What follows belongs to an exercise in optimizing a design on an open flow for small area; a production flow would make more cautious choices.
At most, simulation tests tie the RTL to the original design; equivalence was not proved.
Some runs may be left out. An edit can pass the tests and still lose a function that they never use.
Only the layout flow was run in runs 5 to 7; the RTL was not checked for function there.

Figure 1. Sequential cells colored by netlist name (run 1).
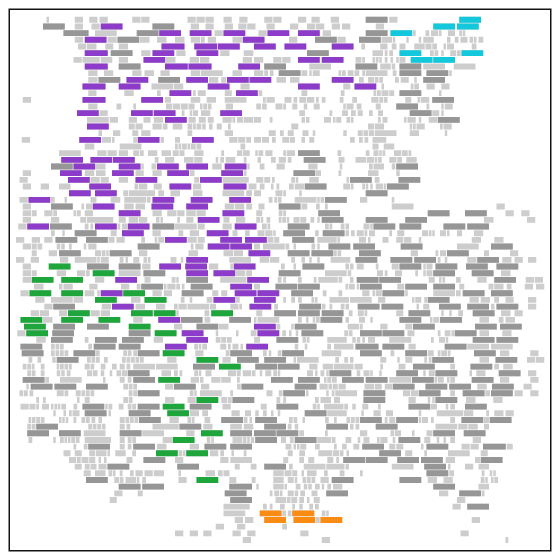
Figure 2. Placed standard cells (run 1).
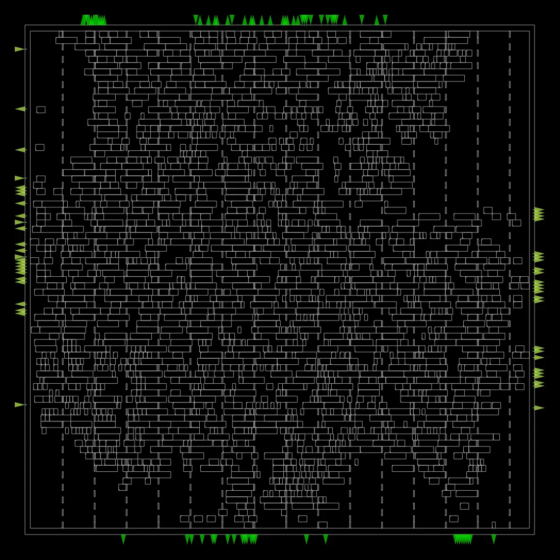
Figure 3. M2 wires (run 1).
Scale bar: 50 µm.
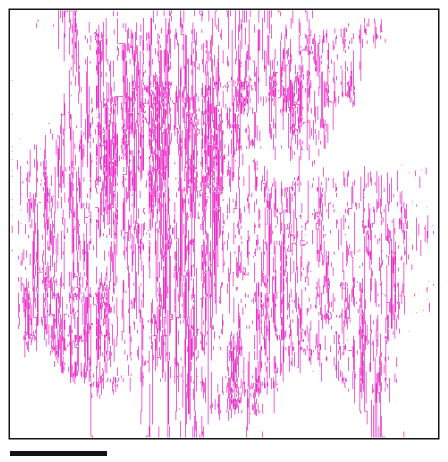
`flow/run.sh`:
```
#!/bin/bash
# synth_recipe.tcl (not shown) runs the flow's synth.tcl, then flattens the netlist and writes it again
# the make line also repeats each setting of config.mk as NAME=value (left out here)
make -C /OpenROAD-flow-scripts/flow DESIGN_CONFIG=/design/flow/config.mk WORK_HOME=/design/flow/orfs CLKGATE_MAP_FILE= SYNTH_SCRIPT=/design/flow/synth_recipe.tcl finish
```
`flow/config.mk`:
```
export PLATFORM = sky130hd
export DESIGN_NAME = top
export DESIGN_NICKNAME = top
export VERILOG_FILES = /design/flow/design.v
export SDC_FILE = /design/flow/constraint.sdc
export NUM_CORES = 4
export LEC_CHECK = 0
export CAP_MARGIN = 20
export CORE_MARGIN = 2
export CORE_UTILIZATION = 40
export SLEW_MARGIN = 20
```
`flow/constraint.sdc`:
```
create_clock -name core_clock -period 10.0 [get_ports {CLK}]
set_input_delay 2.0000 -clock core_clock [delete_from_list [all_inputs] [get_ports {CLK}]]
set_output_delay 2.0000 -clock core_clock [all_outputs]
set_load 0.01 [all_outputs]
```
`flow/design.v`:
```
`timescale 1ns / 1ps
module top(
    input CLK               ,
    input RST_N             ,
    input  SCL              ,
    input  SDA              ,
    output SDA_OUT          ,
    output OUT_EN           ,
    input [7:0] RO_ONE      ,
    input [7:0] RO_TWO      ,
    output [31:0] EFUSE_OUT ,
    output [7:0] CTRL_ONE       ,
    output [7:0] CTRL_TWO       ,
    output [7:0] CTRL_THREE     ,
    output VDD5V                , 
    input  Q                    ,
    output PGENB                ,
    output STROBE               ,
    output NR                   ,
    output [31:0] WE                    
    );
    assign VDD5V = 1'b1;
    wire efuse_bypass     ;
    wire efuse_write      ;
	wire efuse_multiple_en ;
    wire [31:0] efuse_in  ;
    wire write              ;
    wire read               ;
    wire ack                ;
    wire wr_done            ;
    wire rd_done            ;
    wire [31:0] data_in     ;
    wire [31:0] data_out    ;
    wire rst_n_s            ;
    wire clk_div_r          ;
    clk_div  #(.DIV_CLK(1)) 
        u_clk_div(
        .clk        (CLK        ),
        .rst_n      (rst_n_s    ),
        .clk_div_r  (clk_div_r  )
        );
    sync_async_reset u_sync_async_reset(
        .clk    (CLK    ),
        .rst_n  (RST_N  ),
        .rst_n_s(rst_n_s)
   );
    main_state_machine u_main_state_machine(
        .clk            (CLK        )  ,
        .rst_n          (rst_n_s    )  ,
        .efuse_write    (efuse_write)  ,
        .efuse_in       (efuse_in   )  ,
        .efuse_out      (EFUSE_OUT  )  ,
        .efuse_bypass   (efuse_bypass) ,
        .efuse_multiple_en (efuse_multiple_en),  
        .write          (write      )  ,
        .read           (read       )  ,
        .ack            (ack        )  ,
        .data_write     (data_in    )  ,
        .data_read      (data_out   )  ,
        .wr_done        (wr_done    )  ,
        .rd_done        (rd_done    )
    );
    efuse_controller u_efuse_controller(
        .clk_div2   (CLK        ),
        .ce         (~clk_div_r ),
        .rst_n      (rst_n_s    ),
        .wr         (write      ),
        .rd         (read       ),
        .ack        (ack        ),
        .data_in    (data_in    ),
        .data_out   (data_out   ),
        .wr_done    (wr_done    ),
        .rd_done    (rd_done    ),
        .pgenb      (PGENB      ),
        .strobe     (STROBE     ),
        .nr         (NR         ),
        .q          (Q          ),
        .we         (WE         )
    );
    i2c u_i2c(
        .clk           (CLK                 ),
        .reset_n       (rst_n_s             ),
        .efuse_write    (efuse_write        ),
        .efuse_bypass   (efuse_bypass       ),
		.efuse_multiple_en (efuse_multiple_en) ,  
        .efuse_out      (EFUSE_OUT          ),
        .efuse_in       (efuse_in           ),
        .RO_ONE         (RO_ONE             ),
        .RO_TWO         (RO_TWO             ),
        .CTRL_ONE      (CTRL_ONE             ),
        .CTRL_TWO      (CTRL_TWO             ),
        .CTRL_THREE    (CTRL_THREE           ),
        .scl            (SCL                ),
        .sda            (SDA                ),
        .sda_out        (SDA_OUT            ),
        .sda_out_en     (OUT_EN             )
    );
endmodule
`timescale 1ns / 1ps
module clk_div #(parameter DIV_CLK = 1)(
    input clk           ,
    input rst_n         ,
    output reg clk_div_r
    );
    reg [2:0] cnt;
    always @(posedge clk or negedge rst_n) begin
        if(!rst_n)
            cnt <= 3'd0;
        else if(cnt==DIV_CLK-1 )
            cnt <= 3'd0;
        else
            cnt <= cnt + 3'b1;
    end
    always @(posedge clk or negedge rst_n) begin
        if(!rst_n)
            clk_div_r <= 1'b1;
        else if(cnt==DIV_CLK-1 )
            clk_div_r <= ~clk_div_r;
    end
endmodule
`timescale 1ns / 1ps
module sync_async_reset(
    input clk           ,
    input rst_n         ,
    output reg rst_n_s
    );
    reg mid_rst;
    always @(posedge clk or negedge rst_n) begin
        if(!rst_n) begin
            rst_n_s <= 1'b0     ;
            mid_rst <= 1'b0     ;
        end
        else begin
            mid_rst <= 1'b1     ;
            rst_n_s <= mid_rst  ;
        end        
    end
endmodule
`timescale 1ns / 1ps
module main_state_machine(
    input clk           ,
    input rst_n         , 
    input efuse_bypass        ,
    output reg [31:0] efuse_out,
    input efuse_write       ,
	input efuse_multiple_en ,   
    input [31:0] efuse_in   ,
    output reg [31:0] data_write,
    output reg ack              ,
    output reg write            ,
    output reg read             ,
    input wr_done               ,
    input rd_done               ,
    input [31:0] data_read    
    );
    localparam READ = 2'b00;
    localparam WAIT = 2'b01;
    localparam PGM  = 2'b10;
    reg [1:0] state_c;
    reg [1:0] state_n;
    reg efuse_write_d0;
    wire efuse_write_up;
    always @(posedge clk or negedge rst_n) begin
        if(!rst_n)
            state_c <= READ;
        else 
            state_c <= state_n;
    end
    always @(*) begin
        case(state_c)
            READ:   if(rd_done)
                        state_n = WAIT;
                    else    
                        state_n = state_c;
            WAIT:   if((efuse_write_up)&&((efuse_out==32'd0) || efuse_multiple_en))  
                        state_n = PGM;
                    else    
                        state_n = state_c;
            PGM:    if(wr_done)
                        state_n = READ;
                    else    
                        state_n = state_c;
            default:state_n = READ;
        endcase
    end
    always @(posedge clk or negedge rst_n) begin
        if(!rst_n)
            efuse_write_d0 <= 1'b0;
        else 
            efuse_write_d0 <= efuse_write;
    end
    assign efuse_write_up = (efuse_write)&&(!efuse_write_d0);
    always @(posedge clk or negedge rst_n) begin
        if(!rst_n)
            read <= 1'b0;
        else if(rd_done)
            read <= 1'b0;
        else if(state_c == READ)
            read <= 1'b1;
        else 
            read <= 1'b0;
    end
    always @(posedge clk or negedge rst_n) begin
        if(!rst_n)
            write <= 1'b0;
        else if(state_n == PGM)begin
                write <= 1'b1;
        end
        else if(wr_done)
            write <= 1'b0;
        else 
            write <= 1'b0; 
    end
    always @(posedge clk or negedge rst_n) begin
        if(!rst_n)
            efuse_out <= 32'd0;
        else if (efuse_bypass)
            efuse_out <= efuse_in;
        else if(rd_done) begin       
            efuse_out <= data_read;
        end
        else    
            efuse_out <= efuse_out;
    end
    always @(posedge clk or negedge rst_n)begin
        if(!rst_n)
            ack <= 1'b0;
        else if(rd_done)
            ack <= 1'b1;
        else if(wr_done)
            ack <= 1'b1;
        else 
            ack <= 1'b0; 
    end
    always @(posedge clk or negedge rst_n) begin
        if(!rst_n)
            data_write <= 32'd0;
        else if(efuse_write)
            data_write <= (efuse_in & (~ efuse_out)) ;  
        else 
            data_write <= data_write; 
    end
endmodule
`timescale 1ns / 1ps
module efuse_controller #(parameter M=32) (
    input rst_n ,
    input clk_div2,
    input ce    ,    
    input wr    ,
    input rd    ,
    input ack   ,
    input [M-1:0] data_in       ,
    output  reg [M-1:0] data_out,
    input  q,
    output reg pgenb,
    output reg nr,
    output reg strobe,
    output reg [M-1:0] we,
    output reg rd_done,
    output reg wr_done
    );
    reg [M-1:0] temp            ;
    reg [M-1:0] we_d0           ;
    reg [M-1:0] data_out_temp   ;
    reg [1:0] state_c           ;
    reg [1:0] state_n           ;
    reg [4:0] cnt_t_pgm         ;  
    reg [4:0] cnt_pgm           ;
    reg [4:0] cnt_read          ;
    reg strobe_d0   ;
    wire we_rise    ;
    wire strobe_fall;
    localparam WAIT = 2'b00 ;
    localparam READ = 2'b01 ;
    localparam PGM  = 2'b10 ;
    always @(posedge clk_div2 or negedge rst_n) begin
        if(!rst_n)
            state_c <= WAIT   ;
        else if(!ce) begin end  
        else
            state_c <= state_n;
    end
    always @(*) begin
        case(state_c)
            WAIT:begin
                if(rd)
                    state_n = READ;
                else if(wr)
                    state_n = PGM;
                else
                    state_n = state_c;
            end
            READ:begin
                if(rd_done)
                    state_n = WAIT;
                else
                    state_n = state_c;
            end
            PGM:begin
                if(wr_done)
                    state_n = WAIT;
                else 
                    state_n = state_c;
            end
            default:state_n = WAIT;
        endcase
    end
    always @(*) begin
        case(state_c)
            WAIT:begin
                pgenb = 1'b1;
                nr    = 1'b0;
            end
            READ:begin
                pgenb = 1'b1;
                nr    = 1'b1;
            end
            PGM:begin
                pgenb = 1'b0;
                nr    = 1'b0;
            end
            default:begin
                pgenb = 1'b1;               
                nr    = 1'b0;           
            end
        endcase
    end
    always @(posedge clk_div2 or negedge rst_n) begin
        if(!rst_n)
            strobe <= 1'b0;
        else if(!ce) begin end  
        else if(state_c==READ)begin
            if(cnt_t_pgm=='d0&&we!='d0)
                strobe <= 1'b1;
            else if(cnt_t_pgm=='d1)
                strobe <= 1'b1;
            else 
                strobe <= 1'b0; 
        end
        else if(state_c==PGM)begin
            if(we_rise)
                strobe <= 1'b1;
            else if(cnt_t_pgm =='d19)
                strobe <= 1'b0;            
        end
        else
            strobe <= 1'b0;
    end
    always @(posedge clk_div2 or negedge rst_n) begin
        if(!rst_n)begin
            data_out <= 'd0;
        end
        else if(!ce) begin end  
        else if((cnt_read == 'd31)&&(strobe_fall))
            data_out <= data_out_temp;
        else 
            data_out <= data_out;
    end
    always @(posedge clk_div2 or negedge rst_n) begin
        if(!rst_n)begin
            strobe_d0 <= 1'b0;
        end
        else if(!ce) begin end  
        else begin
            strobe_d0 <= strobe;
        end
    end
    always @(posedge clk_div2 or negedge rst_n) begin
        if(!rst_n)begin
            we_d0 <= 'd0;
        end
        else if(!ce) begin end  
        else
            we_d0 <= we;
    end
    assign we_rise = (we!='d0&&we_d0 =='d0);
    assign strobe_fall = (!strobe && strobe_d0);
    always @(posedge clk_div2 or negedge rst_n) begin
        if(!rst_n)begin
            cnt_pgm <=0;
        end
        else if(!ce) begin end  
        else if(state_c == PGM) begin
            if(cnt_pgm == 5'd31) begin
                if(strobe_fall)
                    cnt_pgm <=0;
                else if(data_in[cnt_pgm]==0)
                    cnt_pgm <=0;
            end 
            else if(state_n == WAIT)
                cnt_pgm <=0;
            else if(data_in[cnt_pgm]==0)
                cnt_pgm <= cnt_pgm +1;
            else if(strobe_fall)
                cnt_pgm <= cnt_pgm +1;
            else 
                cnt_pgm <= cnt_pgm;
        end
    end
    wire sign_cnt_t_pgm;
    assign sign_cnt_t_pgm = (cnt_t_pgm==5'd4)?1'b1:1'b0;
    always @(posedge clk_div2 or negedge rst_n) begin
        if(!rst_n)
            cnt_t_pgm <=0;
        else if(!ce) begin end  
        else if(state_c == PGM&&we!='d0)
            if(cnt_t_pgm=='d19)
                cnt_t_pgm <= 'd0;
            else if(strobe)
                cnt_t_pgm <= cnt_t_pgm+1;
            else
                cnt_t_pgm<=0;
        else if(state_c == READ)begin
            if(sign_cnt_t_pgm)
                cnt_t_pgm <= 'd0;
            else
                cnt_t_pgm <= cnt_t_pgm + 'd1;
        end
        else 
            cnt_t_pgm <= 'd0;
    end
    always @(posedge clk_div2 or negedge rst_n) begin
        if(!rst_n)begin
            wr_done <= 0;
        end
        else if(!ce) begin end  
        else if(cnt_pgm == 5'd31)begin
            if(strobe_fall)
                wr_done <= 1'b1;
            else if(data_in[cnt_pgm]==1'b0)
                wr_done <= 1'b1; 
            else
                wr_done <= 0 ;
        end        
        else if(ack)begin
            wr_done <= 0;
        end
        else 
            wr_done <= 0;
    end
      always @(posedge clk_div2 or negedge rst_n) begin
        if(!rst_n)
            rd_done <= 0;
        else if(!ce) begin end  
        else if(state_c == READ)begin
            if(cnt_read == 5'd31&&strobe_fall)
                rd_done <= 1'b1; 
            else 
                rd_done <= 1'b0;
        end
        else if(ack)begin
             rd_done <= 0;
        end
    end
    always @(posedge clk_div2 or negedge rst_n) begin
        if(!rst_n)
            data_out_temp<= 'd0;
        else if(!ce) begin end  
        else if(state_c == WAIT)
            data_out_temp<= 'd0;
        else if(state_c==READ&&cnt_t_pgm=='d2)
            data_out_temp[cnt_read] <= q;
        else
            data_out_temp <= data_out_temp;
    end
    always @(posedge clk_div2 or negedge rst_n) begin
        if(!rst_n)begin
            cnt_read <= 0;
        end
        else if(!ce) begin end  
        else if(state_c==READ)begin
            if((cnt_read == 5'd31)&&(strobe_fall))
                cnt_read <= 'd0;
            else if(cnt_t_pgm=='d3)
                cnt_read <= cnt_read +1;
            else 
                cnt_read <= cnt_read;
        end
    end
    always @(posedge clk_div2 or negedge rst_n) begin
        if(!rst_n)
            we <= 'd0;
        else if(!ce) begin end  
        else if(state_n == READ && we == 'd0)   
            we <= temp;        
        else if(state_c == READ)begin
            if(cnt_t_pgm=='d3)
                we <= 'd0;
            else if(cnt_t_pgm == 'd4)
                we <= temp;
            else 
                we <= we;
        end
        else if(state_c==PGM)begin
            if(strobe_fall)
                we <= 'd0;
            else
                we <= temp & data_in; 
        end
    end
    always @(posedge clk_div2 or negedge rst_n) begin
        if(!rst_n)
            temp <= 'd1;
        else if(!ce) begin end  
        else if( state_c==READ&&cnt_t_pgm=='d3)
            temp <= temp<<1;                    
        else if(cnt_t_pgm=='d19) 
            temp <= temp<<1;
        else if(state_c == PGM && !data_in[cnt_pgm])
            temp <= temp<<1;
        else if(state_c == WAIT)
            temp <= 'd1;
        else
            temp <= temp;
    end
endmodule
`timescale 1ns/1ps
module i2c  (
    input clk                   ,       
    input reset_n               ,
    input  [31:0] efuse_out     ,
    output [31:0] efuse_in      ,
    output efuse_bypass         ,
    output efuse_write          ,
    output  efuse_multiple_en ,   
    input [7:0] RO_ONE         ,
    input [7:0] RO_TWO         ,
    output [7:0] CTRL_ONE       ,
    output [7:0] CTRL_TWO       ,
    output [7:0] CTRL_THREE     ,
    input scl                   ,
    input sda                   ,
    output reg sda_out          ,
    output reg sda_out_en
    );
    parameter I2C_IDLE = 0      ;
    parameter I2C_WORK = 1      ;
    parameter MAX_REGS = 14     ;
    parameter  [6:0] i2c_slave_addr = 7'b1010101; 
    parameter  [7:0] in_reg6    = 8'b0 ;
    parameter  [7:0] in_reg7    = 8'b0 ;
    parameter  [7:0] in_reg8    = 8'b0 ;
    parameter  [7:0] in_reg9    = 8'hff ;
    parameter  [7:0] in_reg10   = 8'b0 ;
    parameter  [7:0] in_reg11   = 8'b0 ;
    parameter  [7:0] in_reg12   = 8'b0 ;
    parameter  [7:0] in_reg13   = 8'b0 ;
    wire  [7:0] EFUSE_IN_ONE  ;
    wire  [7:0] EFUSE_IN_TWO  ;
    wire  [7:0] EFUSE_IN_THREE;
    wire  [7:0] EFUSE_IN_FOUR ;
    wire  [7:0] EFUSE_CTRL    ;
    wire [7:0] read_data            ;        
    reg [7:0] myregs[0:MAX_REGS-1]  ; 
    reg [7:0] addr                  ;                 
    reg [4:0] i                     ;
    reg [7:0] j                     ;
    reg [7:0] slave_addr            ;
    reg [7:0] data                  ;
    reg state                       ;
    reg n_state                     ;
    reg i2c_start       ;
    reg i2c_stop        ;
    reg scl_rise        ;
    reg scl_fall        ;
    reg i2c_set         ;
    reg i2c_get         ;
    reg slave_addr_match;
    reg scl_in, sda_in  ;
    reg scl_old, sda_old; 
    wire time_out       ;
    assign EFUSE_IN_ONE     = myregs[2] ;
    assign EFUSE_IN_TWO     = myregs[3] ;
    assign EFUSE_IN_THREE   = myregs[4];
    assign EFUSE_IN_FOUR    = myregs[5];
    assign EFUSE_CTRL       = myregs[6];
    assign CTRL_ONE         = myregs[7];
    assign CTRL_TWO         = myregs[8];
    assign CTRL_THREE       = myregs[9];
    assign read_data = (addr < MAX_REGS) ? myregs[addr[3:0]] : 8'd0;    
    assign time_out = (j >= 8'd250) ? 1'b1 : 1'b0;     
    assign efuse_in = {EFUSE_IN_FOUR,EFUSE_IN_THREE,EFUSE_IN_TWO,EFUSE_IN_ONE};
    assign efuse_write  = EFUSE_CTRL[0];
    assign efuse_bypass = EFUSE_CTRL[1];
	assign efuse_multiple_en = EFUSE_CTRL[2];  
    always @(posedge clk or negedge reset_n)begin
        if(!reset_n) begin
            state <= I2C_IDLE;
        end
        else begin
            state <= n_state;
        end
    end
    always @(*) begin
        n_state = state;
        case(state)
            I2C_IDLE:begin
                if(i2c_start == 1'b1)
                    n_state = I2C_WORK;
                else
                    n_state = state;
            end
            I2C_WORK:begin
                if(i2c_stop == 1'b1)
                    n_state = I2C_IDLE;
                else if ((scl_fall == 1'b1)&&(i==5'd17 && slave_addr_match && i2c_get))
                    n_state = I2C_IDLE;
                else if ((scl_fall == 1'b1)&&(i==5'd27 && slave_addr_match && i2c_get))
                    n_state = I2C_IDLE;
                else
                    n_state = state ;
            end        
            default: n_state = I2C_IDLE;
        endcase
    end
    always @(posedge clk or negedge reset_n) begin
        if (!reset_n) begin
                myregs[0]  <= 8'd0     ;
                myregs[1]  <= 8'd0     ;
                myregs[2]  <= 8'd0     ;
                myregs[3]  <= 8'd0     ;
                myregs[4]  <= 8'd0     ;
                myregs[5]  <= 8'd0     ;
                myregs[6]  <= in_reg6  ;
                myregs[7]  <= in_reg7  ;
                myregs[8]  <= in_reg8  ;
                myregs[9]  <= in_reg9  ;
                myregs[10] <= in_reg10 ;
                myregs[11] <= in_reg11 ;
                myregs[12] <= in_reg12 ;
                myregs[13] <= in_reg13 ;
        end
        else begin
            myregs[0] <= RO_ONE             ;
            myregs[1] <= RO_TWO             ;            
            myregs[10] <= efuse_out[7:0]     ;
            myregs[11] <= efuse_out[15:8]    ;            
            myregs[12] <= efuse_out[23:16]   ;
            myregs[13] <= efuse_out[31:24]   ;
           if((state==I2C_WORK)&&(scl_fall == 1'b1)&&(i==5'd26) && (i2c_set))begin        
                case(addr) 
                    8'd2 :  myregs[2]  <= data;
                    8'd3 :  myregs[3]  <= data;
                    8'd4 :  myregs[4]  <= data;
                    8'd5 :  myregs[5]  <= data;
                    8'd6 :  myregs[6]  <= data;
                    8'd7 :  myregs[7]  <= data;
                    8'd8 :  myregs[8]  <= data;
                    8'd9 :  myregs[9]  <= data;
                endcase				    
           end        
        end  
    end
    always @(posedge clk or negedge reset_n)begin
        if (reset_n == 1'b0) begin
            scl_in <= 1'b0; 
            sda_in <= 1'b0;
        end
        else begin
            scl_in <= scl;
            sda_in <= sda;
        end
    end
    always @(posedge clk or negedge reset_n)begin
        if (reset_n == 1'b0) begin
            scl_old <= 1'b0; 
            sda_old <= 1'b0;
        end
        else begin
            scl_old <= scl_in; 
            sda_old <= sda_in;
        end
    end
    always @(*) begin
        if(scl_old==1'b1 && scl_in ==1'b1 && sda_old ==1'b1 && sda_in == 1'b0) 
            i2c_start = 1'b1; 
        else 
            i2c_start = 1'b0;
        if(scl_old==1'b1 && scl_in ==1'b1 && sda_old ==1'b0 && sda_in == 1'b1) 
            i2c_stop = 1'b1; 
        else 
            i2c_stop = 1'b0;
        if(scl_old == 1'b0 && scl_in == 1'b1) 
            scl_rise = 1'b1; 
        else 
            scl_rise = 1'b0;
        if(scl_old == 1'b1 && scl_in == 1'b0) 
            scl_fall = 1'b1; 
        else 
            scl_fall = 1'b0;
    end
    always @(*) begin
        if (slave_addr[7:1] == i2c_slave_addr) 
            slave_addr_match = 1'b1; 
        else 
            slave_addr_match = 1'b0;
        if (slave_addr_match && slave_addr[0] == 1'b1)  
            i2c_get = 1'b1; 
        else 
            i2c_get = 1'b0;
        if (slave_addr_match && slave_addr[0] == 1'b0)  
            i2c_set = 1'b1; 
        else 
            i2c_set = 1'b0;
    end
    always @(posedge clk or negedge reset_n)begin
        if(!reset_n)begin
            i <= 5'd0;
        end
        else begin
            if(state==I2C_WORK)begin
                if (i2c_stop == 1'b1)
                    i <= 5'd0;
                else if(i2c_start == 1'b1)
                    i <= 5'd0;
                else if (scl_rise == 1'b1)begin
                    if ( i<5'd30 )
                        i <= i + 5'd1;
                end
                else if ((scl_fall == 1'b1)&&(i==5'd17 && slave_addr_match && i2c_get)) 
                    i <= 5'd0;
                else if ((scl_fall == 1'b1)&&(i==5'd27 && slave_addr_match && i2c_get)) 
                    i <= 5'd0;
            end
            else if(state==I2C_IDLE)begin
                i <= 5'd0;
                if (i2c_start == 1'b1)
                    i <= 5'd0;
            end
        end
    end
    always @(posedge clk or negedge reset_n)begin
        if(!reset_n) begin
            j <= 8'd0;
        end
        else begin
            if( state==I2C_IDLE)
                j <= 8'd0;
            else if( state==I2C_WORK)begin
                if (i2c_start == 1'b1)
                    j <= 8'd0;
                else if (scl_fall == 1'b1)
                    j <= 8'd0;
                else
                    j <= j+8'd1;
            end
        end
    end
    always @(posedge clk or negedge reset_n) begin
        if(!reset_n)begin
            sda_out <= 1'b0;
        end
        else begin
            if(state==I2C_IDLE)
                sda_out <= 1'b1;
            else if( state==I2C_WORK)begin
                if (i2c_stop == 1'b1)
                    sda_out <= 1'b1;
                else if (i2c_start == 1'b1)
                    sda_out <= 1'b1;
                else if (scl_fall == 1'b1)begin
                    if (i==5'd8 && slave_addr_match)
                        sda_out <= 1'b0;
                    else if (i==5'd17 && slave_addr_match && i2c_set)
                        sda_out <= 1'b0;
                    else if (i==5'd26 && slave_addr_match && i2c_set)
                        sda_out <= 1'b0;
                    else if (i==5'd9 && i2c_get)
                        sda_out    <= read_data[7];
                    else if (i==5'd10 && i2c_get)
                        sda_out    <= read_data[6];
                    else if (i==5'd11 && i2c_get)
                        sda_out    <= read_data[5];
                    else if (i==5'd12 && i2c_get)
                        sda_out    <= read_data[4];
                    else if (i==5'd13 && i2c_get)
                        sda_out    <= read_data[3];
                    else if (i==5'd14 && i2c_get)
                        sda_out    <= read_data[2];
                    else if (i==5'd15 && i2c_get)
                        sda_out    <= read_data[1];
                    else if (i==5'd16 && i2c_get)
                        sda_out    <= read_data[0];
                    else if (i==5'd17 && slave_addr_match && i2c_get)
                        sda_out <= 1'b1;
                    else if (i==5'd27 && slave_addr_match && i2c_set)
                        sda_out <= 1'b1;
                end              
            end      
        end
    end
    always @(posedge clk or negedge reset_n) begin
        if(!reset_n)begin
            data <= 8'd0;    
        end
        else begin
            if(state==I2C_WORK)begin
                if ((scl_rise == 1'b1)&&(i>5'd17) && (i<5'd26)&&(i2c_get==0) )
                    data <= {data[6:0], sda_in};   
            end
        end
    end
    always @(posedge clk or negedge reset_n) begin
        if(!reset_n)begin
            addr <= 8'd0;    
        end
        else begin
            if(state==I2C_WORK)begin
                if ((scl_rise == 1'b1)&&(i>5'd8) && (i<5'd17)&&(i2c_get==0) )
                    addr <= {addr[6:0], sda_in};   
            end    
        end
    end
    always @(posedge clk or negedge reset_n) begin
        if(!reset_n)begin
            slave_addr <= 8'd0;  
        end
        else begin
            if(state==I2C_WORK)begin
                if (i2c_stop == 1'b1) 
                    slave_addr <= 8'd0;
                else if (i2c_start == 1'b1)
                    slave_addr <= 8'd0;
                else if (scl_rise == 1'b1)begin
                    if(i<5'd8)begin
                        slave_addr <= {slave_addr[6:0], sda_in};
                    end
                end
                else if (scl_fall == 1'b1)begin
                    if (i==5'd17 && slave_addr_match && i2c_get)
                        slave_addr <= 8'd0;
                    else if (i==5'd27 && slave_addr_match && i2c_set)
                        slave_addr <= 8'd0;        
                end  
            end
        end
    end
    always @(posedge clk or negedge reset_n) begin
        if(!reset_n)begin
            sda_out_en <= 1'b0;
        end
        else begin
            if( state==I2C_WORK)begin           
                if (i2c_stop == 1'b1)
                    sda_out_en <= 1'b0;
                else if (i2c_start == 1'b1)
                    sda_out_en <= 1'b0;
                else if (scl_fall == 1'b1)begin
                    if (i==5'd8 && slave_addr_match)
                        sda_out_en <= 1'b1;
                    else if (i==5'd17 && slave_addr_match && i2c_set)
                        sda_out_en <= 1'b1;
                    else if (i==5'd26 && slave_addr_match && i2c_set)
                        sda_out_en <= 1'b1;
                    else if (i==5'd9 && i2c_get)
                        sda_out_en <= 1'b1;
                    else if (i==5'd10 && i2c_get)
                        sda_out_en <= 1'b1;
                    else if (i==5'd11 && i2c_get)
                        sda_out_en <= 1'b1;
                    else if (i==5'd12 && i2c_get)
                        sda_out_en <= 1'b1;
                    else if (i==5'd13 && i2c_get)
                        sda_out_en <= 1'b1;
                    else if (i==5'd14 && i2c_get)
                        sda_out_en <= 1'b1;
                    else if (i==5'd15 && i2c_get)
                        sda_out_en <= 1'b1;
                    else if (i==5'd16 && i2c_get)
                        sda_out_en <= 1'b1;
                    else if (i==5'd17 && slave_addr_match && i2c_get)
                        sda_out_en <= 1'b0;
                    else if (i==5'd27 && slave_addr_match && i2c_set)
                        sda_out_en <= 1'b0;
                    else 
                        sda_out_en <= 1'b0;
                end
                else if (sda_out_en && time_out)  
                    sda_out_en <= 1'b0;     
            end
        end
    end
endmodule
```
==> results.sh, run 1 <==
export IMPL_synth_seq_cells=413
export IMPL_grt_usage_pct=21.8
export IMPL_numPortBuffers=113
export IMPL_setup_violations=0
export IMPL_gr_usage_met3_pct=3.82
export IMPL_firstDrtPassIters=5
export IMPL_final_nonclk_buf_share_pct=5.87
export IMPL_synth_edff_count=0
export IMPL_yosysWarnings=6
export IMPL_synth_top_family_by_area="compound AO/OA/AOI/OAI gates"
export IMPL_status="timing/DRC/antenna clean"
export IMPL_crit_required_ps=8000
export IMPL_drc_errors=0
export IMPL_hpwl_mm=36.3
export IMPL_path_depth=3
export IMPL_path_delay_family="buffers and inverters"
export IMPL_post_drt_wl_per_cell_um=21.7
export IMPL_path_class="register to primary output"
export IMPL_grt_busiest_layer="met2"
export IMPL_reg2reg_to="u_i2c.myregs[4][7]"
export IMPL_synth_top_cell_area_share_pct=53.9
export IMPL_wl_met1_mm=24.3
export IMPL_ant_nets=0
export IMPL_skew_ps=30.6
export IMPL_endpoint_kind="primary output"
export IMPL_cts_tree="built"
export IMPL_cts_hold_buf=0
export IMPL_r2r_setup_slack_ps=6610
export IMPL_placed_area_um2=20400
export IMPL_holdPathEnd="u_sync_async_reset.rst_n_s"
export IMPL_grt_use_met1_pct=31.9
export IMPL_fin_nets=1809
export IMPL_whs_ps=347
export IMPL_synth_compound_area_share_pct=14.3
export IMPL_crit_path_start_kind="register"
export IMPL_design_seq_count=413
export IMPL_cts_resized=0
export IMPL_num_multi_input_gates=1073
export IMPL_antenna_found_initial=1
export IMPL_clock_sinks=413
export IMPL_hold_start="u_sync_async_reset.mid_rst"
export IMPL_multi_input_area_um2=7630
export IMPL_die_h_um=220
export IMPL_cp_slowest_cell="clkdlybuf4s50_1"
export IMPL_min_period_ps=4110
export IMPL_finalCritPeriodShare_pct=41.1
export IMPL_hold_viol=0
export IMPL_worst_pin_slew_ps=1080
export IMPL_n_all_buffers=132
export IMPL_clock_buffers=60
export IMPL_grt_max_degree=139
export IMPL_maxCapViolations=0
export IMPL_stdcell_area_um2=22000
export IMPL_synth_cell_types=74
export IMPL_grt_overflow=0
export IMPL_synthCells=1681
export IMPL_drive_above_1_share_pct=16.0
export IMPL_largest_class="registers"
export IMPL_final_setup_tns_ps=0
export IMPL_avgSynthCellArea_um2=11.1
export IMPL_gr_usage_met2_pct=33.3
export IMPL_vias_per_cell=5.65
export IMPL_path_clk_slew_ps=60
export IMPL_met2_length_mm=24.0
export IMPL_start_util_pct=40.3
export IMPL_clkCellAreaFrac_pct=7.14
export IMPL_synth_common_cells="403 x dfrtp_1, 166 x o21ai_0, 152 x mux2_2"
export IMPL_slew_headroom_pct=27.7
export IMPL_stdcell_count=2405
export IMPL_multi_input_area_share_pct=34.7
export IMPL_yosysTopAreaCell="dfrtp_1"
export IMPL_holdPathStages=0
export IMPL_cts_setup_buffers=0
export IMPL_crit_start="u_efuse_controller.state_c[1]"
export IMPL_rsz0062_at_grt="false"
export IMPL_maxUsedRoutingLayer="met5"
export IMPL_drt_initial_drc_count=1297
Notes on Figure 1 above:
[`u_i2c.myregs`] purple | flops: 112
[`u_efuse_controller.data_out`] green | flops: 32
[`u_i2c.j`] cyan | flops: 8 | where: north-east
[`u_efuse_controller.cnt_t_pgm`] orange | flops: 5 | where: south
not colored: 256
Seq area share: 47.1%
sequential cell area: 10400 µm²
Core Util, Final: 47.4%

Notes on Figure 2 above:
tapcell count: 607
number of core rows: 79
core area: 46400 µm²
Fill cells: 4245

Notes on Figure 3 above:
main direction: vertical
nets with wire on the layer: 1517
wire length on this layer: 24.0 mm
WL final: 52.1 mm
DR vias: 13600

--- run 2 (changed files replaced; the others as in run 1) ---
==> flow/design.v <==
`timescale 1ns / 1ps
module top(
    input CLK               ,
    input RST_N             ,
    input  SCL              ,
    input  SDA              ,
    output SDA_OUT          ,
    output OUT_EN           ,
    input [7:0] RO_ONE      ,
    input [7:0] RO_TWO      ,
    output [31:0] EFUSE_OUT ,
    output [7:0] CTRL_ONE       ,
    output [7:0] CTRL_TWO       ,
    output [7:0] CTRL_THREE     ,
    output VDD5V                ,
    input  Q                    ,
    output PGENB                ,
    output STROBE               ,
    output NR                   ,
    output [31:0] WE
    );
    assign VDD5V = 1'b1;
    wire efuse_bypass     ;
    wire efuse_write      ;
    wire efuse_multiple_en ;
    wire [31:0] efuse_in  ;
    wire write              ;
    wire read               ;
    wire wr_done            ;
    wire rd_done            ;
    wire dshift             ;
    wire [31:0] data_in     ;
    wire rst_n_s            ;
    wire clk_div_r          ;
    clk_div u_clk_div(
        .clk        (CLK        ),
        .rst_n      (rst_n_s    ),
        .clk_div_r  (clk_div_r  )
        );
    sync_async_reset u_sync_async_reset(
        .clk    (CLK    ),
        .rst_n  (RST_N  ),
        .rst_n_s(rst_n_s)
   );
    main_state_machine u_main_state_machine(
        .clk            (CLK        )  ,
        .rst_n          (rst_n_s    )  ,
        .efuse_write    (efuse_write)  ,
        .efuse_in       (efuse_in   )  ,
        .efuse_out      (EFUSE_OUT  )  ,
        .efuse_bypass   (efuse_bypass) ,
        .efuse_multiple_en (efuse_multiple_en),
        .write          (write      )  ,
        .read           (read       )  ,
        .data_write     (data_in    )  ,
        .dshift         (dshift     )  ,
        .q              (Q          )  ,
        .wr_done        (wr_done    )  ,
        .rd_done        (rd_done    )
    );
    efuse_controller u_efuse_controller(
        .clk        (CLK        ),
        .ce         (~clk_div_r ),
        .rst_n      (rst_n_s    ),
        .wr         (write      ),
        .rd         (read       ),
        .data_in    (data_in    ),
        .dshift     (dshift     ),
        .wr_done    (wr_done    ),
        .rd_done    (rd_done    ),
        .pgenb      (PGENB      ),
        .strobe     (STROBE     ),
        .nr         (NR         ),
        .we         (WE         )
    );
    i2c u_i2c(
        .clk           (CLK                 ),
        .reset_n       (rst_n_s             ),
        .efuse_write    (efuse_write        ),
        .efuse_bypass   (efuse_bypass       ),
        .efuse_multiple_en (efuse_multiple_en) ,
        .efuse_out      (EFUSE_OUT          ),
        .efuse_in       (efuse_in           ),
        .RO_ONE         (RO_ONE             ),
        .RO_TWO         (RO_TWO             ),
        .CTRL_ONE      (CTRL_ONE             ),
        .CTRL_TWO      (CTRL_TWO             ),
        .CTRL_THREE    (CTRL_THREE           ),
        .scl            (SCL                ),
        .sda            (SDA                ),
        .sda_out        (SDA_OUT            ),
        .sda_out_en     (OUT_EN             )
    );
endmodule
`timescale 1ns / 1ps
module clk_div (
    input clk           ,
    input rst_n         ,
    output reg clk_div_r
    );
    always @(posedge clk or negedge rst_n) begin
        if(!rst_n)
            clk_div_r <= 1'b1;
        else
            clk_div_r <= ~clk_div_r;
    end
endmodule
`timescale 1ns / 1ps
module sync_async_reset(
    input clk           ,
    input rst_n         ,
    output reg rst_n_s
    );
    reg mid_rst;
    always @(posedge clk or negedge rst_n) begin
        if(!rst_n) begin
            rst_n_s <= 1'b0     ;
            mid_rst <= 1'b0     ;
        end
        else begin
            mid_rst <= 1'b1     ;
            rst_n_s <= mid_rst  ;
        end
    end
endmodule
`timescale 1ns / 1ps
module main_state_machine(
    input clk           ,
    input rst_n         ,
    input efuse_bypass        ,
    output reg [31:0] efuse_out,
    input efuse_write       ,
    input efuse_multiple_en ,
    input [31:0] efuse_in   ,
    output reg [31:0] data_write,
    output reg write            ,
    output reg read             ,
    input  dshift               ,
    input  q                    ,
    input wr_done               ,
    input rd_done
    );
    localparam READ = 2'b00;
    localparam WAIT = 2'b01;
    localparam PGM  = 2'b10;
    reg [1:0] state_c;
    reg [1:0] state_n;
    reg efuse_write_d0;
    wire efuse_write_up = efuse_write & ~efuse_write_d0;
    always @(posedge clk or negedge rst_n) begin
        if(!rst_n)
            state_c <= READ;
        else
            state_c <= state_n;
    end
    always @(*) begin
        case(state_c)
            READ:   state_n = rd_done ? WAIT : READ;
            WAIT:   state_n = (efuse_write_up && ((efuse_out==32'd0) || efuse_multiple_en)) ? PGM : WAIT;
            PGM:    state_n = wr_done ? READ : PGM;
            default:state_n = READ;
        endcase
    end
    always @(posedge clk or negedge rst_n) begin
        if(!rst_n) begin
            efuse_write_d0 <= 1'b0;
            read  <= 1'b0;
            write <= 1'b0;
        end else begin
            efuse_write_d0 <= efuse_write;
            read  <= !rd_done && (state_c == READ);
            write <= (state_n == PGM);
        end
    end
    always @(posedge clk or negedge rst_n) begin
        if(!rst_n)
            efuse_out <= 32'd0;
        else if (efuse_bypass)
            efuse_out <= efuse_in;
        else if(rd_done)
            efuse_out <= data_write;
    end
    always @(posedge clk or negedge rst_n) begin
        if(!rst_n)
            data_write <= 32'd0;
        else if(dshift)
            data_write <= {q, data_write[31:1]};
        else if(efuse_write && state_c != READ)
            data_write <= efuse_in & ~efuse_out;
    end
endmodule
`timescale 1ns / 1ps
module efuse_controller (
    input rst_n ,
    input clk   ,
    input ce    ,
    input wr    ,
    input rd    ,
    input [31:0] data_in,
    output dshift,           
    output reg pgenb,
    output reg nr,
    output reg strobe,
    output [31:0] we,
    output reg rd_done,
    output reg wr_done
    );
    localparam WAIT = 2'b00 ;
    localparam READ = 2'b01 ;
    localparam PGM  = 2'b10 ;
    localparam [5:0] ZERO = 6'd32;
    reg [1:0] state_c   ;
    reg [1:0] state_n   ;
    reg [5:0] temp      ;
    reg [5:0] we_i      ;
    reg we_nz_d0        ;
    reg strobe_d0       ;
    reg [4:0] cnt_t_pgm ;
    reg [4:0] cnt_pgm   ;
    reg [4:0] cnt_read  ;
    wire we_nz       = ~we_i[5];
    wire we_rise     = we_nz & ~we_nz_d0;
    wire strobe_fall = ~strobe & strobe_d0;
    wire din_p       = data_in[cnt_pgm];
    wire din_t       = ~temp[5] & data_in[temp[4:0]];
    wire [5:0] temp_sh = temp[5] ? temp : temp + 6'd1;
    wire st_wait = (state_c == WAIT);
    wire st_read = (state_c == READ);
    wire st_pgm  = (state_c == PGM);
    genvar k;
    generate for (k = 0; k < 32; k = k + 1) begin : g_we
        assign we[k] = (we_i == k);
    end endgenerate
    assign dshift = ce & st_read & (cnt_t_pgm == 5'd2);
    always @(posedge clk or negedge rst_n) begin
        if(!rst_n)
            state_c <= WAIT;
        else if(ce)
            state_c <= state_n;
    end
    always @(*) begin
        case(state_c)
            WAIT:    state_n = rd ? READ : (wr ? PGM : WAIT);
            READ:    state_n = rd_done ? WAIT : READ;
            PGM:     state_n = wr_done ? WAIT : PGM;
            default: state_n = WAIT;
        endcase
    end
    always @(*) begin
        case(state_c)
            READ:    begin pgenb = 1'b1; nr = 1'b1; end
            PGM:     begin pgenb = 1'b0; nr = 1'b0; end
            default: begin pgenb = 1'b1; nr = 1'b0; end
        endcase
    end
    always @(posedge clk or negedge rst_n) begin
        if(!rst_n)
            strobe <= 1'b0;
        else if(ce) begin
            if(st_read)
                strobe <= (cnt_t_pgm == 5'd0 && we_nz) || (cnt_t_pgm == 5'd1);
            else if(st_pgm) begin
                if(we_rise)
                    strobe <= 1'b1;
                else if(cnt_t_pgm == 5'd19)
                    strobe <= 1'b0;
            end
            else
                strobe <= 1'b0;
        end
    end
    always @(posedge clk or negedge rst_n) begin
        if(!rst_n) begin
            strobe_d0 <= 1'b0;
            we_nz_d0  <= 1'b0;
        end
        else if(ce) begin
            strobe_d0 <= strobe;
            we_nz_d0  <= we_nz;
        end
    end
    always @(posedge clk or negedge rst_n) begin
        if(!rst_n)
            cnt_pgm <= 5'd0;
        else if(ce && st_pgm) begin
            if(cnt_pgm == 5'd31) begin
                if(strobe_fall || !din_p)
                    cnt_pgm <= 5'd0;
            end
            else if(state_n == WAIT)
                cnt_pgm <= 5'd0;
            else if(!din_p || strobe_fall)
                cnt_pgm <= cnt_pgm + 5'd1;
        end
    end
    always @(posedge clk or negedge rst_n) begin
        if(!rst_n)
            cnt_t_pgm <= 5'd0;
        else if(ce) begin
            if(st_pgm && we_nz) begin
                if(cnt_t_pgm == 5'd19)
                    cnt_t_pgm <= 5'd0;
                else if(strobe)
                    cnt_t_pgm <= cnt_t_pgm + 5'd1;
                else
                    cnt_t_pgm <= 5'd0;
            end
            else if(st_read)
                cnt_t_pgm <= (cnt_t_pgm == 5'd4) ? 5'd0 : cnt_t_pgm + 5'd1;
            else
                cnt_t_pgm <= 5'd0;
        end
    end
    always @(posedge clk or negedge rst_n) begin
        if(!rst_n) begin
            wr_done <= 1'b0;
            rd_done <= 1'b0;
        end
        else if(ce) begin
            wr_done <= (cnt_pgm == 5'd31) && (strobe_fall || !din_p);
            rd_done <= st_read && (cnt_read == 5'd31) && strobe_fall;
        end
    end
    always @(posedge clk or negedge rst_n) begin
        if(!rst_n)
            cnt_read <= 5'd0;
        else if(ce && st_read) begin
            if((cnt_read == 5'd31) && strobe_fall)
                cnt_read <= 5'd0;
            else if(cnt_t_pgm == 5'd3)
                cnt_read <= cnt_read + 5'd1;
        end
    end
    always @(posedge clk or negedge rst_n) begin
        if(!rst_n)
            we_i <= ZERO;
        else if(ce) begin
            if(state_n == READ && !we_nz)
                we_i <= temp;
            else if(st_read) begin
                if(cnt_t_pgm == 5'd3)
                    we_i <= ZERO;
                else if(cnt_t_pgm == 5'd4)
                    we_i <= temp;
            end
            else if(st_pgm)
                we_i <= (strobe_fall || !din_t) ? ZERO : temp;
        end
    end
    always @(posedge clk or negedge rst_n) begin
        if(!rst_n)
            temp <= 6'd0;
        else if(ce) begin
            if(st_read && cnt_t_pgm == 5'd3)
                temp <= temp_sh;
            else if(cnt_t_pgm == 5'd19)
                temp <= temp_sh;
            else if(st_pgm && !din_p)
                temp <= temp_sh;
            else if(st_wait)
                temp <= 6'd0;
        end
    end
endmodule
`timescale 1ns/1ps
module i2c  (
    input clk                   ,
    input reset_n               ,
    input  [31:0] efuse_out     ,
    output [31:0] efuse_in      ,
    output efuse_bypass         ,
    output efuse_write          ,
    output efuse_multiple_en    ,
    input [7:0] RO_ONE          ,
    input [7:0] RO_TWO          ,
    output [7:0] CTRL_ONE       ,
    output [7:0] CTRL_TWO       ,
    output [7:0] CTRL_THREE     ,
    input scl                   ,
    input sda                   ,
    output reg sda_out          ,
    output reg sda_out_en
    );
    localparam I2C_IDLE = 1'b0;
    localparam I2C_WORK = 1'b1;
    reg [7:0] reg2, reg3, reg4, reg5, reg6, reg7, reg8, reg9;
    reg [7:0] addr      ;
    reg [7:0] data      ;
    reg [4:0] i         ;
    reg [4:0] i_n       ;
    reg [7:0] j         ;
    reg state           ;
    reg n_state         ;
    reg amatch          ;
    reg arw             ;
    reg rbit            ;
    reg scl_in, sda_in  ;
    reg scl_old, sda_old;
    wire i2c_start = scl_old & scl_in & sda_old & ~sda_in;
    wire i2c_stop  = scl_old & scl_in & ~sda_old & sda_in;
    wire scl_rise  = ~scl_old & scl_in;
    wire scl_fall  = scl_old & ~scl_in;
    wire work      = (state == I2C_WORK);
    wire i2c_get   = amatch & arw;
    wire i2c_set   = amatch & ~arw;
    wire time_out  = (j >= 8'd250);
    wire i_rd      = (i >= 5'd9) && (i <= 5'd16);
    assign efuse_in          = {reg5, reg4, reg3, reg2};
    assign efuse_write       = reg6[0];
    assign efuse_bypass      = reg6[1];
    assign efuse_multiple_en = reg6[2];
    assign CTRL_ONE          = reg7;
    assign CTRL_TWO          = reg8;
    assign CTRL_THREE        = reg9;
    reg [7:0] rsrc;
    always @(*) begin
        case(addr)
            8'd0:  rsrc = RO_ONE;
            8'd1:  rsrc = RO_TWO;
            8'd2:  rsrc = reg2;
            8'd3:  rsrc = reg3;
            8'd4:  rsrc = reg4;
            8'd5:  rsrc = reg5;
            8'd6:  rsrc = reg6;
            8'd7:  rsrc = reg7;
            8'd8:  rsrc = reg8;
            8'd9:  rsrc = reg9;
            8'd10: rsrc = efuse_out[7:0];
            8'd11: rsrc = efuse_out[15:8];
            8'd12: rsrc = efuse_out[23:16];
            8'd13: rsrc = efuse_out[31:24];
            default: rsrc = 8'd0;
        endcase
    end
    always @(posedge clk or negedge reset_n) begin
        if(!reset_n)
            rbit <= 1'b0;
        else
            rbit <= rsrc[3'd0 - i_n[2:0]];
    end
    always @(*) begin
        n_state = state;
        if(!work) begin
            if(i2c_start) n_state = I2C_WORK;
        end
        else if(i2c_stop)
            n_state = I2C_IDLE;
        else if(scl_fall && i == 5'd17 && i2c_get)
            n_state = I2C_IDLE;
    end
    always @(*) begin
        i_n = i;
        if(!work)
            i_n = 5'd0;
        else if(i2c_stop || i2c_start)
            i_n = 5'd0;
        else if(scl_rise) begin
            if(i < 5'd30) i_n = i + 5'd1;
        end
        else if(scl_fall && i == 5'd17 && i2c_get)
            i_n = 5'd0;
    end
    always @(posedge clk or negedge reset_n) begin
        if(!reset_n) begin
            state <= I2C_IDLE;
            i     <= 5'd0;
        end else begin
            state <= n_state;
            i     <= i_n;
        end
    end
    always @(posedge clk or negedge reset_n) begin
        if (!reset_n) begin
            reg2 <= 8'd0;
            reg3 <= 8'd0;
            reg4 <= 8'd0;
            reg5 <= 8'd0;
            reg6 <= 8'd0;
            reg7 <= 8'd0;
            reg8 <= 8'd0;
            reg9 <= 8'hff;
        end
        else if(work && scl_fall && (i == 5'd26) && i2c_set) begin
            case(addr)
                8'd2 :  reg2 <= data;
                8'd3 :  reg3 <= data;
                8'd4 :  reg4 <= data;
                8'd5 :  reg5 <= data;
                8'd6 :  reg6 <= data;
                8'd7 :  reg7 <= data;
                8'd8 :  reg8 <= data;
                8'd9 :  reg9 <= data;
                default: ;
            endcase
        end
    end
    always @(posedge clk or negedge reset_n)begin
        if (reset_n == 1'b0) begin
            scl_in  <= 1'b0;
            sda_in  <= 1'b0;
            scl_old <= 1'b0;
            sda_old <= 1'b0;
        end
        else begin
            scl_in  <= scl;
            sda_in  <= sda;
            scl_old <= scl_in;
            sda_old <= sda_in;
        end
    end
    always @(posedge clk or negedge reset_n)begin
        if(!reset_n)
            j <= 8'd0;
        else if(!work || i2c_start || scl_fall)
            j <= 8'd0;
        else
            j <= j + 8'd1;
    end
    always @(posedge clk or negedge reset_n) begin
        if(!reset_n)begin
            sda_out <= 1'b0;
        end
        else if(!work || i2c_stop || i2c_start)
            sda_out <= 1'b1;
        else if(scl_fall) begin
            if (i == 5'd8 && amatch)
                sda_out <= 1'b0;
            else if ((i == 5'd17 || i == 5'd26) && i2c_set)
                sda_out <= 1'b0;
            else if (i_rd && i2c_get)
                sda_out <= rbit;
            else if (i == 5'd17 && i2c_get)
                sda_out <= 1'b1;
            else if (i == 5'd27 && i2c_set)
                sda_out <= 1'b1;
        end
    end
    always @(posedge clk or negedge reset_n) begin
        if(!reset_n)
            data <= 8'd0;
        else if(work && scl_rise && (i > 5'd17) && (i < 5'd26) && !i2c_get)
            data <= {data[6:0], sda_in};
    end
    always @(posedge clk or negedge reset_n) begin
        if(!reset_n)
            addr <= 8'd0;
        else if(work && scl_rise && i_rd && !i2c_get)
            addr <= {addr[6:0], sda_in};
    end
    always @(posedge clk or negedge reset_n) begin
        if(!reset_n) begin
            amatch <= 1'b1;
            arw    <= 1'b0;
        end
        else if(work) begin
            if (i2c_stop || i2c_start)
                amatch <= 1'b1;
            else if (scl_rise) begin
                if (i < 5'd7)
                    amatch <= amatch & (sda_in == ~i[0]);
                else if (i == 5'd7)
                    arw <= sda_in;
            end
            else if (scl_fall) begin
                if (i == 5'd17 && i2c_get)
                    amatch <= 1'b1;
                else if (i == 5'd27 && i2c_set)
                    amatch <= 1'b0;
            end
        end
    end
    always @(posedge clk or negedge reset_n) begin
        if(!reset_n)
            sda_out_en <= 1'b0;
        else if(work) begin
            if (i2c_stop || i2c_start)
                sda_out_en <= 1'b0;
            else if (scl_fall)
                sda_out_en <= (i == 5'd8 && amatch) ||
                              ((i == 5'd17 || i == 5'd26) && i2c_set) ||
                              (i_rd && i2c_get);
            else if (sda_out_en && time_out)
                sda_out_en <= 1'b0;
        end
    end
endmodule
==> flow/config.mk <==
export PLATFORM = sky130hd
export DESIGN_NAME = top
export DESIGN_NICKNAME = top
export VERILOG_FILES = /design/flow/design.v
export SDC_FILE = /design/flow/constraint.sdc
export NUM_CORES = 4
export LEC_CHECK = 0
export ABC_AREA = 1
export CAP_MARGIN = 20
export CORE_MARGIN = 2
export CORE_UTILIZATION = 40
export CTS_BUF_LIST = sky130_fd_sc_hd__clkbuf_4
export SLEW_MARGIN = 20
Figure 4. Placed standard cells (run 2).
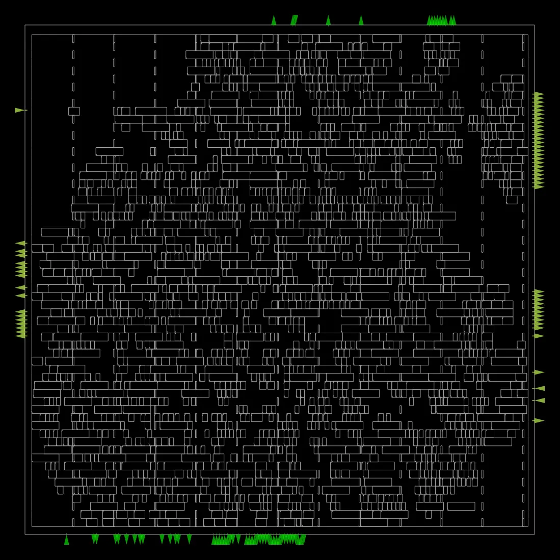
core area: 27800 µm²
Fill cells: 2838
Seq cells: 209
number of core rows: 61
Core Util, Final: 48.4%

Figure 5. Pin placement (run 2).
Pins as bars across the die edge, other pins in gray.
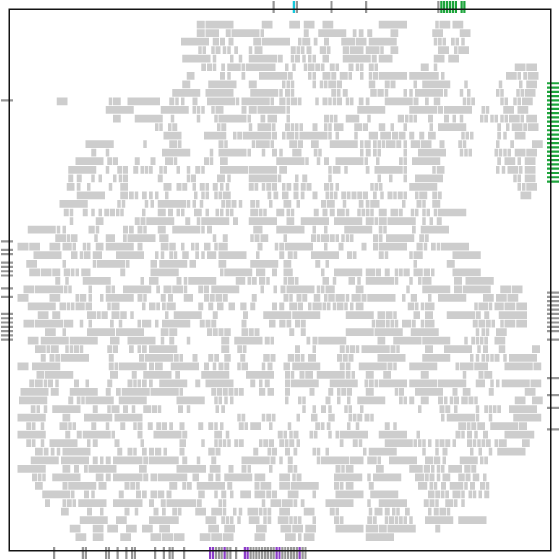
[`WE`] green | pins: 32 | direction: output | edge: 24 east, 8 north
[`NR`] cyan | pins: 1 | direction: output | edge: north
[`RO_ONE`] purple | pins: 8 | direction: input | edge: south
Die Width: 172 µm
Buffers on Ports: 113
Chip Height: 172 µm

Figure 6. Flops by top-level scope (run 2).
Scale bar: 50 µm.
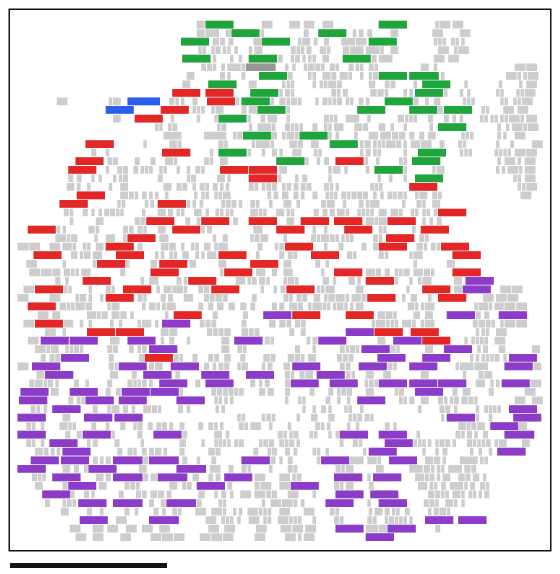
[`u_efuse_controller`] green | flops: 34
[`u_sync_async_reset`] blue | flops: 2
[`u_main_state_machine`] red | flops: 69
[`u_i2c`] purple | flops: 103
non-filler cells, final: 2045
die area: 29600 µm²

Figure 7. CTS result over the die (run 2).
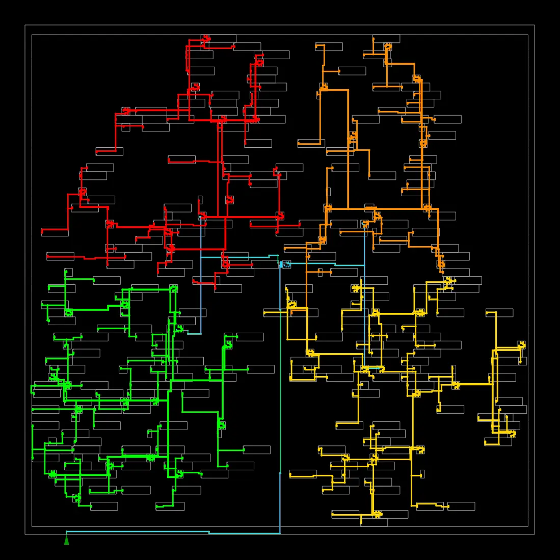
CTS H-Tree Depth: 2
Clock Sinks: 209
CTS root buffer: clkbuf_4

==> results.sh, run 2 <==
export IMPL_status="timing/DRC/antenna clean"
export IMPL_grt_overflow=0
export IMPL_grt_usage_pct=24.5
export IMPL_crit_path_start_kind="register"
export IMPL_grt_busiest_layer="met1"
export IMPL_rsz0062_at_grt="false"
export IMPL_clock_buffers=91
export IMPL_stdcell_area_um2=13500
export IMPL_synth_compound_area_share_pct=14.9
export IMPL_min_period_ps=4330
export IMPL_gr_usage_met3_pct=4.92
export IMPL_gr_usage_met2_pct=34.3
export IMPL_synth_cell_types=39
export IMPL_drc_errors=0
export IMPL_num_multi_input_gates=1069
export IMPL_setup_violations=0
export IMPL_drive_above_1_share_pct=7.32
export IMPL_worst_pin_slew_ps=1020
export IMPL_path_class="register to primary output"
export IMPL_wirelength_mm=35.9
export IMPL_start_util_pct=40.6
export IMPL_multi_input_area_share_pct=38.5
export IMPL_synth_edff_count=0
export IMPL_drt_initial_drc_count=1066
export IMPL_firstDrtPassIters=6
export IMPL_synthCells=1500
export IMPL_vias_per_cell=5.40
export IMPL_met2_length_mm=15.0
export IMPL_endpoint_kind="primary output"
export IMPL_yosysTopAreaCell="dfrtp_1"
export IMPL_slew_headroom_pct=31.8
export IMPL_hpwl_mm=25.7
export IMPL_r2r_setup_slack_ps=7100
export IMPL_synth_common_cells="330 x nand2_1, 198 x dfrtp_1, 188 x nor2_1"
export IMPL_antenna_found_initial=1
export IMPL_cts_tree="built"
export IMPL_fin_nets=1656
## Run 3: what changed since run 2
==> flow/config.mk (replaced) <==
export PLATFORM = sky130hd
export DESIGN_NAME = top
export DESIGN_NICKNAME = top
export VERILOG_FILES = /design/flow/design.v
export SDC_FILE = /design/flow/constraint.sdc
export NUM_CORES = 4
export LEC_CHECK = 0
export CAP_MARGIN = 20
export CORE_MARGIN = 2
export CORE_UTILIZATION = 40
export SLEW_MARGIN = 20
Figure 8. M2 wires (run 3).
Scale bar: 50 µm.
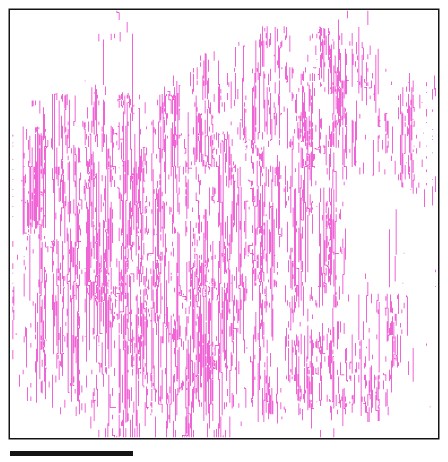
DR vias: 9504
WL final: 34.4 mm
met2 usage: 34.3%

Figure 9. Flops by top-level scope (run 3).
Scale bar: 50 µm.
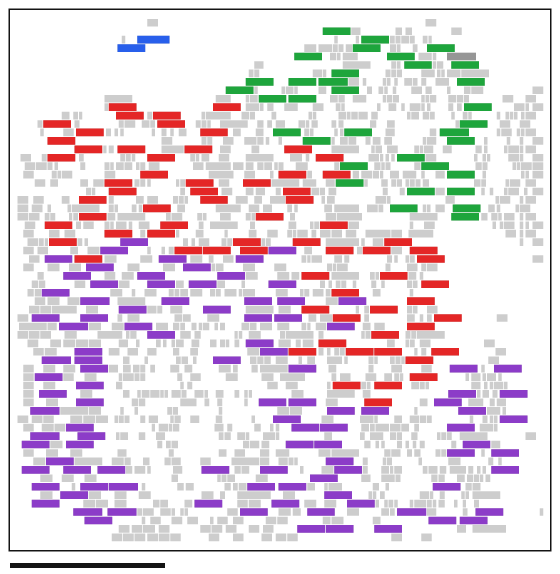
[`u_sync_async_reset`] blue | flops: 2
[`u_i2c`] purple | flops: 103
[`u_main_state_machine`] red | flops: 69
[`u_efuse_controller`] green | flops: 34

Figure 10. Placed standard cells (run 3).
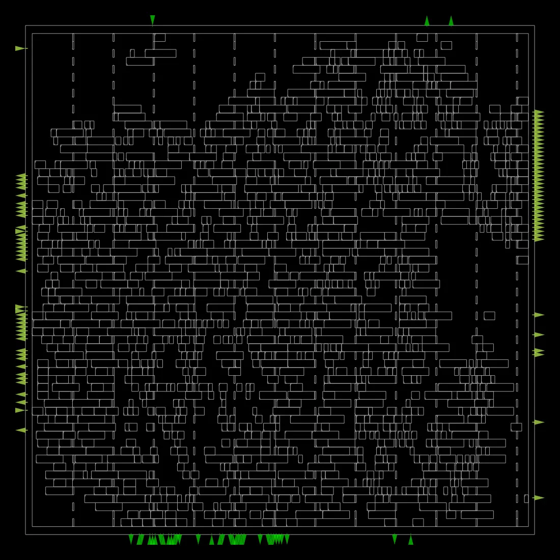
non-filler cells, final: 1660
Fill cells: 2710
Core Util, Final: 48.3%

Figure 11. Routed metal per tile (run 3).
Scale bar: 50 µm. 35 x 35 tiles, from black (low) to pale yellow (high), scaled to the fullest tile. Values are wire area over tile area, all layers added.
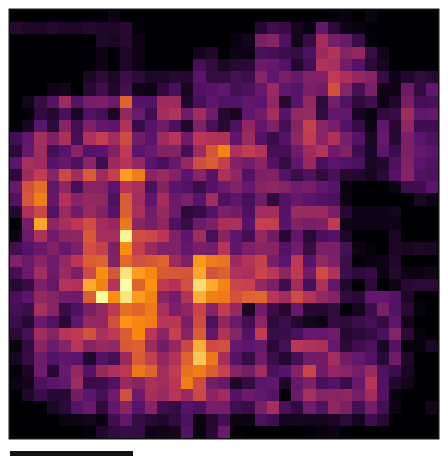
fullest tile: 0.74
emptiest ninth of the die: north-west
mean over tiles: 0.18

==> results.sh, run 3 <==
export IMPL_place_inst=1614
export IMPL_coreArea_um2=28600
export IMPL_num_multi_input_gates=875
export IMPL_grt_busiest_layer="met2"
export IMPL_crit_buf_inv=2
export IMPL_synth_most_common_cell="dfrtp_1"
export IMPL_cts_root_buf="clkbuf_16"
export IMPL_n_all_buffers=124
export IMPL_path_class="register to primary output"
export IMPL_die_h_um=174
export IMPL_min_period_ps=4030
export IMPL_synth_edff_count=0
export IMPL_final_setup_tns_ps=0
export IMPL_final_common_cell="dfrtp_1"
export IMPL_die_width_um=174
export IMPL_clkCellAreaFrac_pct=6.13
export IMPL_drt_initial_drc_count=811
export IMPL_yosysTopAreaCell="dfrtp_1"
export IMPL_r2r_setup_slack_ps=6760
export IMPL_seq_share_pct=38.0
export IMPL_synth_common_cells="198 x dfrtp_1, 143 x nand2_1, 103 x o21ai_0"
export IMPL_gp_congestion=0.892
export IMPL_reg2regPathDepth=14
export IMPL_clock_sinks=209
export IMPL_dr_wl_met3_mm=2.14
export IMPL_path_depth=3
export IMPL_drc_errors=0
export IMPL_slew_headroom_pct=35.4
export IMPL_synth_cell_types=84
export IMPL_vias_per_cell=5.73
export IMPL_rsz0062_at_grt="false"
export IMPL_rows=62
export IMPL_multi_input_area_share_pct=42.9
export IMPL_crit_path_start_kind="register"
export IMPL_grt_overflow=0
export IMPL_die_area_um2=30300
export IMPL_reg2reg_to="u_i2c.rbit"
export IMPL_post_drt_wl_per_cell_um=20.8
export IMPL_finalCritPeriodShare_pct=40.3
export IMPL_clock_buffers=38
export IMPL_h_tree_depth=1
export IMPL_avgSynthCellArea_um2=9.80
export IMPL_max_freq_mhz=248
export IMPL_synthCells=1181
export IMPL_timing_rr_start="u_i2c.i[1]"
export IMPL_grt_max_degree=149
export IMPL_gr_usage_met3_pct=3.78
export IMPL_endpoint="NR"
export IMPL_start_util_pct=40.4
export IMPL_met2_length_mm=15.1
export IMPL_crit_start="u_efuse_controller.state_c[0]"
export IMPL_cts_tree="built"
export IMPL_synth_compound_area_share_pct=14.1
export IMPL_yosysWarnings=5
export IMPL_endpoint_kind="primary output"
export IMPL_worst_pin_slew_ps=969
export IMPL_drive_above_1_share_pct=14.7
export IMPL_worstHoldPathType="register to register"
export IMPL_max_stage_delay_ps=550
export IMPL_cts_hold_buf=0
export IMPL_antenna_found_initial=0
export IMPL_crit_required_ps=8000
export IMPL_grt_usage_pct=22.6
export IMPL_path_clk_slew_ps=60
export IMPL_status="timing/DRC/antenna clean"
export IMPL_numPortBuffers=113
export IMPL_cp_max_fo=13
export IMPL_holdPathStages=0
export IMPL_pin_count=115
export IMPL_design_seq_count=209
export IMPL_largest_class="multi-input gates"
export IMPL_synth_ff_type="dfrtp_1"
export IMPL_firstDrtPassIters=7
export IMPL_cp_slowest_cell="clkdlybuf4s50_1"
export IMPL_setup_violations=0
export IMPL_stdcell_area_um2=13800
export IMPL_cts_buffer_depth=3
export IMPL_multi_input_area_um2=5930
export IMPL_synth_top_cell_area_share_pct=42.8
export IMPL_holdPathEnd="u_sync_async_reset.rst_n_s"
export IMPL_fin_nets=1293
export IMPL_hpwl_mm=23.8
Figure 12. Pin placement (run 3).
Pins as bars across the die edge, other pins in gray.
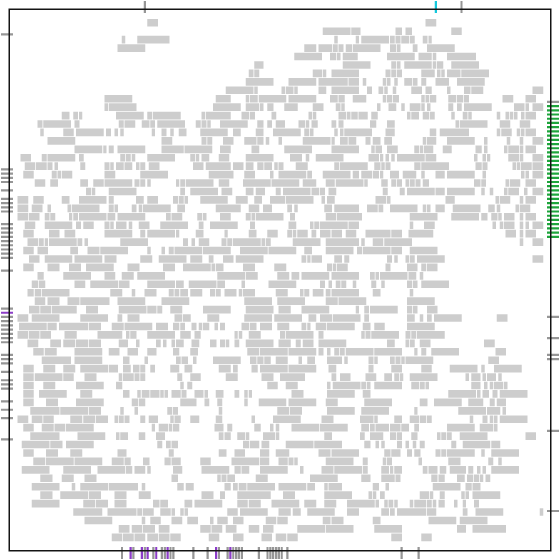

## Run 4: what changed since run 3
--- a/flow/config.mk
+++ b/flow/config.mk
@@ -5,7 +5,10 @@
 export SDC_FILE = /design/flow/constraint.sdc
 export NUM_CORES = 4
 export LEC_CHECK = 0
+export ABC_AREA = 1
 export CAP_MARGIN = 20
 export CORE_MARGIN = 2
 export CORE_UTILIZATION = 40
+export CTS_BUF_LIST = sky130_fd_sc_hd__clkbuf_8
+export CTS_CLUSTER_SIZE = 30
 export SLEW_MARGIN = 20
Figure 13. Pin placement (run 4).
Pins as bars across the die edge, other pins in gray.
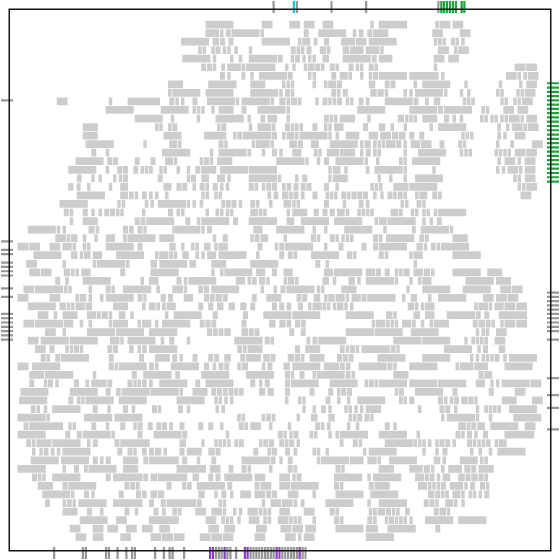

Figure 14. Placed standard cells (run 4).
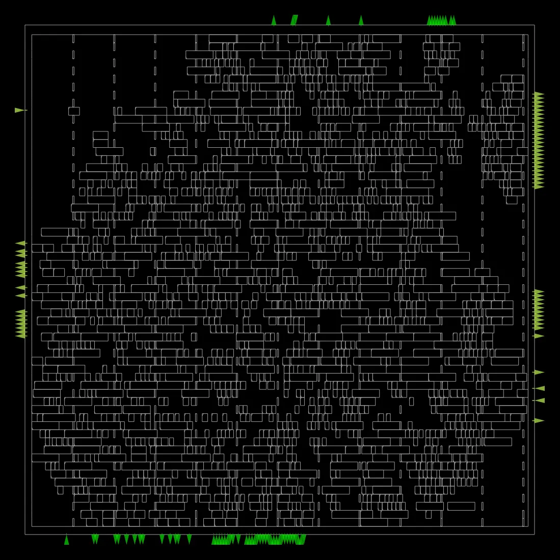
Core Util, Final: 48.5%
Fill cells: 2806

Figure 15. Routed metal per tile (run 4).
Scale bar: 50 µm. 34 x 34 tiles, from black (low) to pale yellow (high), scaled to the fullest tile. Values are wire area over tile area, all layers added.
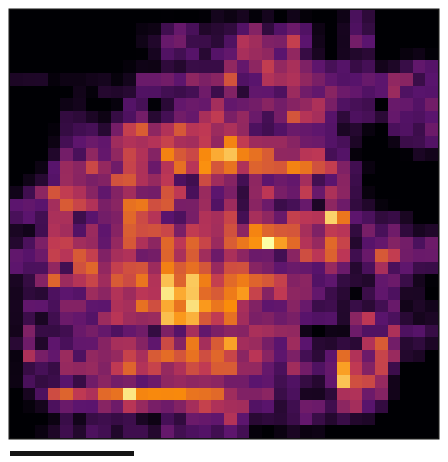
nearly empty tiles: 16%
emptiest ninth of the die: north-west
tiles over half the peak: 16%
mean over tiles: 0.20
GRT Overall Usage: 24.2%
WL final: 35.6 mm

Figure 16. Flops by top-level scope (run 4).
Scale bar: 50 µm.
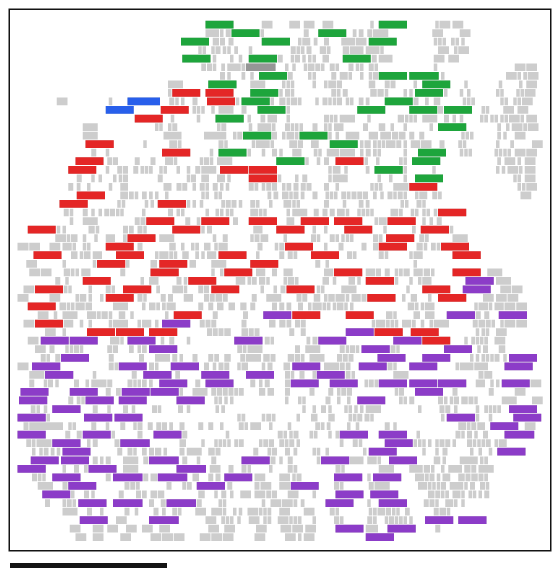
[`u_efuse_controller`] green | flops: 34
[`u_main_state_machine`] red | flops: 69
[`u_sync_async_reset`] blue | flops: 2
[`u_i2c`] purple | flops: 103
not colored: 1
non-filler cells, final: 2005

==> results.sh, run 4 <==
export IMPL_antenna_found_initial=0
export IMPL_die_width_um=172
export IMPL_vias=10900
export IMPL_finalCritPeriodShare_pct=41.9
export IMPL_cts_tree="built"
export IMPL_grt_busiest_layer="met1"
export IMPL_cp_slowest_cell="dfstp_2"
export IMPL_worst_pin_slew_ps=1040
export IMPL_numPortBuffers=113
export IMPL_cts_root_buf="clkbuf_8"
export IMPL_vias_per_cell=5.44
export IMPL_met2_length_mm=14.8
export IMPL_synthCells=1500
export IMPL_synth_edff_count=0
export IMPL_grt_max_degree=177
export IMPL_clock_sinks=209
export IMPL_grt_overflow=0
export IMPL_gp_congestion=0.907
export IMPL_synth_ff_type="dfrtp_1"
export IMPL_design_seq_count=209
export IMPL_num_multi_input_gates=1069
export IMPL_start_util_pct=40.6
export IMPL_cp_max_fo=16
export IMPL_synth_cell_types=39
export IMPL_largest_class="registers"
export IMPL_status="timing/DRC/antenna clean"
export IMPL_place_inst=1938
export IMPL_coreArea_um2=27800
export IMPL_yosysTopAreaCell="dfrtp_1"
export IMPL_max_freq_mhz=239
export IMPL_endpoint="WE[24]"
export IMPL_drt_initial_drc_count=1191
export IMPL_n_all_buffers=119
export IMPL_hpwl_mm=25.7
export IMPL_drive_above_1_share_pct=4.86
export IMPL_multi_input_area_um2=5180
export IMPL_pin_count=115
export IMPL_crit_path_start_kind="register"
export IMPL_endpoint_kind="primary output"
export IMPL_crit_start="u_efuse_controller.we_i[5]"
## Run 5: what changed since run 4
--- a/flow/design.v
+++ b/flow/design.v
@@ -133,8 +133,8 @@
     input efuse_multiple_en ,
     input [31:0] efuse_in   ,
     output reg [31:0] data_write,
-    output reg write            ,
-    output reg read             ,
+    output write                ,
+    output read                 ,
     input  dshift               ,
     input  q                    ,
     input wr_done               ,
@@ -162,16 +162,13 @@
         endcase
     end
     always @(posedge clk or negedge rst_n) begin
-        if(!rst_n) begin
+        if(!rst_n)
             efuse_write_d0 <= 1'b0;
-            read  <= 1'b0;
-            write <= 1'b0;
-        end else begin
+        else
             efuse_write_d0 <= efuse_write;
-            read  <= !rd_done && (state_c == READ);
-            write <= (state_n == PGM);
-        end
     end
+    assign write = (state_c == PGM);
+    assign read  = (state_c == READ) && !wr_done;
     always @(posedge clk or negedge rst_n) begin
         if(!rst_n)
             efuse_out <= 32'd0;
@@ -552,21 +549,13 @@
             amatch <= 1'b1;
             arw    <= 1'b0;
         end
-        else if(work) begin
-            if (i2c_stop || i2c_start)
-                amatch <= 1'b1;
-            else if (scl_rise) begin
-                if (i < 5'd7)
-                    amatch <= amatch & (sda_in == ~i[0]);
-                else if (i == 5'd7)
-                    arw <= sda_in;
-            end
-            else if (scl_fall) begin
-                if (i == 5'd17 && i2c_get)
-                    amatch <= 1'b1;
-                else if (i == 5'd27 && i2c_set)
-                    amatch <= 1'b0;
-            end
+        else if (!work || i2c_stop || i2c_start)
+            amatch <= 1'b1;
+        else if (scl_rise) begin
+            if (i < 5'd7)
+                amatch <= amatch & (sda_in == ~i[0]);
+            else if (i == 5'd7)
+                arw <= sda_in;
         end
     end
     always @(posedge clk or negedge reset_n) begin
==> flow/flow/run.sh (new file) <==
#!/bin/bash
# Standard ORFS layout with smaller port buffers and a clock tree without
# dummy loads; everything else (synthesis included) is standard.sh.
set -euo pipefail
export BUFFER_PORTS_ARGS="-buffer_cell sky130_fd_sc_hd__buf_1"
export CTS_ARGS="-sink_clustering_enable -repair_clock_nets -buf_list {sky130_fd_sc_hd__clkbuf_4 sky130_fd_sc_hd__clkbuf_8} -dont_use_dummy_load"
bash standard.sh > standard.log 2>&1
==> flow/standard.sh (new file) <==
#!/bin/bash
# synth_recipe.tcl (not shown) runs the flow's synth.tcl, then flattens the netlist and writes it again
# the make line also repeats each setting of config.mk as NAME=value (left out here)
make -C /OpenROAD-flow-scripts/flow DESIGN_CONFIG=/design/flow/config.mk WORK_HOME=/design/flow/orfs CLKGATE_MAP_FILE= SYNTH_SCRIPT=/design/flow/synth_recipe.tcl "${@:-finish}"
--- a/flow/config.mk
+++ b/flow/config.mk
@@ -9,6 +9,4 @@
 export CAP_MARGIN = 20
 export CORE_MARGIN = 2
 export CORE_UTILIZATION = 40
-export CTS_BUF_LIST = sky130_fd_sc_hd__clkbuf_8
-export CTS_CLUSTER_SIZE = 30
 export SLEW_MARGIN = 20
removed: flow/run.sh
==> results.sh, run 5 <==
export IMPL_crit_start="u_efuse_controller.we_i[5]"
export IMPL_grt_overflow=0
export IMPL_grt_max_degree=139
export IMPL_crit_required_ps=8000
export IMPL_diodes=0
export IMPL_cp_slowest_cell="dfstp_2"
export IMPL_setup_violations=0
export IMPL_slew_headroom_pct=26.2
export IMPL_cts_setup_buffers=0
export IMPL_rsz0062_at_grt="false"
export IMPL_drt_initial_drc_count=1136
export IMPL_synth_edff_count=0
export IMPL_path_delay_family="flip-flops"
export IMPL_die_width_um=173
export IMPL_gr_usage_met3_pct=3.72
export IMPL_final_setup_tns_ps=0
export IMPL_die_h_um=173
export IMPL_reg_top3="u_main_state_machine.data_write (32), u_main_state_machine.efuse_out (32)"
export IMPL_grt_usage_pct=22.9
export IMPL_skew_ps=37.6
export IMPL_clkCellAreaFrac_pct=4.37
export IMPL_synth_compound_area_share_pct=13.1
export IMPL_synth_common_cells="347 x nand2_1, 196 x dfrtp_1, 176 x nand3_1"
export IMPL_crit_buf_inv=2
export IMPL_drive_above_1_share_pct=6.14
export IMPL_cts_hold_buf=0
export IMPL_layout_setup_ws_ps=6220
export IMPL_multi_input_area_um2=5230
export IMPL_met2_length_mm=14.8
export IMPL_num_fill_cells=2868
export IMPL_synthMuxAreaShare_pct=0.0879
export IMPL_n_all_buffers=119
export IMPL_grt_pass1_vias=9932
export IMPL_avgSynthCellArea_um2=7.71
export IMPL_post_drt_wl_per_cell_um=17.8
export IMPL_holdPathStages=0
export IMPL_endpoint_kind="primary output"
export IMPL_dp_slack_ps=6770
export IMPL_cp_max_fo=16
export IMPL_worstSkewPairLatency_ps=540
export IMPL_ant_nets=0
export IMPL_fin_nets=1618
export IMPL_stdcell_area_um2=12600
export IMPL_firstDrtPassIters=5
export IMPL_largest_class="multi-input gates"
export IMPL_place_inst=1918
export IMPL_min_period_ps=3780
export IMPL_coreArea_um2=27900
export IMPL_synth_ff_type="dfrtp_1"
export IMPL_num_multi_input_gates=1038
export IMPL_synth_area_leaders="dfrtp_1 43%, nand2_1 11%, nand3_1 7.7%, inv_1 5.6%, nor2_1 5.4%"
export IMPL_maxCapViolations=0
export IMPL_grt_pass1_wl_mm=55.2
export IMPL_fin_util_pct=45.1
export IMPL_hpwl_mm=24.7
export IMPL_synth_simple_area_share_pct=30.7
export IMPL_wl_met1_mm=16.6
export IMPL_synthAdderAreaFrac_pct=1.65
export IMPL_cts_tree="built"
export IMPL_max_freq_mhz=264
export IMPL_nNonClkInverters=176
export IMPL_area_growth_syn_to_layout_pct=10.6
export IMPL_timing_rr_start="u_i2c.reg6[0]"
export IMPL_antenna_found_initial=0
export IMPL_cp_arrival_ps=1780
export IMPL_synth_top_cell_area_share_pct=43.1
export IMPL_gp_congestion=0.905
export IMPL_final_common_cell="nand2_1"
export IMPL_hold_viol=0
export IMPL_grt_busiest_layer="met1"
export IMPL_clock_buffers=40
export IMPL_vias_per_cell=5.49
export IMPL_die_area_um2=29800
export IMPL_synth_xor_area_share_pct=0.308
export IMPL_path_cells="inv_1, nand2_1, nor2_1, buf_1"
export IMPL_grt_use_met1_pct=35.0
export IMPL_path_depth=4
export IMPL_multi_input_area_share_pct=41.5
export IMPL_endpoint="WE[21]"
export IMPL_worst_pin_slew_ps=1110
export IMPL_finalCritPeriodShare_pct=37.8
export IMPL_crit_path_start_kind="register"
export IMPL_worstHoldPathType="register to register"
export IMPL_synthCells=1478
export IMPL_path_clk_slew_ps=50
export IMPL_pin_count=115
export IMPL_status="timing/DRC/antenna clean"
export IMPL_numPortBuffers=113
export IMPL_yosysTopAreaCell="dfrtp_1"
export IMPL_r2r_setup_slack_ps=7210
export IMPL_synth_most_common_cell="nand2_1"
export IMPL_start_util_pct=40.8
export IMPL_rows=61
export IMPL_final_nonclk_buf_share_pct=3.83
export IMPL_synth_cell_types=49
export IMPL_whs_ps=344
export IMPL_reg2reg_to="u_main_state_machine.data_write[23]"
export IMPL_h_tree_depth=2
Figure 17. Pin placement (run 5).
Pins as bars across the die edge, other pins in gray.
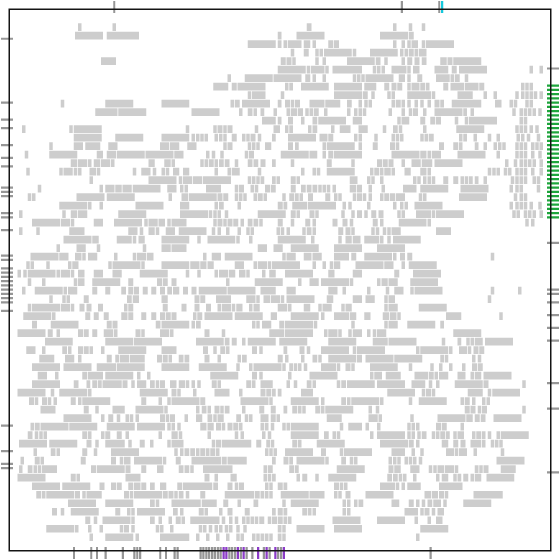
[`WE`] green | pins: 32 | direction: output | edge: east
[`NR`] cyan | pins: 1 | direction: output | edge: north
[`RO_ONE`] purple | pins: 8 | direction: input | edge: south
all pins by edge: 43 east, 39 south, 29 west, 4 north

Figure 18. CTS result over the die (run 5).
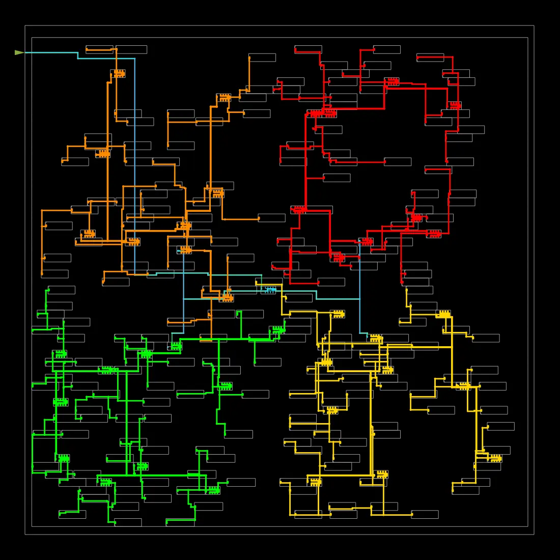
CTS Buf Count: 40
Seq cells: 207
Clock Sinks: 207
CTS root buffer: clkbuf_8

Figure 19. Placed standard cells (run 5).
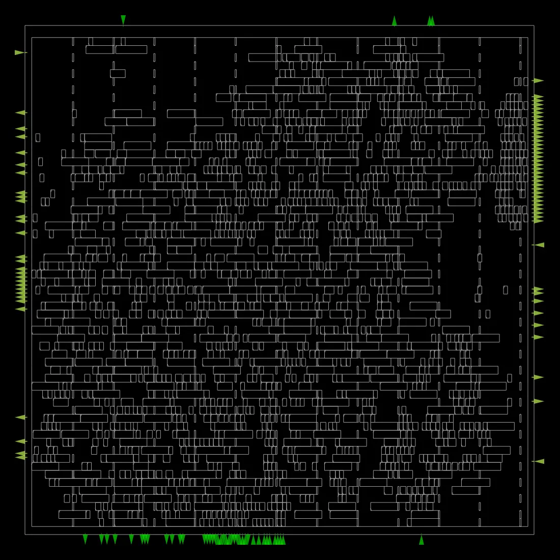
non-filler cells, final: 1958
tapcell count: 378
Seq area share: 41.3%

Figure 20. M2 wires (run 5).
Scale bar: 50 µm.
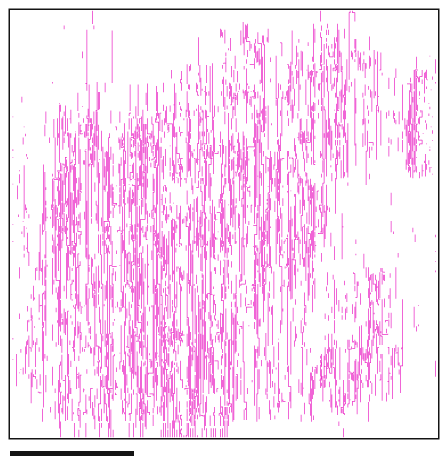
WL final: 34.8 mm
DR vias: 10800
met2 usage: 33.4%

## Run 6: what changed since run 5
==> flow/flow/run.sh (replaced) <==
#!/bin/bash
# The standard layout (standard.sh) with three changes:
#  - synthesis maps logic with an area-only ABC script (flow/abc_area2.script);
#    everything else in synthesis, flip-flop mapping included, is unchanged
#  - port buffers use buf_1
#  - the clock tree uses clkbuf_8 with larger sink clusters and no dummy loads
set -euo pipefail
here=$(pwd)
export MY_ABC_SCRIPT=$here/flow/abc_area2.script
export BUFFER_PORTS_ARGS="-buffer_cell sky130_fd_sc_hd__buf_1"
export CTS_ARGS="-sink_clustering_enable -repair_clock_nets -buf_list {sky130_fd_sc_hd__clkbuf_8} -sink_clustering_size 12 -sink_clustering_max_diameter 50 -dont_use_dummy_load"
sed "s|SYNTH_SCRIPT=[^ ]*|SYNTH_SCRIPT=$here/flow/my_synth.tcl|" standard.sh > my_standard.sh
grep -q "SYNTH_SCRIPT=$here/flow/my_synth.tcl" my_standard.sh
bash my_standard.sh > standard.log 2>&1
==> flow/flow/abc_area2.script (new file) <==
strash
dch
map -a
strash
dch
map -a
topo
==> flow/flow/my_synth.tcl (new file) <==
proc synth {args} { yosys synth -nofsm -noshare {*}$args }
proc abc {args} {
  if {[info exists ::env(MY_ABC_SCRIPT)]} {
    set i [lsearch -exact $args -script]
    if {$i >= 0} { set args [lreplace $args $i [expr {$i+1}] -script $::env(MY_ABC_SCRIPT)] }
  }
  puts "abc args: $args"
  yosys abc {*}$args
}
source $::env(SCRIPTS_DIR)/synth.tcl
# left out here: clear keep_hierarchy, flatten, clean up, hide names made inside functions, write 1_2_yosys.v
--- a/flow/config.mk
+++ b/flow/config.mk
@@ -8,5 +8,6 @@
 export ABC_AREA = 1
 export CAP_MARGIN = 20
 export CORE_MARGIN = 2
-export CORE_UTILIZATION = 40
+export CORE_UTILIZATION = 55
+export PLACE_DENSITY = 0.7
 export SLEW_MARGIN = 20
Figure 21. CTS result over the die (run 6).
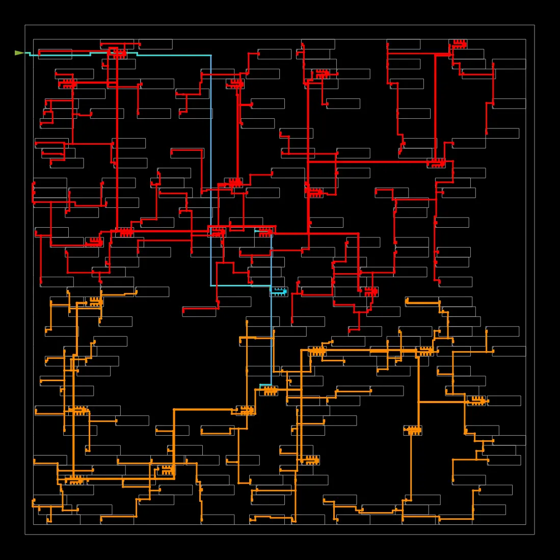
CTS Buf Count: 25
CTS H-Tree Depth: 1

Figure 22. Placed standard cells (run 6).
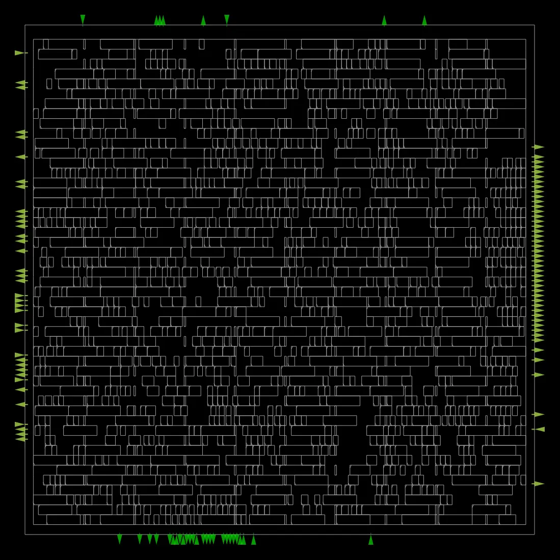
non-filler cells, final: 1562
Seq area share: 46.1%
core area: 18000 µm²
Core Util, Final: 62.6%

==> results.sh, run 6 <==
export IMPL_status="timing/DRC/antenna clean"
export IMPL_vias=9794
export IMPL_setup_violations=0
export IMPL_synth_cell_types=37
export IMPL_pin_count=115
export IMPL_die_width_um=140
export IMPL_antenna_found_initial=0
export IMPL_grt_usage_pct=32.9
export IMPL_grt_overflow=0
export IMPL_path_depth=4
export IMPL_fin_nets=1371
export IMPL_gp_congestion=1.01
export IMPL_finalCritPeriodShare_pct=39.4
export IMPL_num_fill_cells=1616
export IMPL_diodes=0
export IMPL_avgSynthCellArea_um2=8.56
export IMPL_final_common_cell="dfrtp_1"
export IMPL_crit_start="u_efuse_controller.we_i[5]"
export IMPL_synth_xor_area_share_pct=0.431
export IMPL_cp_arrival_ps=1940
export IMPL_grt_pass1_wl_mm=51.0
export IMPL_synth_most_common_cell="dfrtp_1"
export IMPL_rows=49
export IMPL_yosysTopAreaCell="dfrtp_1"
export IMPL_grt_use_met1_pct=49.3
export IMPL_synth_simple_area_share_pct=16.8
export IMPL_rsz0062_at_grt="false"
export IMPL_final_nonclk_buf_share_pct=4.29
export IMPL_gr_usage_met3_pct=5.30
export IMPL_final_setup_tns_ps=0
export IMPL_stdcell_area_um2=11300
export IMPL_cp_slowest_cell="dfstp_2"
export IMPL_synth_ff_type="dfrtp_1"
export IMPL_ant_nets=0
export IMPL_max_freq_mhz=254
export IMPL_crit_buf_inv=2
export IMPL_path_cells="clkinv_1, nand2_1, nor2_1, buf_1"
export IMPL_timing_rr_start="u_efuse_controller.cnt_t_pgm[0]"
export IMPL_nNonClkInverters=163
export IMPL_maxCapViolations=0
export IMPL_synth_edff_count=0
export IMPL_drive_above_1_share_pct=3.90
export IMPL_crit_path_start_kind="register"
export IMPL_synth_compound_area_share_pct=23.6
export IMPL_clock_sinks=207
export IMPL_worst_pin_slew_ps=918
export IMPL_design_seq_count=207
export IMPL_min_period_ps=3940
export IMPL_area_growth_syn_to_layout_pct=11.1
export IMPL_nWellTaps=229
export IMPL_path_delay_family="flip-flops"
export IMPL_drt_initial_drc_count=1002
export IMPL_worstSkewPairLatency_ps=560
export IMPL_place_inst=1537
export IMPL_synth_top_cell_area_share_pct=48.3
export IMPL_cts_root_buf="clkbuf_8"
export IMPL_post_drt_wl_per_cell_um=20.5
export IMPL_layout_setup_ws_ps=6060
export IMPL_hpwl_mm=23.6
export IMPL_cts_tree="built"
export IMPL_grt_busiest_layer="met1"
export IMPL_multi_input_area_um2=4360
export IMPL_crit_required_ps=8000
export IMPL_firstDrtPassIters=6
export IMPL_hold_viol=0
export IMPL_cts_setup_buffers=0
export IMPL_whs_ps=254
export IMPL_synthCells=1187
Figure 23. Flops by top-level scope (run 6).
Scale bar: 50 µm.
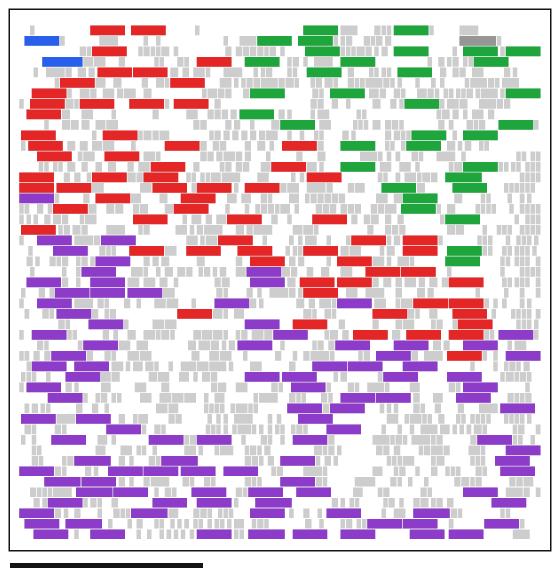
[`u_main_state_machine`] red | flops: 67
[`u_efuse_controller`] green | flops: 34
[`u_i2c`] purple | flops: 103
[`u_sync_async_reset`] blue | flops: 2
not colored: 1

Figure 24. Routed metal per tile (run 6).
Scale bar: 50 µm. 28 x 28 tiles, from black (low) to pale yellow (high), scaled to the fullest tile. Values are wire area over tile area, all layers added.
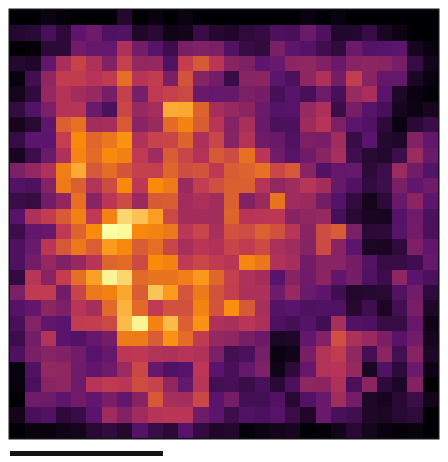
mean over tiles: 0.28
fullest tile: 0.81
tiles over half the peak: 23%
nearly empty tiles: 4.6%

## Run 7: what changed since run 6
--- a/flow/flow/run.sh
+++ b/flow/flow/run.sh
@@ -8,7 +8,7 @@
 here=$(pwd)
 export MY_ABC_SCRIPT=$here/flow/abc_area2.script
 export BUFFER_PORTS_ARGS="-buffer_cell sky130_fd_sc_hd__buf_1"
-export CTS_ARGS="-sink_clustering_enable -repair_clock_nets -buf_list {sky130_fd_sc_hd__clkbuf_8} -sink_clustering_size 12 -sink_clustering_max_diameter 50 -dont_use_dummy_load"
+export CTS_ARGS="-sink_clustering_enable -repair_clock_nets -buf_list {sky130_fd_sc_hd__clkbuf_8} -sink_clustering_size 12 -sink_clustering_max_diameter 60 -dont_use_dummy_load"
 sed "s|SYNTH_SCRIPT=[^ ]*|SYNTH_SCRIPT=$here/flow/my_synth.tcl|" standard.sh > my_standard.sh
 grep -q "SYNTH_SCRIPT=$here/flow/my_synth.tcl" my_standard.sh
 bash my_standard.sh > standard.log 2>&1
--- a/flow/config.mk
+++ b/flow/config.mk
@@ -8,6 +8,5 @@
 export ABC_AREA = 1
 export CAP_MARGIN = 20
 export CORE_MARGIN = 2
-export CORE_UTILIZATION = 55
-export PLACE_DENSITY = 0.7
+export CORE_UTILIZATION = 40
 export SLEW_MARGIN = 20
Figure 25. Flops by top-level scope (run 7).
Scale bar: 50 µm.
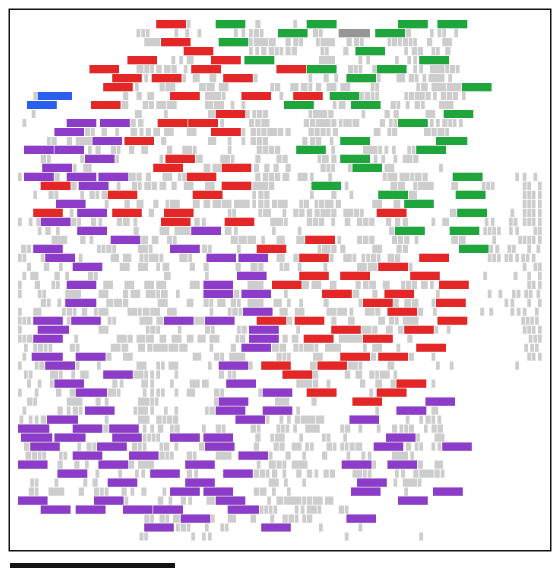
[`u_sync_async_reset`] blue | flops: 2
[`u_efuse_controller`] green | flops: 34
[`u_i2c`] purple | flops: 103
[`u_main_state_machine`] red | flops: 67
not colored: 1

Figure 26. M2 wires (run 7).
Scale bar: 50 µm.
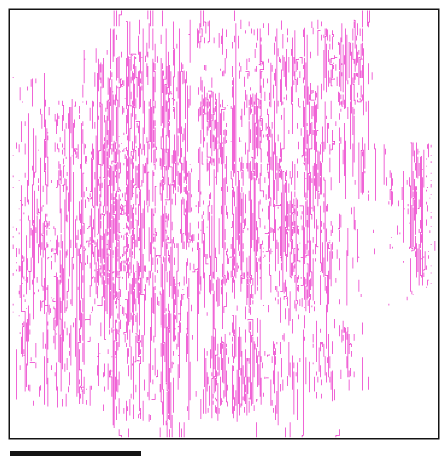
nets with wire on the layer: 1086
wire length on this layer: 14300 µm
share of all routed wire: 43%
main direction: vertical
longest straight run: 64.6 µm
DR vias: 9624
met2 usage: 36.9%

Figure 27. Routed metal per tile (run 7).
Scale bar: 50 µm. 33 x 33 tiles, from black (low) to pale yellow (high), scaled to the fullest tile. Values are wire area over tile area, all layers added.
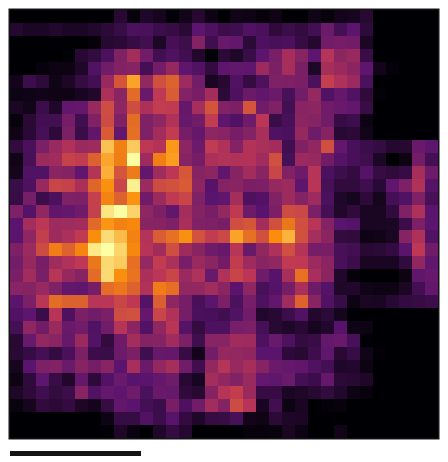
mean over tiles: 0.21
densest ninth of the die: west
fullest tile: 0.79
tiles over half the peak: 12%
nearly empty tiles: 16%
emptiest ninth of the die: south-east
GRT Overall Usage: 25.1%
WL/cell: 20.2 µm
WL final: 33.5 mm

Figure 28. Placed standard cells (run 7).
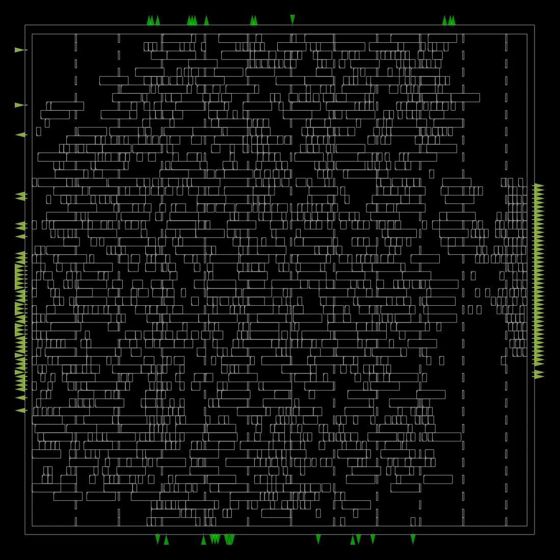
Seq area share: 45.6%
Core Util, Final: 45.5%
Fill cells: 2540
non-filler cells, final: 1660
number of core rows: 58

==> results.sh, run 7 <==
export IMPL_status="timing/DRC/antenna clean"
export IMPL_final_common_cell="dfrtp_1"
export IMPL_nWellTaps=330
export IMPL_path_cells="clkinv_1, nand2_1, nor2_1, buf_1"
export IMPL_avgSynthCellArea_um2=8.56
export IMPL_min_period_ps=3950
export IMPL_firstDrtPassIters=5
export IMPL_vias_per_cell=5.80
export IMPL_drc_errors=0
export IMPL_gp_congestion=0.975
export IMPL_grt_use_met1_pct=36.7
export IMPL_worst_pin_slew_ps=1080
export IMPL_cp_arrival_ps=1950
export IMPL_worstSkewPairLatency_ps=560
export IMPL_ant_nets=0
export IMPL_diodes=0
export IMPL_synth_top_cell_area_share_pct=48.3
export IMPL_crit_start="u_efuse_controller.we_i[5]"
export IMPL_synth_xor_area_share_pct=0.431
export IMPL_hpwl_mm=24.7
export IMPL_synth_area_leaders="dfrtp_1 48%, o21ai_0 6.7%, nand2_1 6.2%, clkinv_1 6.0%, nor2_1 4.7%"
export IMPL_grt_overflow=0
export IMPL_cts_tree="built"
export IMPL_drive_above_1_share_pct=3.61
export IMPL_cts_setup_buffers=0
export IMPL_final_nonclk_buf_share_pct=4.29
export IMPL_cp_slowest_cell="dfstp_2"
export IMPL_crit_buf_inv=2
export IMPL_path_delay_family="flip-flops"
export IMPL_place_inst=1636
export IMPL_multi_input_area_um2=4370
export IMPL_nNonClkInverters=163
export IMPL_path_depth=4
export IMPL_synth_cell_types=37
export IMPL_synth_compound_area_share_pct=23.6
export IMPL_whs_ps=357
export IMPL_crit_required_ps=8000
export IMPL_finalCritPeriodShare_pct=39.5
export IMPL_cts_root_buf="clkbuf_8"
export IMPL_drt_initial_drc_count=852
export IMPL_crit_path_start_kind="register"
export IMPL_cp_max_fo=16
export IMPL_h_tree_depth=1
export IMPL_pin_count=115
export IMPL_wl_met1_mm=15.4
export IMPL_die_width_um=163
export IMPL_coreArea_um2=25000
export IMPL_fin_nets=1368
export IMPL_synth_edff_count=0
export IMPL_clock_sinks=207
export IMPL_timing_rr_start="u_efuse_controller.cnt_t_pgm[0]"
export IMPL_synth_simple_area_share_pct=16.8
export IMPL_stdcell_area_um2=11400
export IMPL_setup_violations=0
export IMPL_rsz0062_at_grt="false"
export IMPL_synthMuxAreaShare_pct=0
export IMPL_synth_ff_type="dfrtp_1"
export IMPL_synth_most_common_cell="dfrtp_1"
export IMPL_hold_viol=0
export IMPL_final_setup_tns_ps=0
export IMPL_numCtsBuffers=23
export IMPL_layout_setup_ws_ps=6050
export IMPL_grt_busiest_layer="met2"
## Run 8: what changed since run 7
--- a/flow/design.v
+++ b/flow/design.v
@@ -213,12 +213,11 @@
     reg we_nz_d0        ;
     reg strobe_d0       ;
     reg [4:0] cnt_t_pgm ;
-    reg [4:0] cnt_pgm   ;
-    reg [4:0] cnt_read  ;
+    reg [4:0] cnt_bit   ;
     wire we_nz       = ~we_i[5];
     wire we_rise     = we_nz & ~we_nz_d0;
     wire strobe_fall = ~strobe & strobe_d0;
-    wire din_p       = data_in[cnt_pgm];
+    wire din_p       = data_in[cnt_bit];
     wire din_t       = ~temp[5] & data_in[temp[4:0]];
     wire [5:0] temp_sh = temp[5] ? temp : temp + 6'd1;
     wire st_wait = (state_c == WAIT);
@@ -278,16 +277,22 @@
     end
     always @(posedge clk or negedge rst_n) begin
         if(!rst_n)
-            cnt_pgm <= 5'd0;
+            cnt_bit <= 5'd0;
         else if(ce && st_pgm) begin
-            if(cnt_pgm == 5'd31) begin
+            if(cnt_bit == 5'd31) begin
                 if(strobe_fall || !din_p)
-                    cnt_pgm <= 5'd0;
+                    cnt_bit <= 5'd0;
             end
             else if(state_n == WAIT)
-                cnt_pgm <= 5'd0;
+                cnt_bit <= 5'd0;
             else if(!din_p || strobe_fall)
-                cnt_pgm <= cnt_pgm + 5'd1;
+                cnt_bit <= cnt_bit + 5'd1;
+        end
+        else if(ce && st_read) begin
+            if((cnt_bit == 5'd31) && strobe_fall)
+                cnt_bit <= 5'd0;
+            else if(cnt_t_pgm == 5'd3)
+                cnt_bit <= cnt_bit + 5'd1;
         end
     end
     always @(posedge clk or negedge rst_n) begin
@@ -314,18 +319,8 @@
             rd_done <= 1'b0;
         end
         else if(ce) begin
-            wr_done <= (cnt_pgm == 5'd31) && (strobe_fall || !din_p);
-            rd_done <= st_read && (cnt_read == 5'd31) && strobe_fall;
-        end
-    end
-    always @(posedge clk or negedge rst_n) begin
-        if(!rst_n)
-            cnt_read <= 5'd0;
-        else if(ce && st_read) begin
-            if((cnt_read == 5'd31) && strobe_fall)
-                cnt_read <= 5'd0;
-            else if(cnt_t_pgm == 5'd3)
-                cnt_read <= cnt_read + 5'd1;
+            wr_done <= st_pgm && (cnt_bit == 5'd31) && (strobe_fall || !din_p);
+            rd_done <= st_read && (cnt_bit == 5'd31) && strobe_fall;
         end
     end
     always @(posedge clk or negedge rst_n) begin
@@ -382,10 +377,9 @@
     localparam I2C_WORK = 1'b1;
     reg [7:0] reg2, reg3, reg4, reg5, reg6, reg7, reg8, reg9;
     reg [7:0] addr      ;
-    reg [7:0] data      ;
+    reg [7:0] tj        ;
     reg [4:0] i         ;
     reg [4:0] i_n       ;
-    reg [7:0] j         ;
     reg state           ;
     reg n_state         ;
     reg amatch          ;
@@ -400,7 +394,7 @@
     wire work      = (state == I2C_WORK);
     wire i2c_get   = amatch & arw;
     wire i2c_set   = amatch & ~arw;
-    wire time_out  = (j >= 8'd250);
+    wire time_out  = (tj >= 8'd250);
     wire i_rd      = (i >= 5'd9) && (i <= 5'd16);
     assign efuse_in          = {reg5, reg4, reg3, reg2};
     assign efuse_write       = reg6[0];
@@ -479,14 +473,14 @@
         end
         else if(work && scl_fall && (i == 5'd26) && i2c_set) begin
             case(addr)
-                8'd2 :  reg2 <= data;
-                8'd3 :  reg3 <= data;
-                8'd4 :  reg4 <= data;
-                8'd5 :  reg5 <= data;
-                8'd6 :  reg6 <= data;
-                8'd7 :  reg7 <= data;
-                8'd8 :  reg8 <= data;
-                8'd9 :  reg9 <= data;
+                8'd2 :  reg2 <= tj;
+                8'd3 :  reg3 <= tj;
+                8'd4 :  reg4 <= tj;
+                8'd5 :  reg5 <= tj;
+                8'd6 :  reg6 <= tj;
+                8'd7 :  reg7 <= tj;
+                8'd8 :  reg8 <= tj;
+                8'd9 :  reg9 <= tj;
                 default: ;
             endcase
         end
@@ -505,13 +499,20 @@
             sda_old <= sda_in;
         end
     end
+    wire en_set = (i == 5'd8 && amatch) ||
+                  ((i == 5'd17 || i == 5'd26) && i2c_set) ||
+                  (i_rd && i2c_get);
     always @(posedge clk or negedge reset_n)begin
         if(!reset_n)
-            j <= 8'd0;
-        else if(!work || i2c_start || scl_fall)
-            j <= 8'd0;
-        else
-            j <= j + 8'd1;
+            tj <= 8'd0;
+        else if(work && scl_fall) begin
+            if(en_set)
+                tj <= 8'd0;
+        end
+        else if(sda_out_en)
+            tj <= tj + 8'd1;
+        else if(work && scl_rise && (i > 5'd17) && (i < 5'd26) && !i2c_get)
+            tj <= {tj[6:0], sda_in};
     end
     always @(posedge clk or negedge reset_n) begin
         if(!reset_n)begin
@@ -534,12 +535,6 @@
     end
     always @(posedge clk or negedge reset_n) begin
         if(!reset_n)
-            data <= 8'd0;
-        else if(work && scl_rise && (i > 5'd17) && (i < 5'd26) && !i2c_get)
-            data <= {data[6:0], sda_in};
-    end
-    always @(posedge clk or negedge reset_n) begin
-        if(!reset_n)
             addr <= 8'd0;
         else if(work && scl_rise && i_rd && !i2c_get)
             addr <= {addr[6:0], sda_in};
@@ -565,9 +560,7 @@
             if (i2c_stop || i2c_start)
                 sda_out_en <= 1'b0;
             else if (scl_fall)
-                sda_out_en <= (i == 5'd8 && amatch) ||
-                              ((i == 5'd17 || i == 5'd26) && i2c_set) ||
-                              (i_rd && i2c_get);
+                sda_out_en <= en_set;
             else if (sda_out_en && time_out)
                 sda_out_en <= 1'b0;
         end
--- a/flow/flow/run.sh
+++ b/flow/flow/run.sh
@@ -8,7 +8,7 @@
 here=$(pwd)
 export MY_ABC_SCRIPT=$here/flow/abc_area2.script
 export BUFFER_PORTS_ARGS="-buffer_cell sky130_fd_sc_hd__buf_1"
-export CTS_ARGS="-sink_clustering_enable -repair_clock_nets -buf_list {sky130_fd_sc_hd__clkbuf_8} -sink_clustering_size 12 -sink_clustering_max_diameter 60 -dont_use_dummy_load"
+export CTS_ARGS="-sink_clustering_enable -repair_clock_nets -buf_list {sky130_fd_sc_hd__clkbuf_8} -sink_clustering_size 20 -sink_clustering_max_diameter 45 -dont_use_dummy_load"
 sed "s|SYNTH_SCRIPT=[^ ]*|SYNTH_SCRIPT=$here/flow/my_synth.tcl|" standard.sh > my_standard.sh
 grep -q "SYNTH_SCRIPT=$here/flow/my_synth.tcl" my_standard.sh
 bash my_standard.sh > standard.log 2>&1
Figure 29. CTS result over the die (run 8).
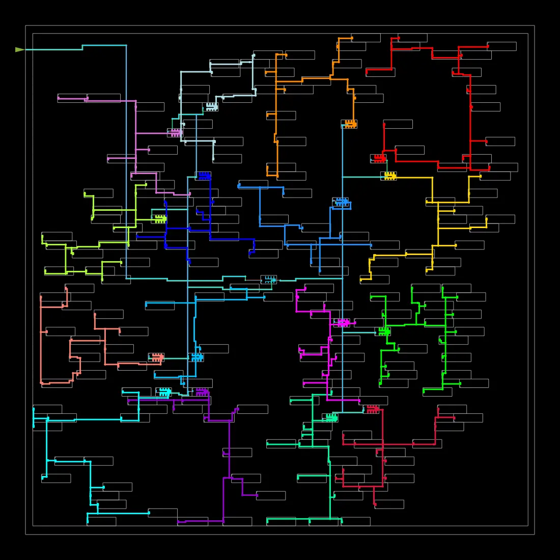
CTS Buf Count: 17
Seq cells: 194
CTS H-Tree Depth: 4

Figure 30. Routed metal per tile (run 8).
Scale bar: 50 µm. 32 x 32 tiles, from black (low) to pale yellow (high), scaled to the fullest tile. Values are wire area over tile area, all layers added.
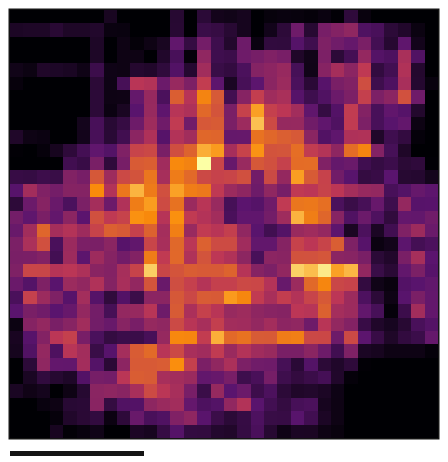
tiles over half the peak: 18%
nearly empty tiles: 14%
densest ninth of the die: center
emptiest ninth of the die: north-west

Figure 31. Pin placement (run 8).
Pins as bars across the die edge, other pins in gray.
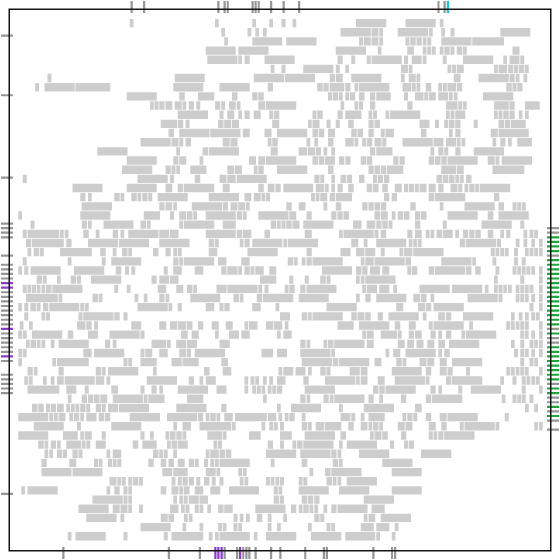
[`WE`] green | pins: 32 | direction: output | edge: east
[`NR`] cyan | pins: 1 | direction: output | edge: north
[`RO_ONE`] purple | pins: 8 | direction: input | edge: 4 south, 4 west

Figure 32. Placed standard cells (run 8).
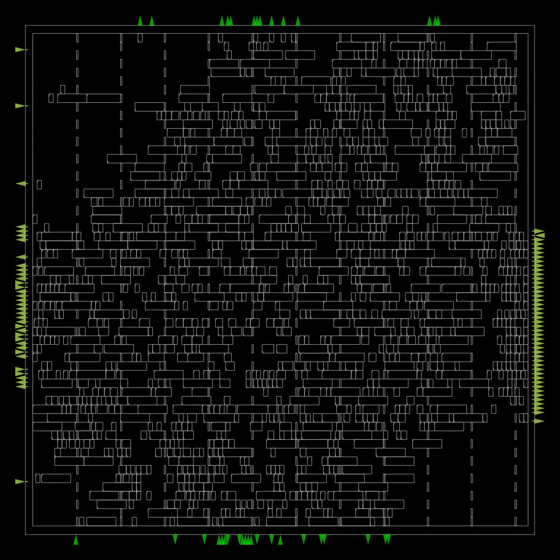
Seq area share: 44.7%
number of core rows: 57
core area: 24200 µm²
non-filler cells, final: 1642
Core Util, Final: 45.1%

==> results.sh, run 8 <==
export IMPL_synth_simple_area_share_pct=17.7
export IMPL_hpwl_mm=24.2
export IMPL_nNonClkInverters=141
export IMPL_final_common_cell="nand2_1"
export IMPL_synth_top_cell_area_share_pct=46.9
export IMPL_final_nonclk_buf_share_pct=4.38
export IMPL_path_delay_family="flip-flops"
export IMPL_cts_tree="built"
export IMPL_cp_arrival_ps=1860
export IMPL_multi_input_area_um2=4380
export IMPL_drive_above_1_share_pct=3.41
export IMPL_crit_required_ps=8000
export IMPL_rsz0062_at_grt="false"
export IMPL_gp_congestion=0.938
export IMPL_grt_usage_pct=26.1
export IMPL_max_stage_delay_ps=560
export IMPL_min_period_ps=3860
export IMPL_synth_most_common_cell="nand2_1"
export IMPL_path_depth=4
export IMPL_post_drt_wl_per_cell_um=20.1
export IMPL_status="timing/DRC/antenna clean"
export IMPL_vias=9576
export IMPL_diodes=0
export IMPL_ant_nets=0
export IMPL_area_growth_syn_to_layout_pct=11.5
export IMPL_clock_sinks=194
export IMPL_hold_viol=0
export IMPL_synth_edff_count=0
export IMPL_maxCapViolations=0
export IMPL_hold_start="u_sync_async_reset.mid_rst"
export IMPL_die_width_um=160
export IMPL_avgSynthCellArea_um2=8.27
export IMPL_path_cells="clkinv_1, nand2_1, nor2_1, buf_1"
export IMPL_grt_busiest_layer="met2"
export IMPL_drc_errors=0
export IMPL_final_setup_tns_ps=0
export IMPL_pin_count=115
export IMPL_nWellTaps=324
export IMPL_setup_violations=0
export IMPL_fin_nets=1354
export IMPL_grt_use_met1_pct=37.7
export IMPL_finalCritPeriodShare_pct=38.6
export IMPL_timing_rr_start="u_efuse_controller.state_c[0]"
export IMPL_synth_ff_type="dfrtp_1"
export IMPL_worstSkewPairLatency_ps=480
export IMPL_cp_slowest_cell="dfstp_2"
export IMPL_cp_max_fo=16
export IMPL_met2_length_mm=14.6
export IMPL_synth_cell_types=37
export IMPL_vias_per_cell=5.83
export IMPL_num_fill_cells=2422
export IMPL_wirelength_mm=33.0
export IMPL_wl_met1_mm=14.8
export IMPL_crit_buf_inv=2
export IMPL_grt_overflow=0
export IMPL_ys_seq_area_share_pct=49.8
export IMPL_whs_ps=350
export IMPL_synth_area_leaders="dfrtp_1 47%, nand2_1 7.5%, o21ai_0 6.8%, clkinv_1 5.4%, a21oi_1 5.4%"
export IMPL_firstDrtPassIters=8
export IMPL_worst_pin_slew_ps=1050
export IMPL_stdcell_area_um2=10900
export IMPL_layout_setup_ws_ps=6140
export IMPL_cts_root_buf="clkbuf_8"
export IMPL_gr_usage_met2_pct=39.6
export IMPL_cts_setup_buffers=0
## Run 9: what changed since run 8
--- a/flow/flow/run.sh
+++ b/flow/flow/run.sh
@@ -8,7 +8,7 @@
 here=$(pwd)
 export MY_ABC_SCRIPT=$here/flow/abc_area2.script
 export BUFFER_PORTS_ARGS="-buffer_cell sky130_fd_sc_hd__buf_1"
-export CTS_ARGS="-sink_clustering_enable -repair_clock_nets -buf_list {sky130_fd_sc_hd__clkbuf_8} -sink_clustering_size 20 -sink_clustering_max_diameter 45 -dont_use_dummy_load"
+export CTS_ARGS="-sink_clustering_enable -repair_clock_nets -buf_list {sky130_fd_sc_hd__clkbuf_16} -sink_clustering_size 40 -sink_clustering_max_diameter 60 -dont_use_dummy_load"
 sed "s|SYNTH_SCRIPT=[^ ]*|SYNTH_SCRIPT=$here/flow/my_synth.tcl|" standard.sh > my_standard.sh
 grep -q "SYNTH_SCRIPT=$here/flow/my_synth.tcl" my_standard.sh
 bash my_standard.sh > standard.log 2>&1
==> results.sh, run 9 <==
export IMPL_nWellTaps=324
export IMPL_hold_start="u_sync_async_reset.mid_rst"
export IMPL_wl_met1_mm=14.7
export IMPL_timing_rr_start="u_efuse_controller.state_c[0]"
export IMPL_grt_busiest_layer="met2"
export IMPL_grt_pass1_wl_mm=52.0
export IMPL_grt_overflow=0
export IMPL_synth_top_cell_area_share_pct=46.9
export IMPL_rows=57
export IMPL_gp_congestion=0.938
export IMPL_final_setup_tns_ps=0
export IMPL_finalCritPeriodShare_pct=38.1
export IMPL_max_stage_delay_ps=550
export IMPL_maxCapViolations=0
export IMPL_grt_use_met1_pct=37.6
export IMPL_endpoint_kind="primary output"
export IMPL_placed_area_um2=10700
export IMPL_path_delay_family="flip-flops"
export IMPL_grt_pass1_vias=8878
export IMPL_path_depth=4
export IMPL_grt_max_degree=70
export IMPL_synth_area_leaders="dfrtp_1 47%, nand2_1 7.5%, o21ai_0 6.8%, clkinv_1 5.4%, a21oi_1 5.4%"
export IMPL_synth_simple_area_share_pct=17.7
export IMPL_skew_ps=24.5
export IMPL_setup_violations=0
export IMPL_status="timing/DRC/antenna clean"
export IMPL_reg_top3="u_main_state_machine.data_write (32), u_main_state_machine.efuse_out (32)"
export IMPL_crit_required_ps=8000
export IMPL_synth_edff_count=0
export IMPL_cts_setup_buffers=0
export IMPL_crit_buf_inv=2
export IMPL_drc_errors=0
export IMPL_fin_nets=1354
export IMPL_worst_pin_slew_ps=1040
export IMPL_endpoint="WE[4]"
export IMPL_rsz0062_at_grt="false"
export IMPL_cts_buffer_depth=2
export IMPL_layout_setup_ws_ps=6190
export IMPL_cp_slowest_cell="dfstp_2"
export IMPL_place_inst=1625
export IMPL_cp_arrival_ps=1810
export IMPL_coreArea_um2=24200
export IMPL_firstDrtPassIters=6
export IMPL_nNonClkInverters=141
export IMPL_stdcell_area_um2=11100
export IMPL_synth_cell_types=37
export IMPL_path_class="register to primary output"
export IMPL_cp_max_fo=16
export IMPL_final_nonclk_buf_share_pct=4.30
export IMPL_final_common_cell="nand2_1"
export IMPL_vias=9642
export IMPL_design_seq_count=194
export IMPL_pin_count=115
export IMPL_numCtsBuffers=17
export IMPL_hold_viol=0
export IMPL_whs_ps=346
export IMPL_area_growth_syn_to_layout_pct=13.5
export IMPL_synth_most_common_cell="nand2_1"
export IMPL_diodes=0
export IMPL_die_area_um2=25700
export IMPL_met2_length_mm=14.7
export IMPL_path_cells="clkinv_1, nand2_1, nor2_1, buf_1"
export IMPL_ys_seq_area_share_pct=49.8
export IMPL_die_width_um=160
export IMPL_avgSynthCellArea_um2=8.27
export IMPL_gr_usage_met2_pct=39.6
export IMPL_vias_per_cell=5.87
export IMPL_ff_latch_area_um2=4870
export IMPL_min_period_ps=3810
export IMPL_stdcell_count=1642
export IMPL_h_tree_depth=4
export IMPL_seq_share_pct=43.9
export IMPL_num_fill_cells=2386
export IMPL_fin_util_pct=45.9
export IMPL_worstSkewPairLatency_ps=450
export IMPL_cts_tree="built"
export IMPL_drive_above_1_share_pct=3.41
export IMPL_hpwl_mm=24.2
export IMPL_synth_ff_type="dfrtp_1"
export IMPL_ant_nets=0
export IMPL_multi_input_area_um2=4380
export IMPL_holdPathStages=0
Figure 33. Routed metal per tile (run 9).
Scale bar: 50 µm. 32 x 32 tiles, from black (low) to pale yellow (high), scaled to the fullest tile. Values are wire area over tile area, all layers added.
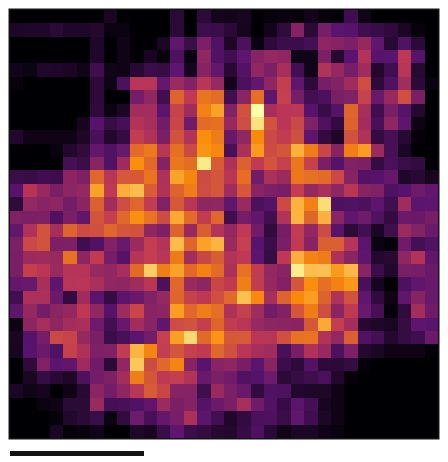
GRT Overall Usage: 26.2%
WL final: 33.0 mm
WL/cell: 20.1 µm

Figure 34. CTS result over the die (run 9).
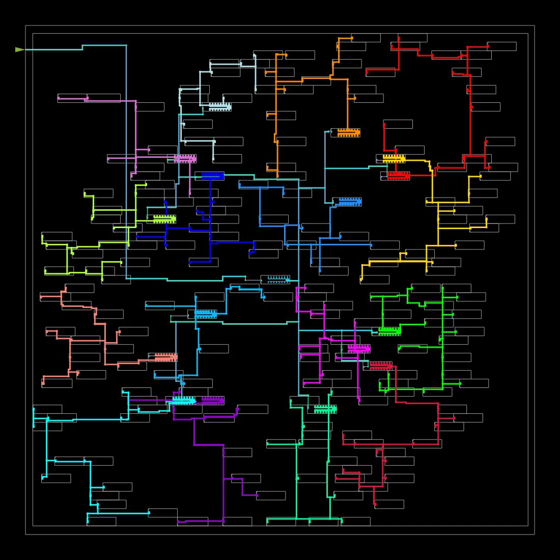
CTS root buffer: clkbuf_16
Clock Sinks: 194

Figure 35. M2 wires (run 9).
Scale bar: 50 µm.
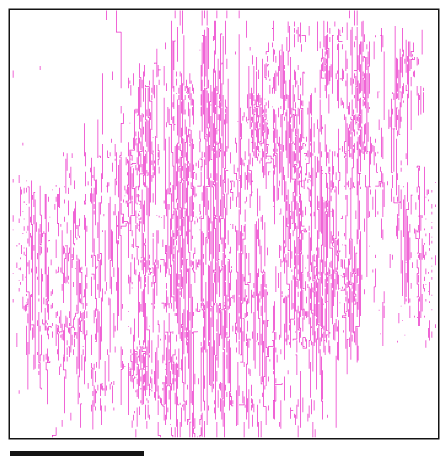
longest straight run: 63.2 µm
nets with wire on the layer: 1083
share of all routed wire: 44%
main direction: vertical

Figure 36. Pin placement (run 9).
Pins as bars across the die edge, other pins in gray.
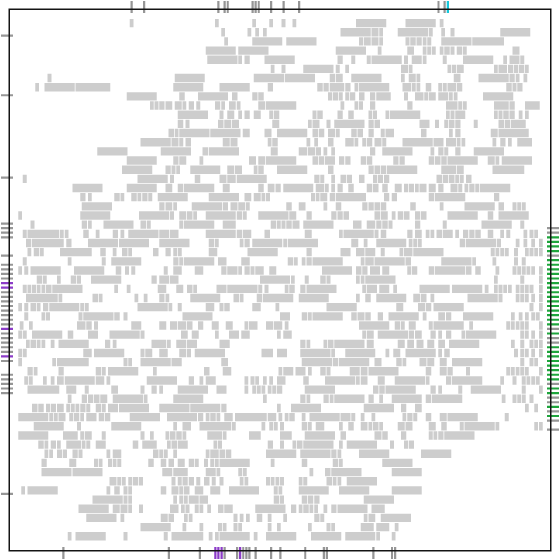
[`NR`] cyan | pins: 1 | direction: output | edge: north
[`WE`] green | pins: 32 | direction: output | edge: east
[`RO_ONE`] purple | pins: 8 | direction: input | edge: 4 south, 4 west
all pins by edge: 44 east, 36 west, 21 south, 14 north


## Gallery

M2 wires.
Scale bar: 50 µm.
image #1
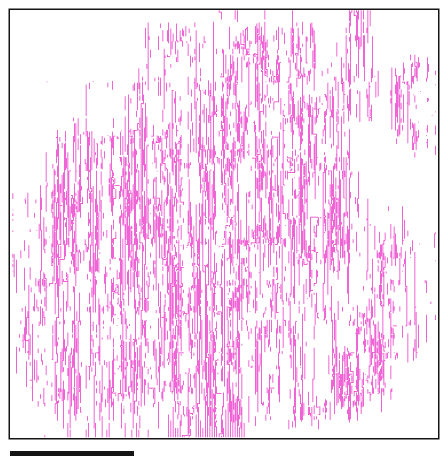
image #2
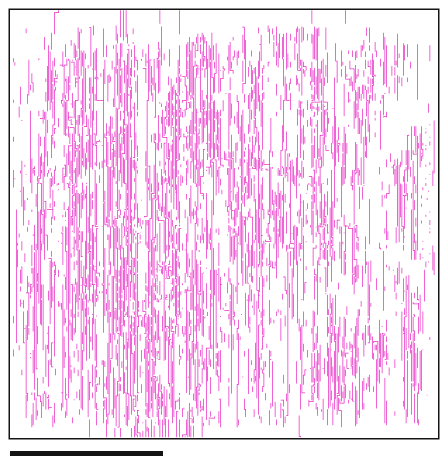
image #3
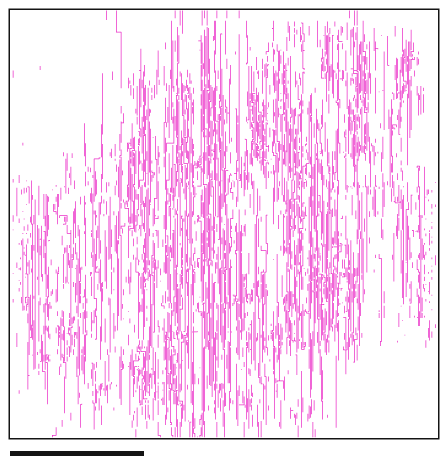
The one with the largest die is image #1.
The one with the smallest die is image #2.
| picture | from |
|---|---|
| image #3 | run 8 |
| image #2 | run 6 |
| image #1 | run 2 |

Key to image #1:
nets with wire on the layer: 1313
wire length on this layer: 15000 µm
share of all routed wire: 42%
main direction: vertical


==> notes/layouts.md <==
Pictures saved along the way, in no particular order.

Pin placement.
Pins as bars across the die edge, other pins in gray.
(a)
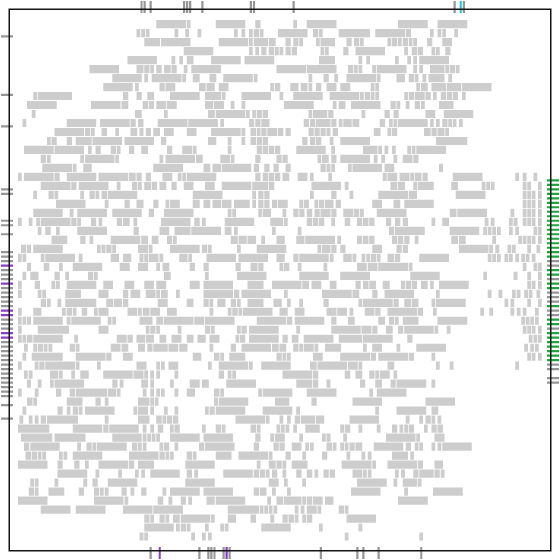
(b)
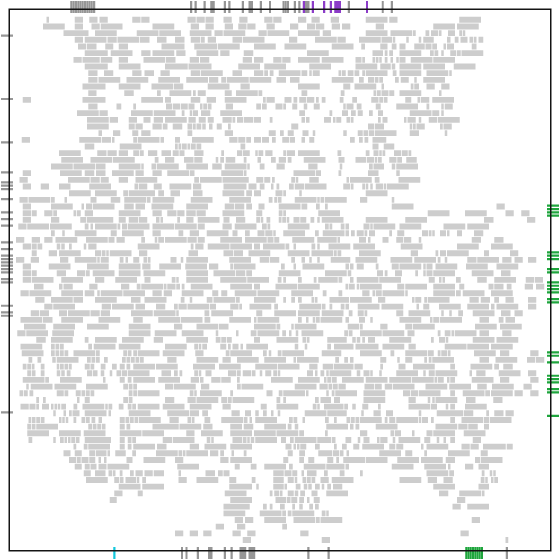
(c)
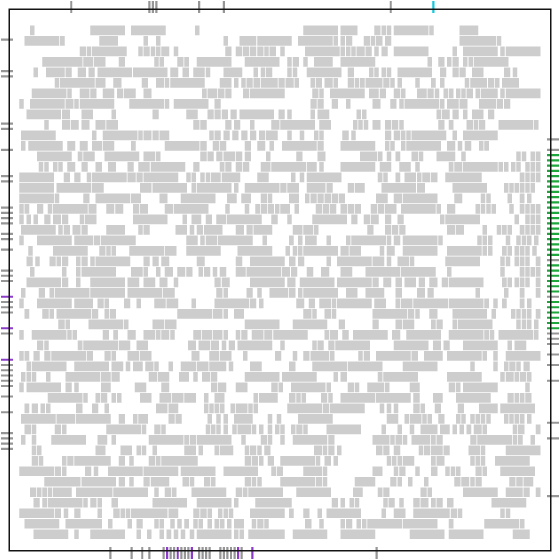
(c): run 6
(b): run 1
(a): run 7

## what the ideal ports hide
No port has a modelled driver above. Below, the same layouts with a new extraction and two added sets of constraints.
Step 1: set_driving_cell puts a clkbuf_16 on CLK and a buf_2 on each other input, an assumption about the parent block.
Step 2 times the ports against the registers' clock, not the clock port: input delays grow and output delays shrink by t, the midpoint of the rising clock arrivals with the driver on.
a / b / c = no drivers / after step 1 / after step 2; a / b = the first two.
| run | shift t [ns] | setup WS [ns] | pins driven straight from the clock port |
|---|---|---|---|
| run 1 | 0.623 | 5.888 / 5.832 / 6.430 | 1 |
| run 2 | 0.719 | 5.673 / 5.632 / 6.351 | 1 |
| run 3 | 0.575 | 5.970 / 5.920 / 6.300 | 1 |
| run 4 | 0.578 | 5.814 / 5.771 / 6.349 | 1 |
| run 5 | 0.560 | 6.215 / 6.169 / 6.729 | 1 |
| run 6 | 0.573 | 6.061 / 6.021 / 6.531 | 1 |
| run 7 | 0.583 | 6.050 / 6.007 / 6.538 | 1 |
| run 8 | 0.510 | 6.141 / 6.097 / 6.321 | 1 |
| run 9 | 0.483 | 6.185 / 6.136 / 6.370 | 1 |
After both steps setup and hold are still met in every run listed.
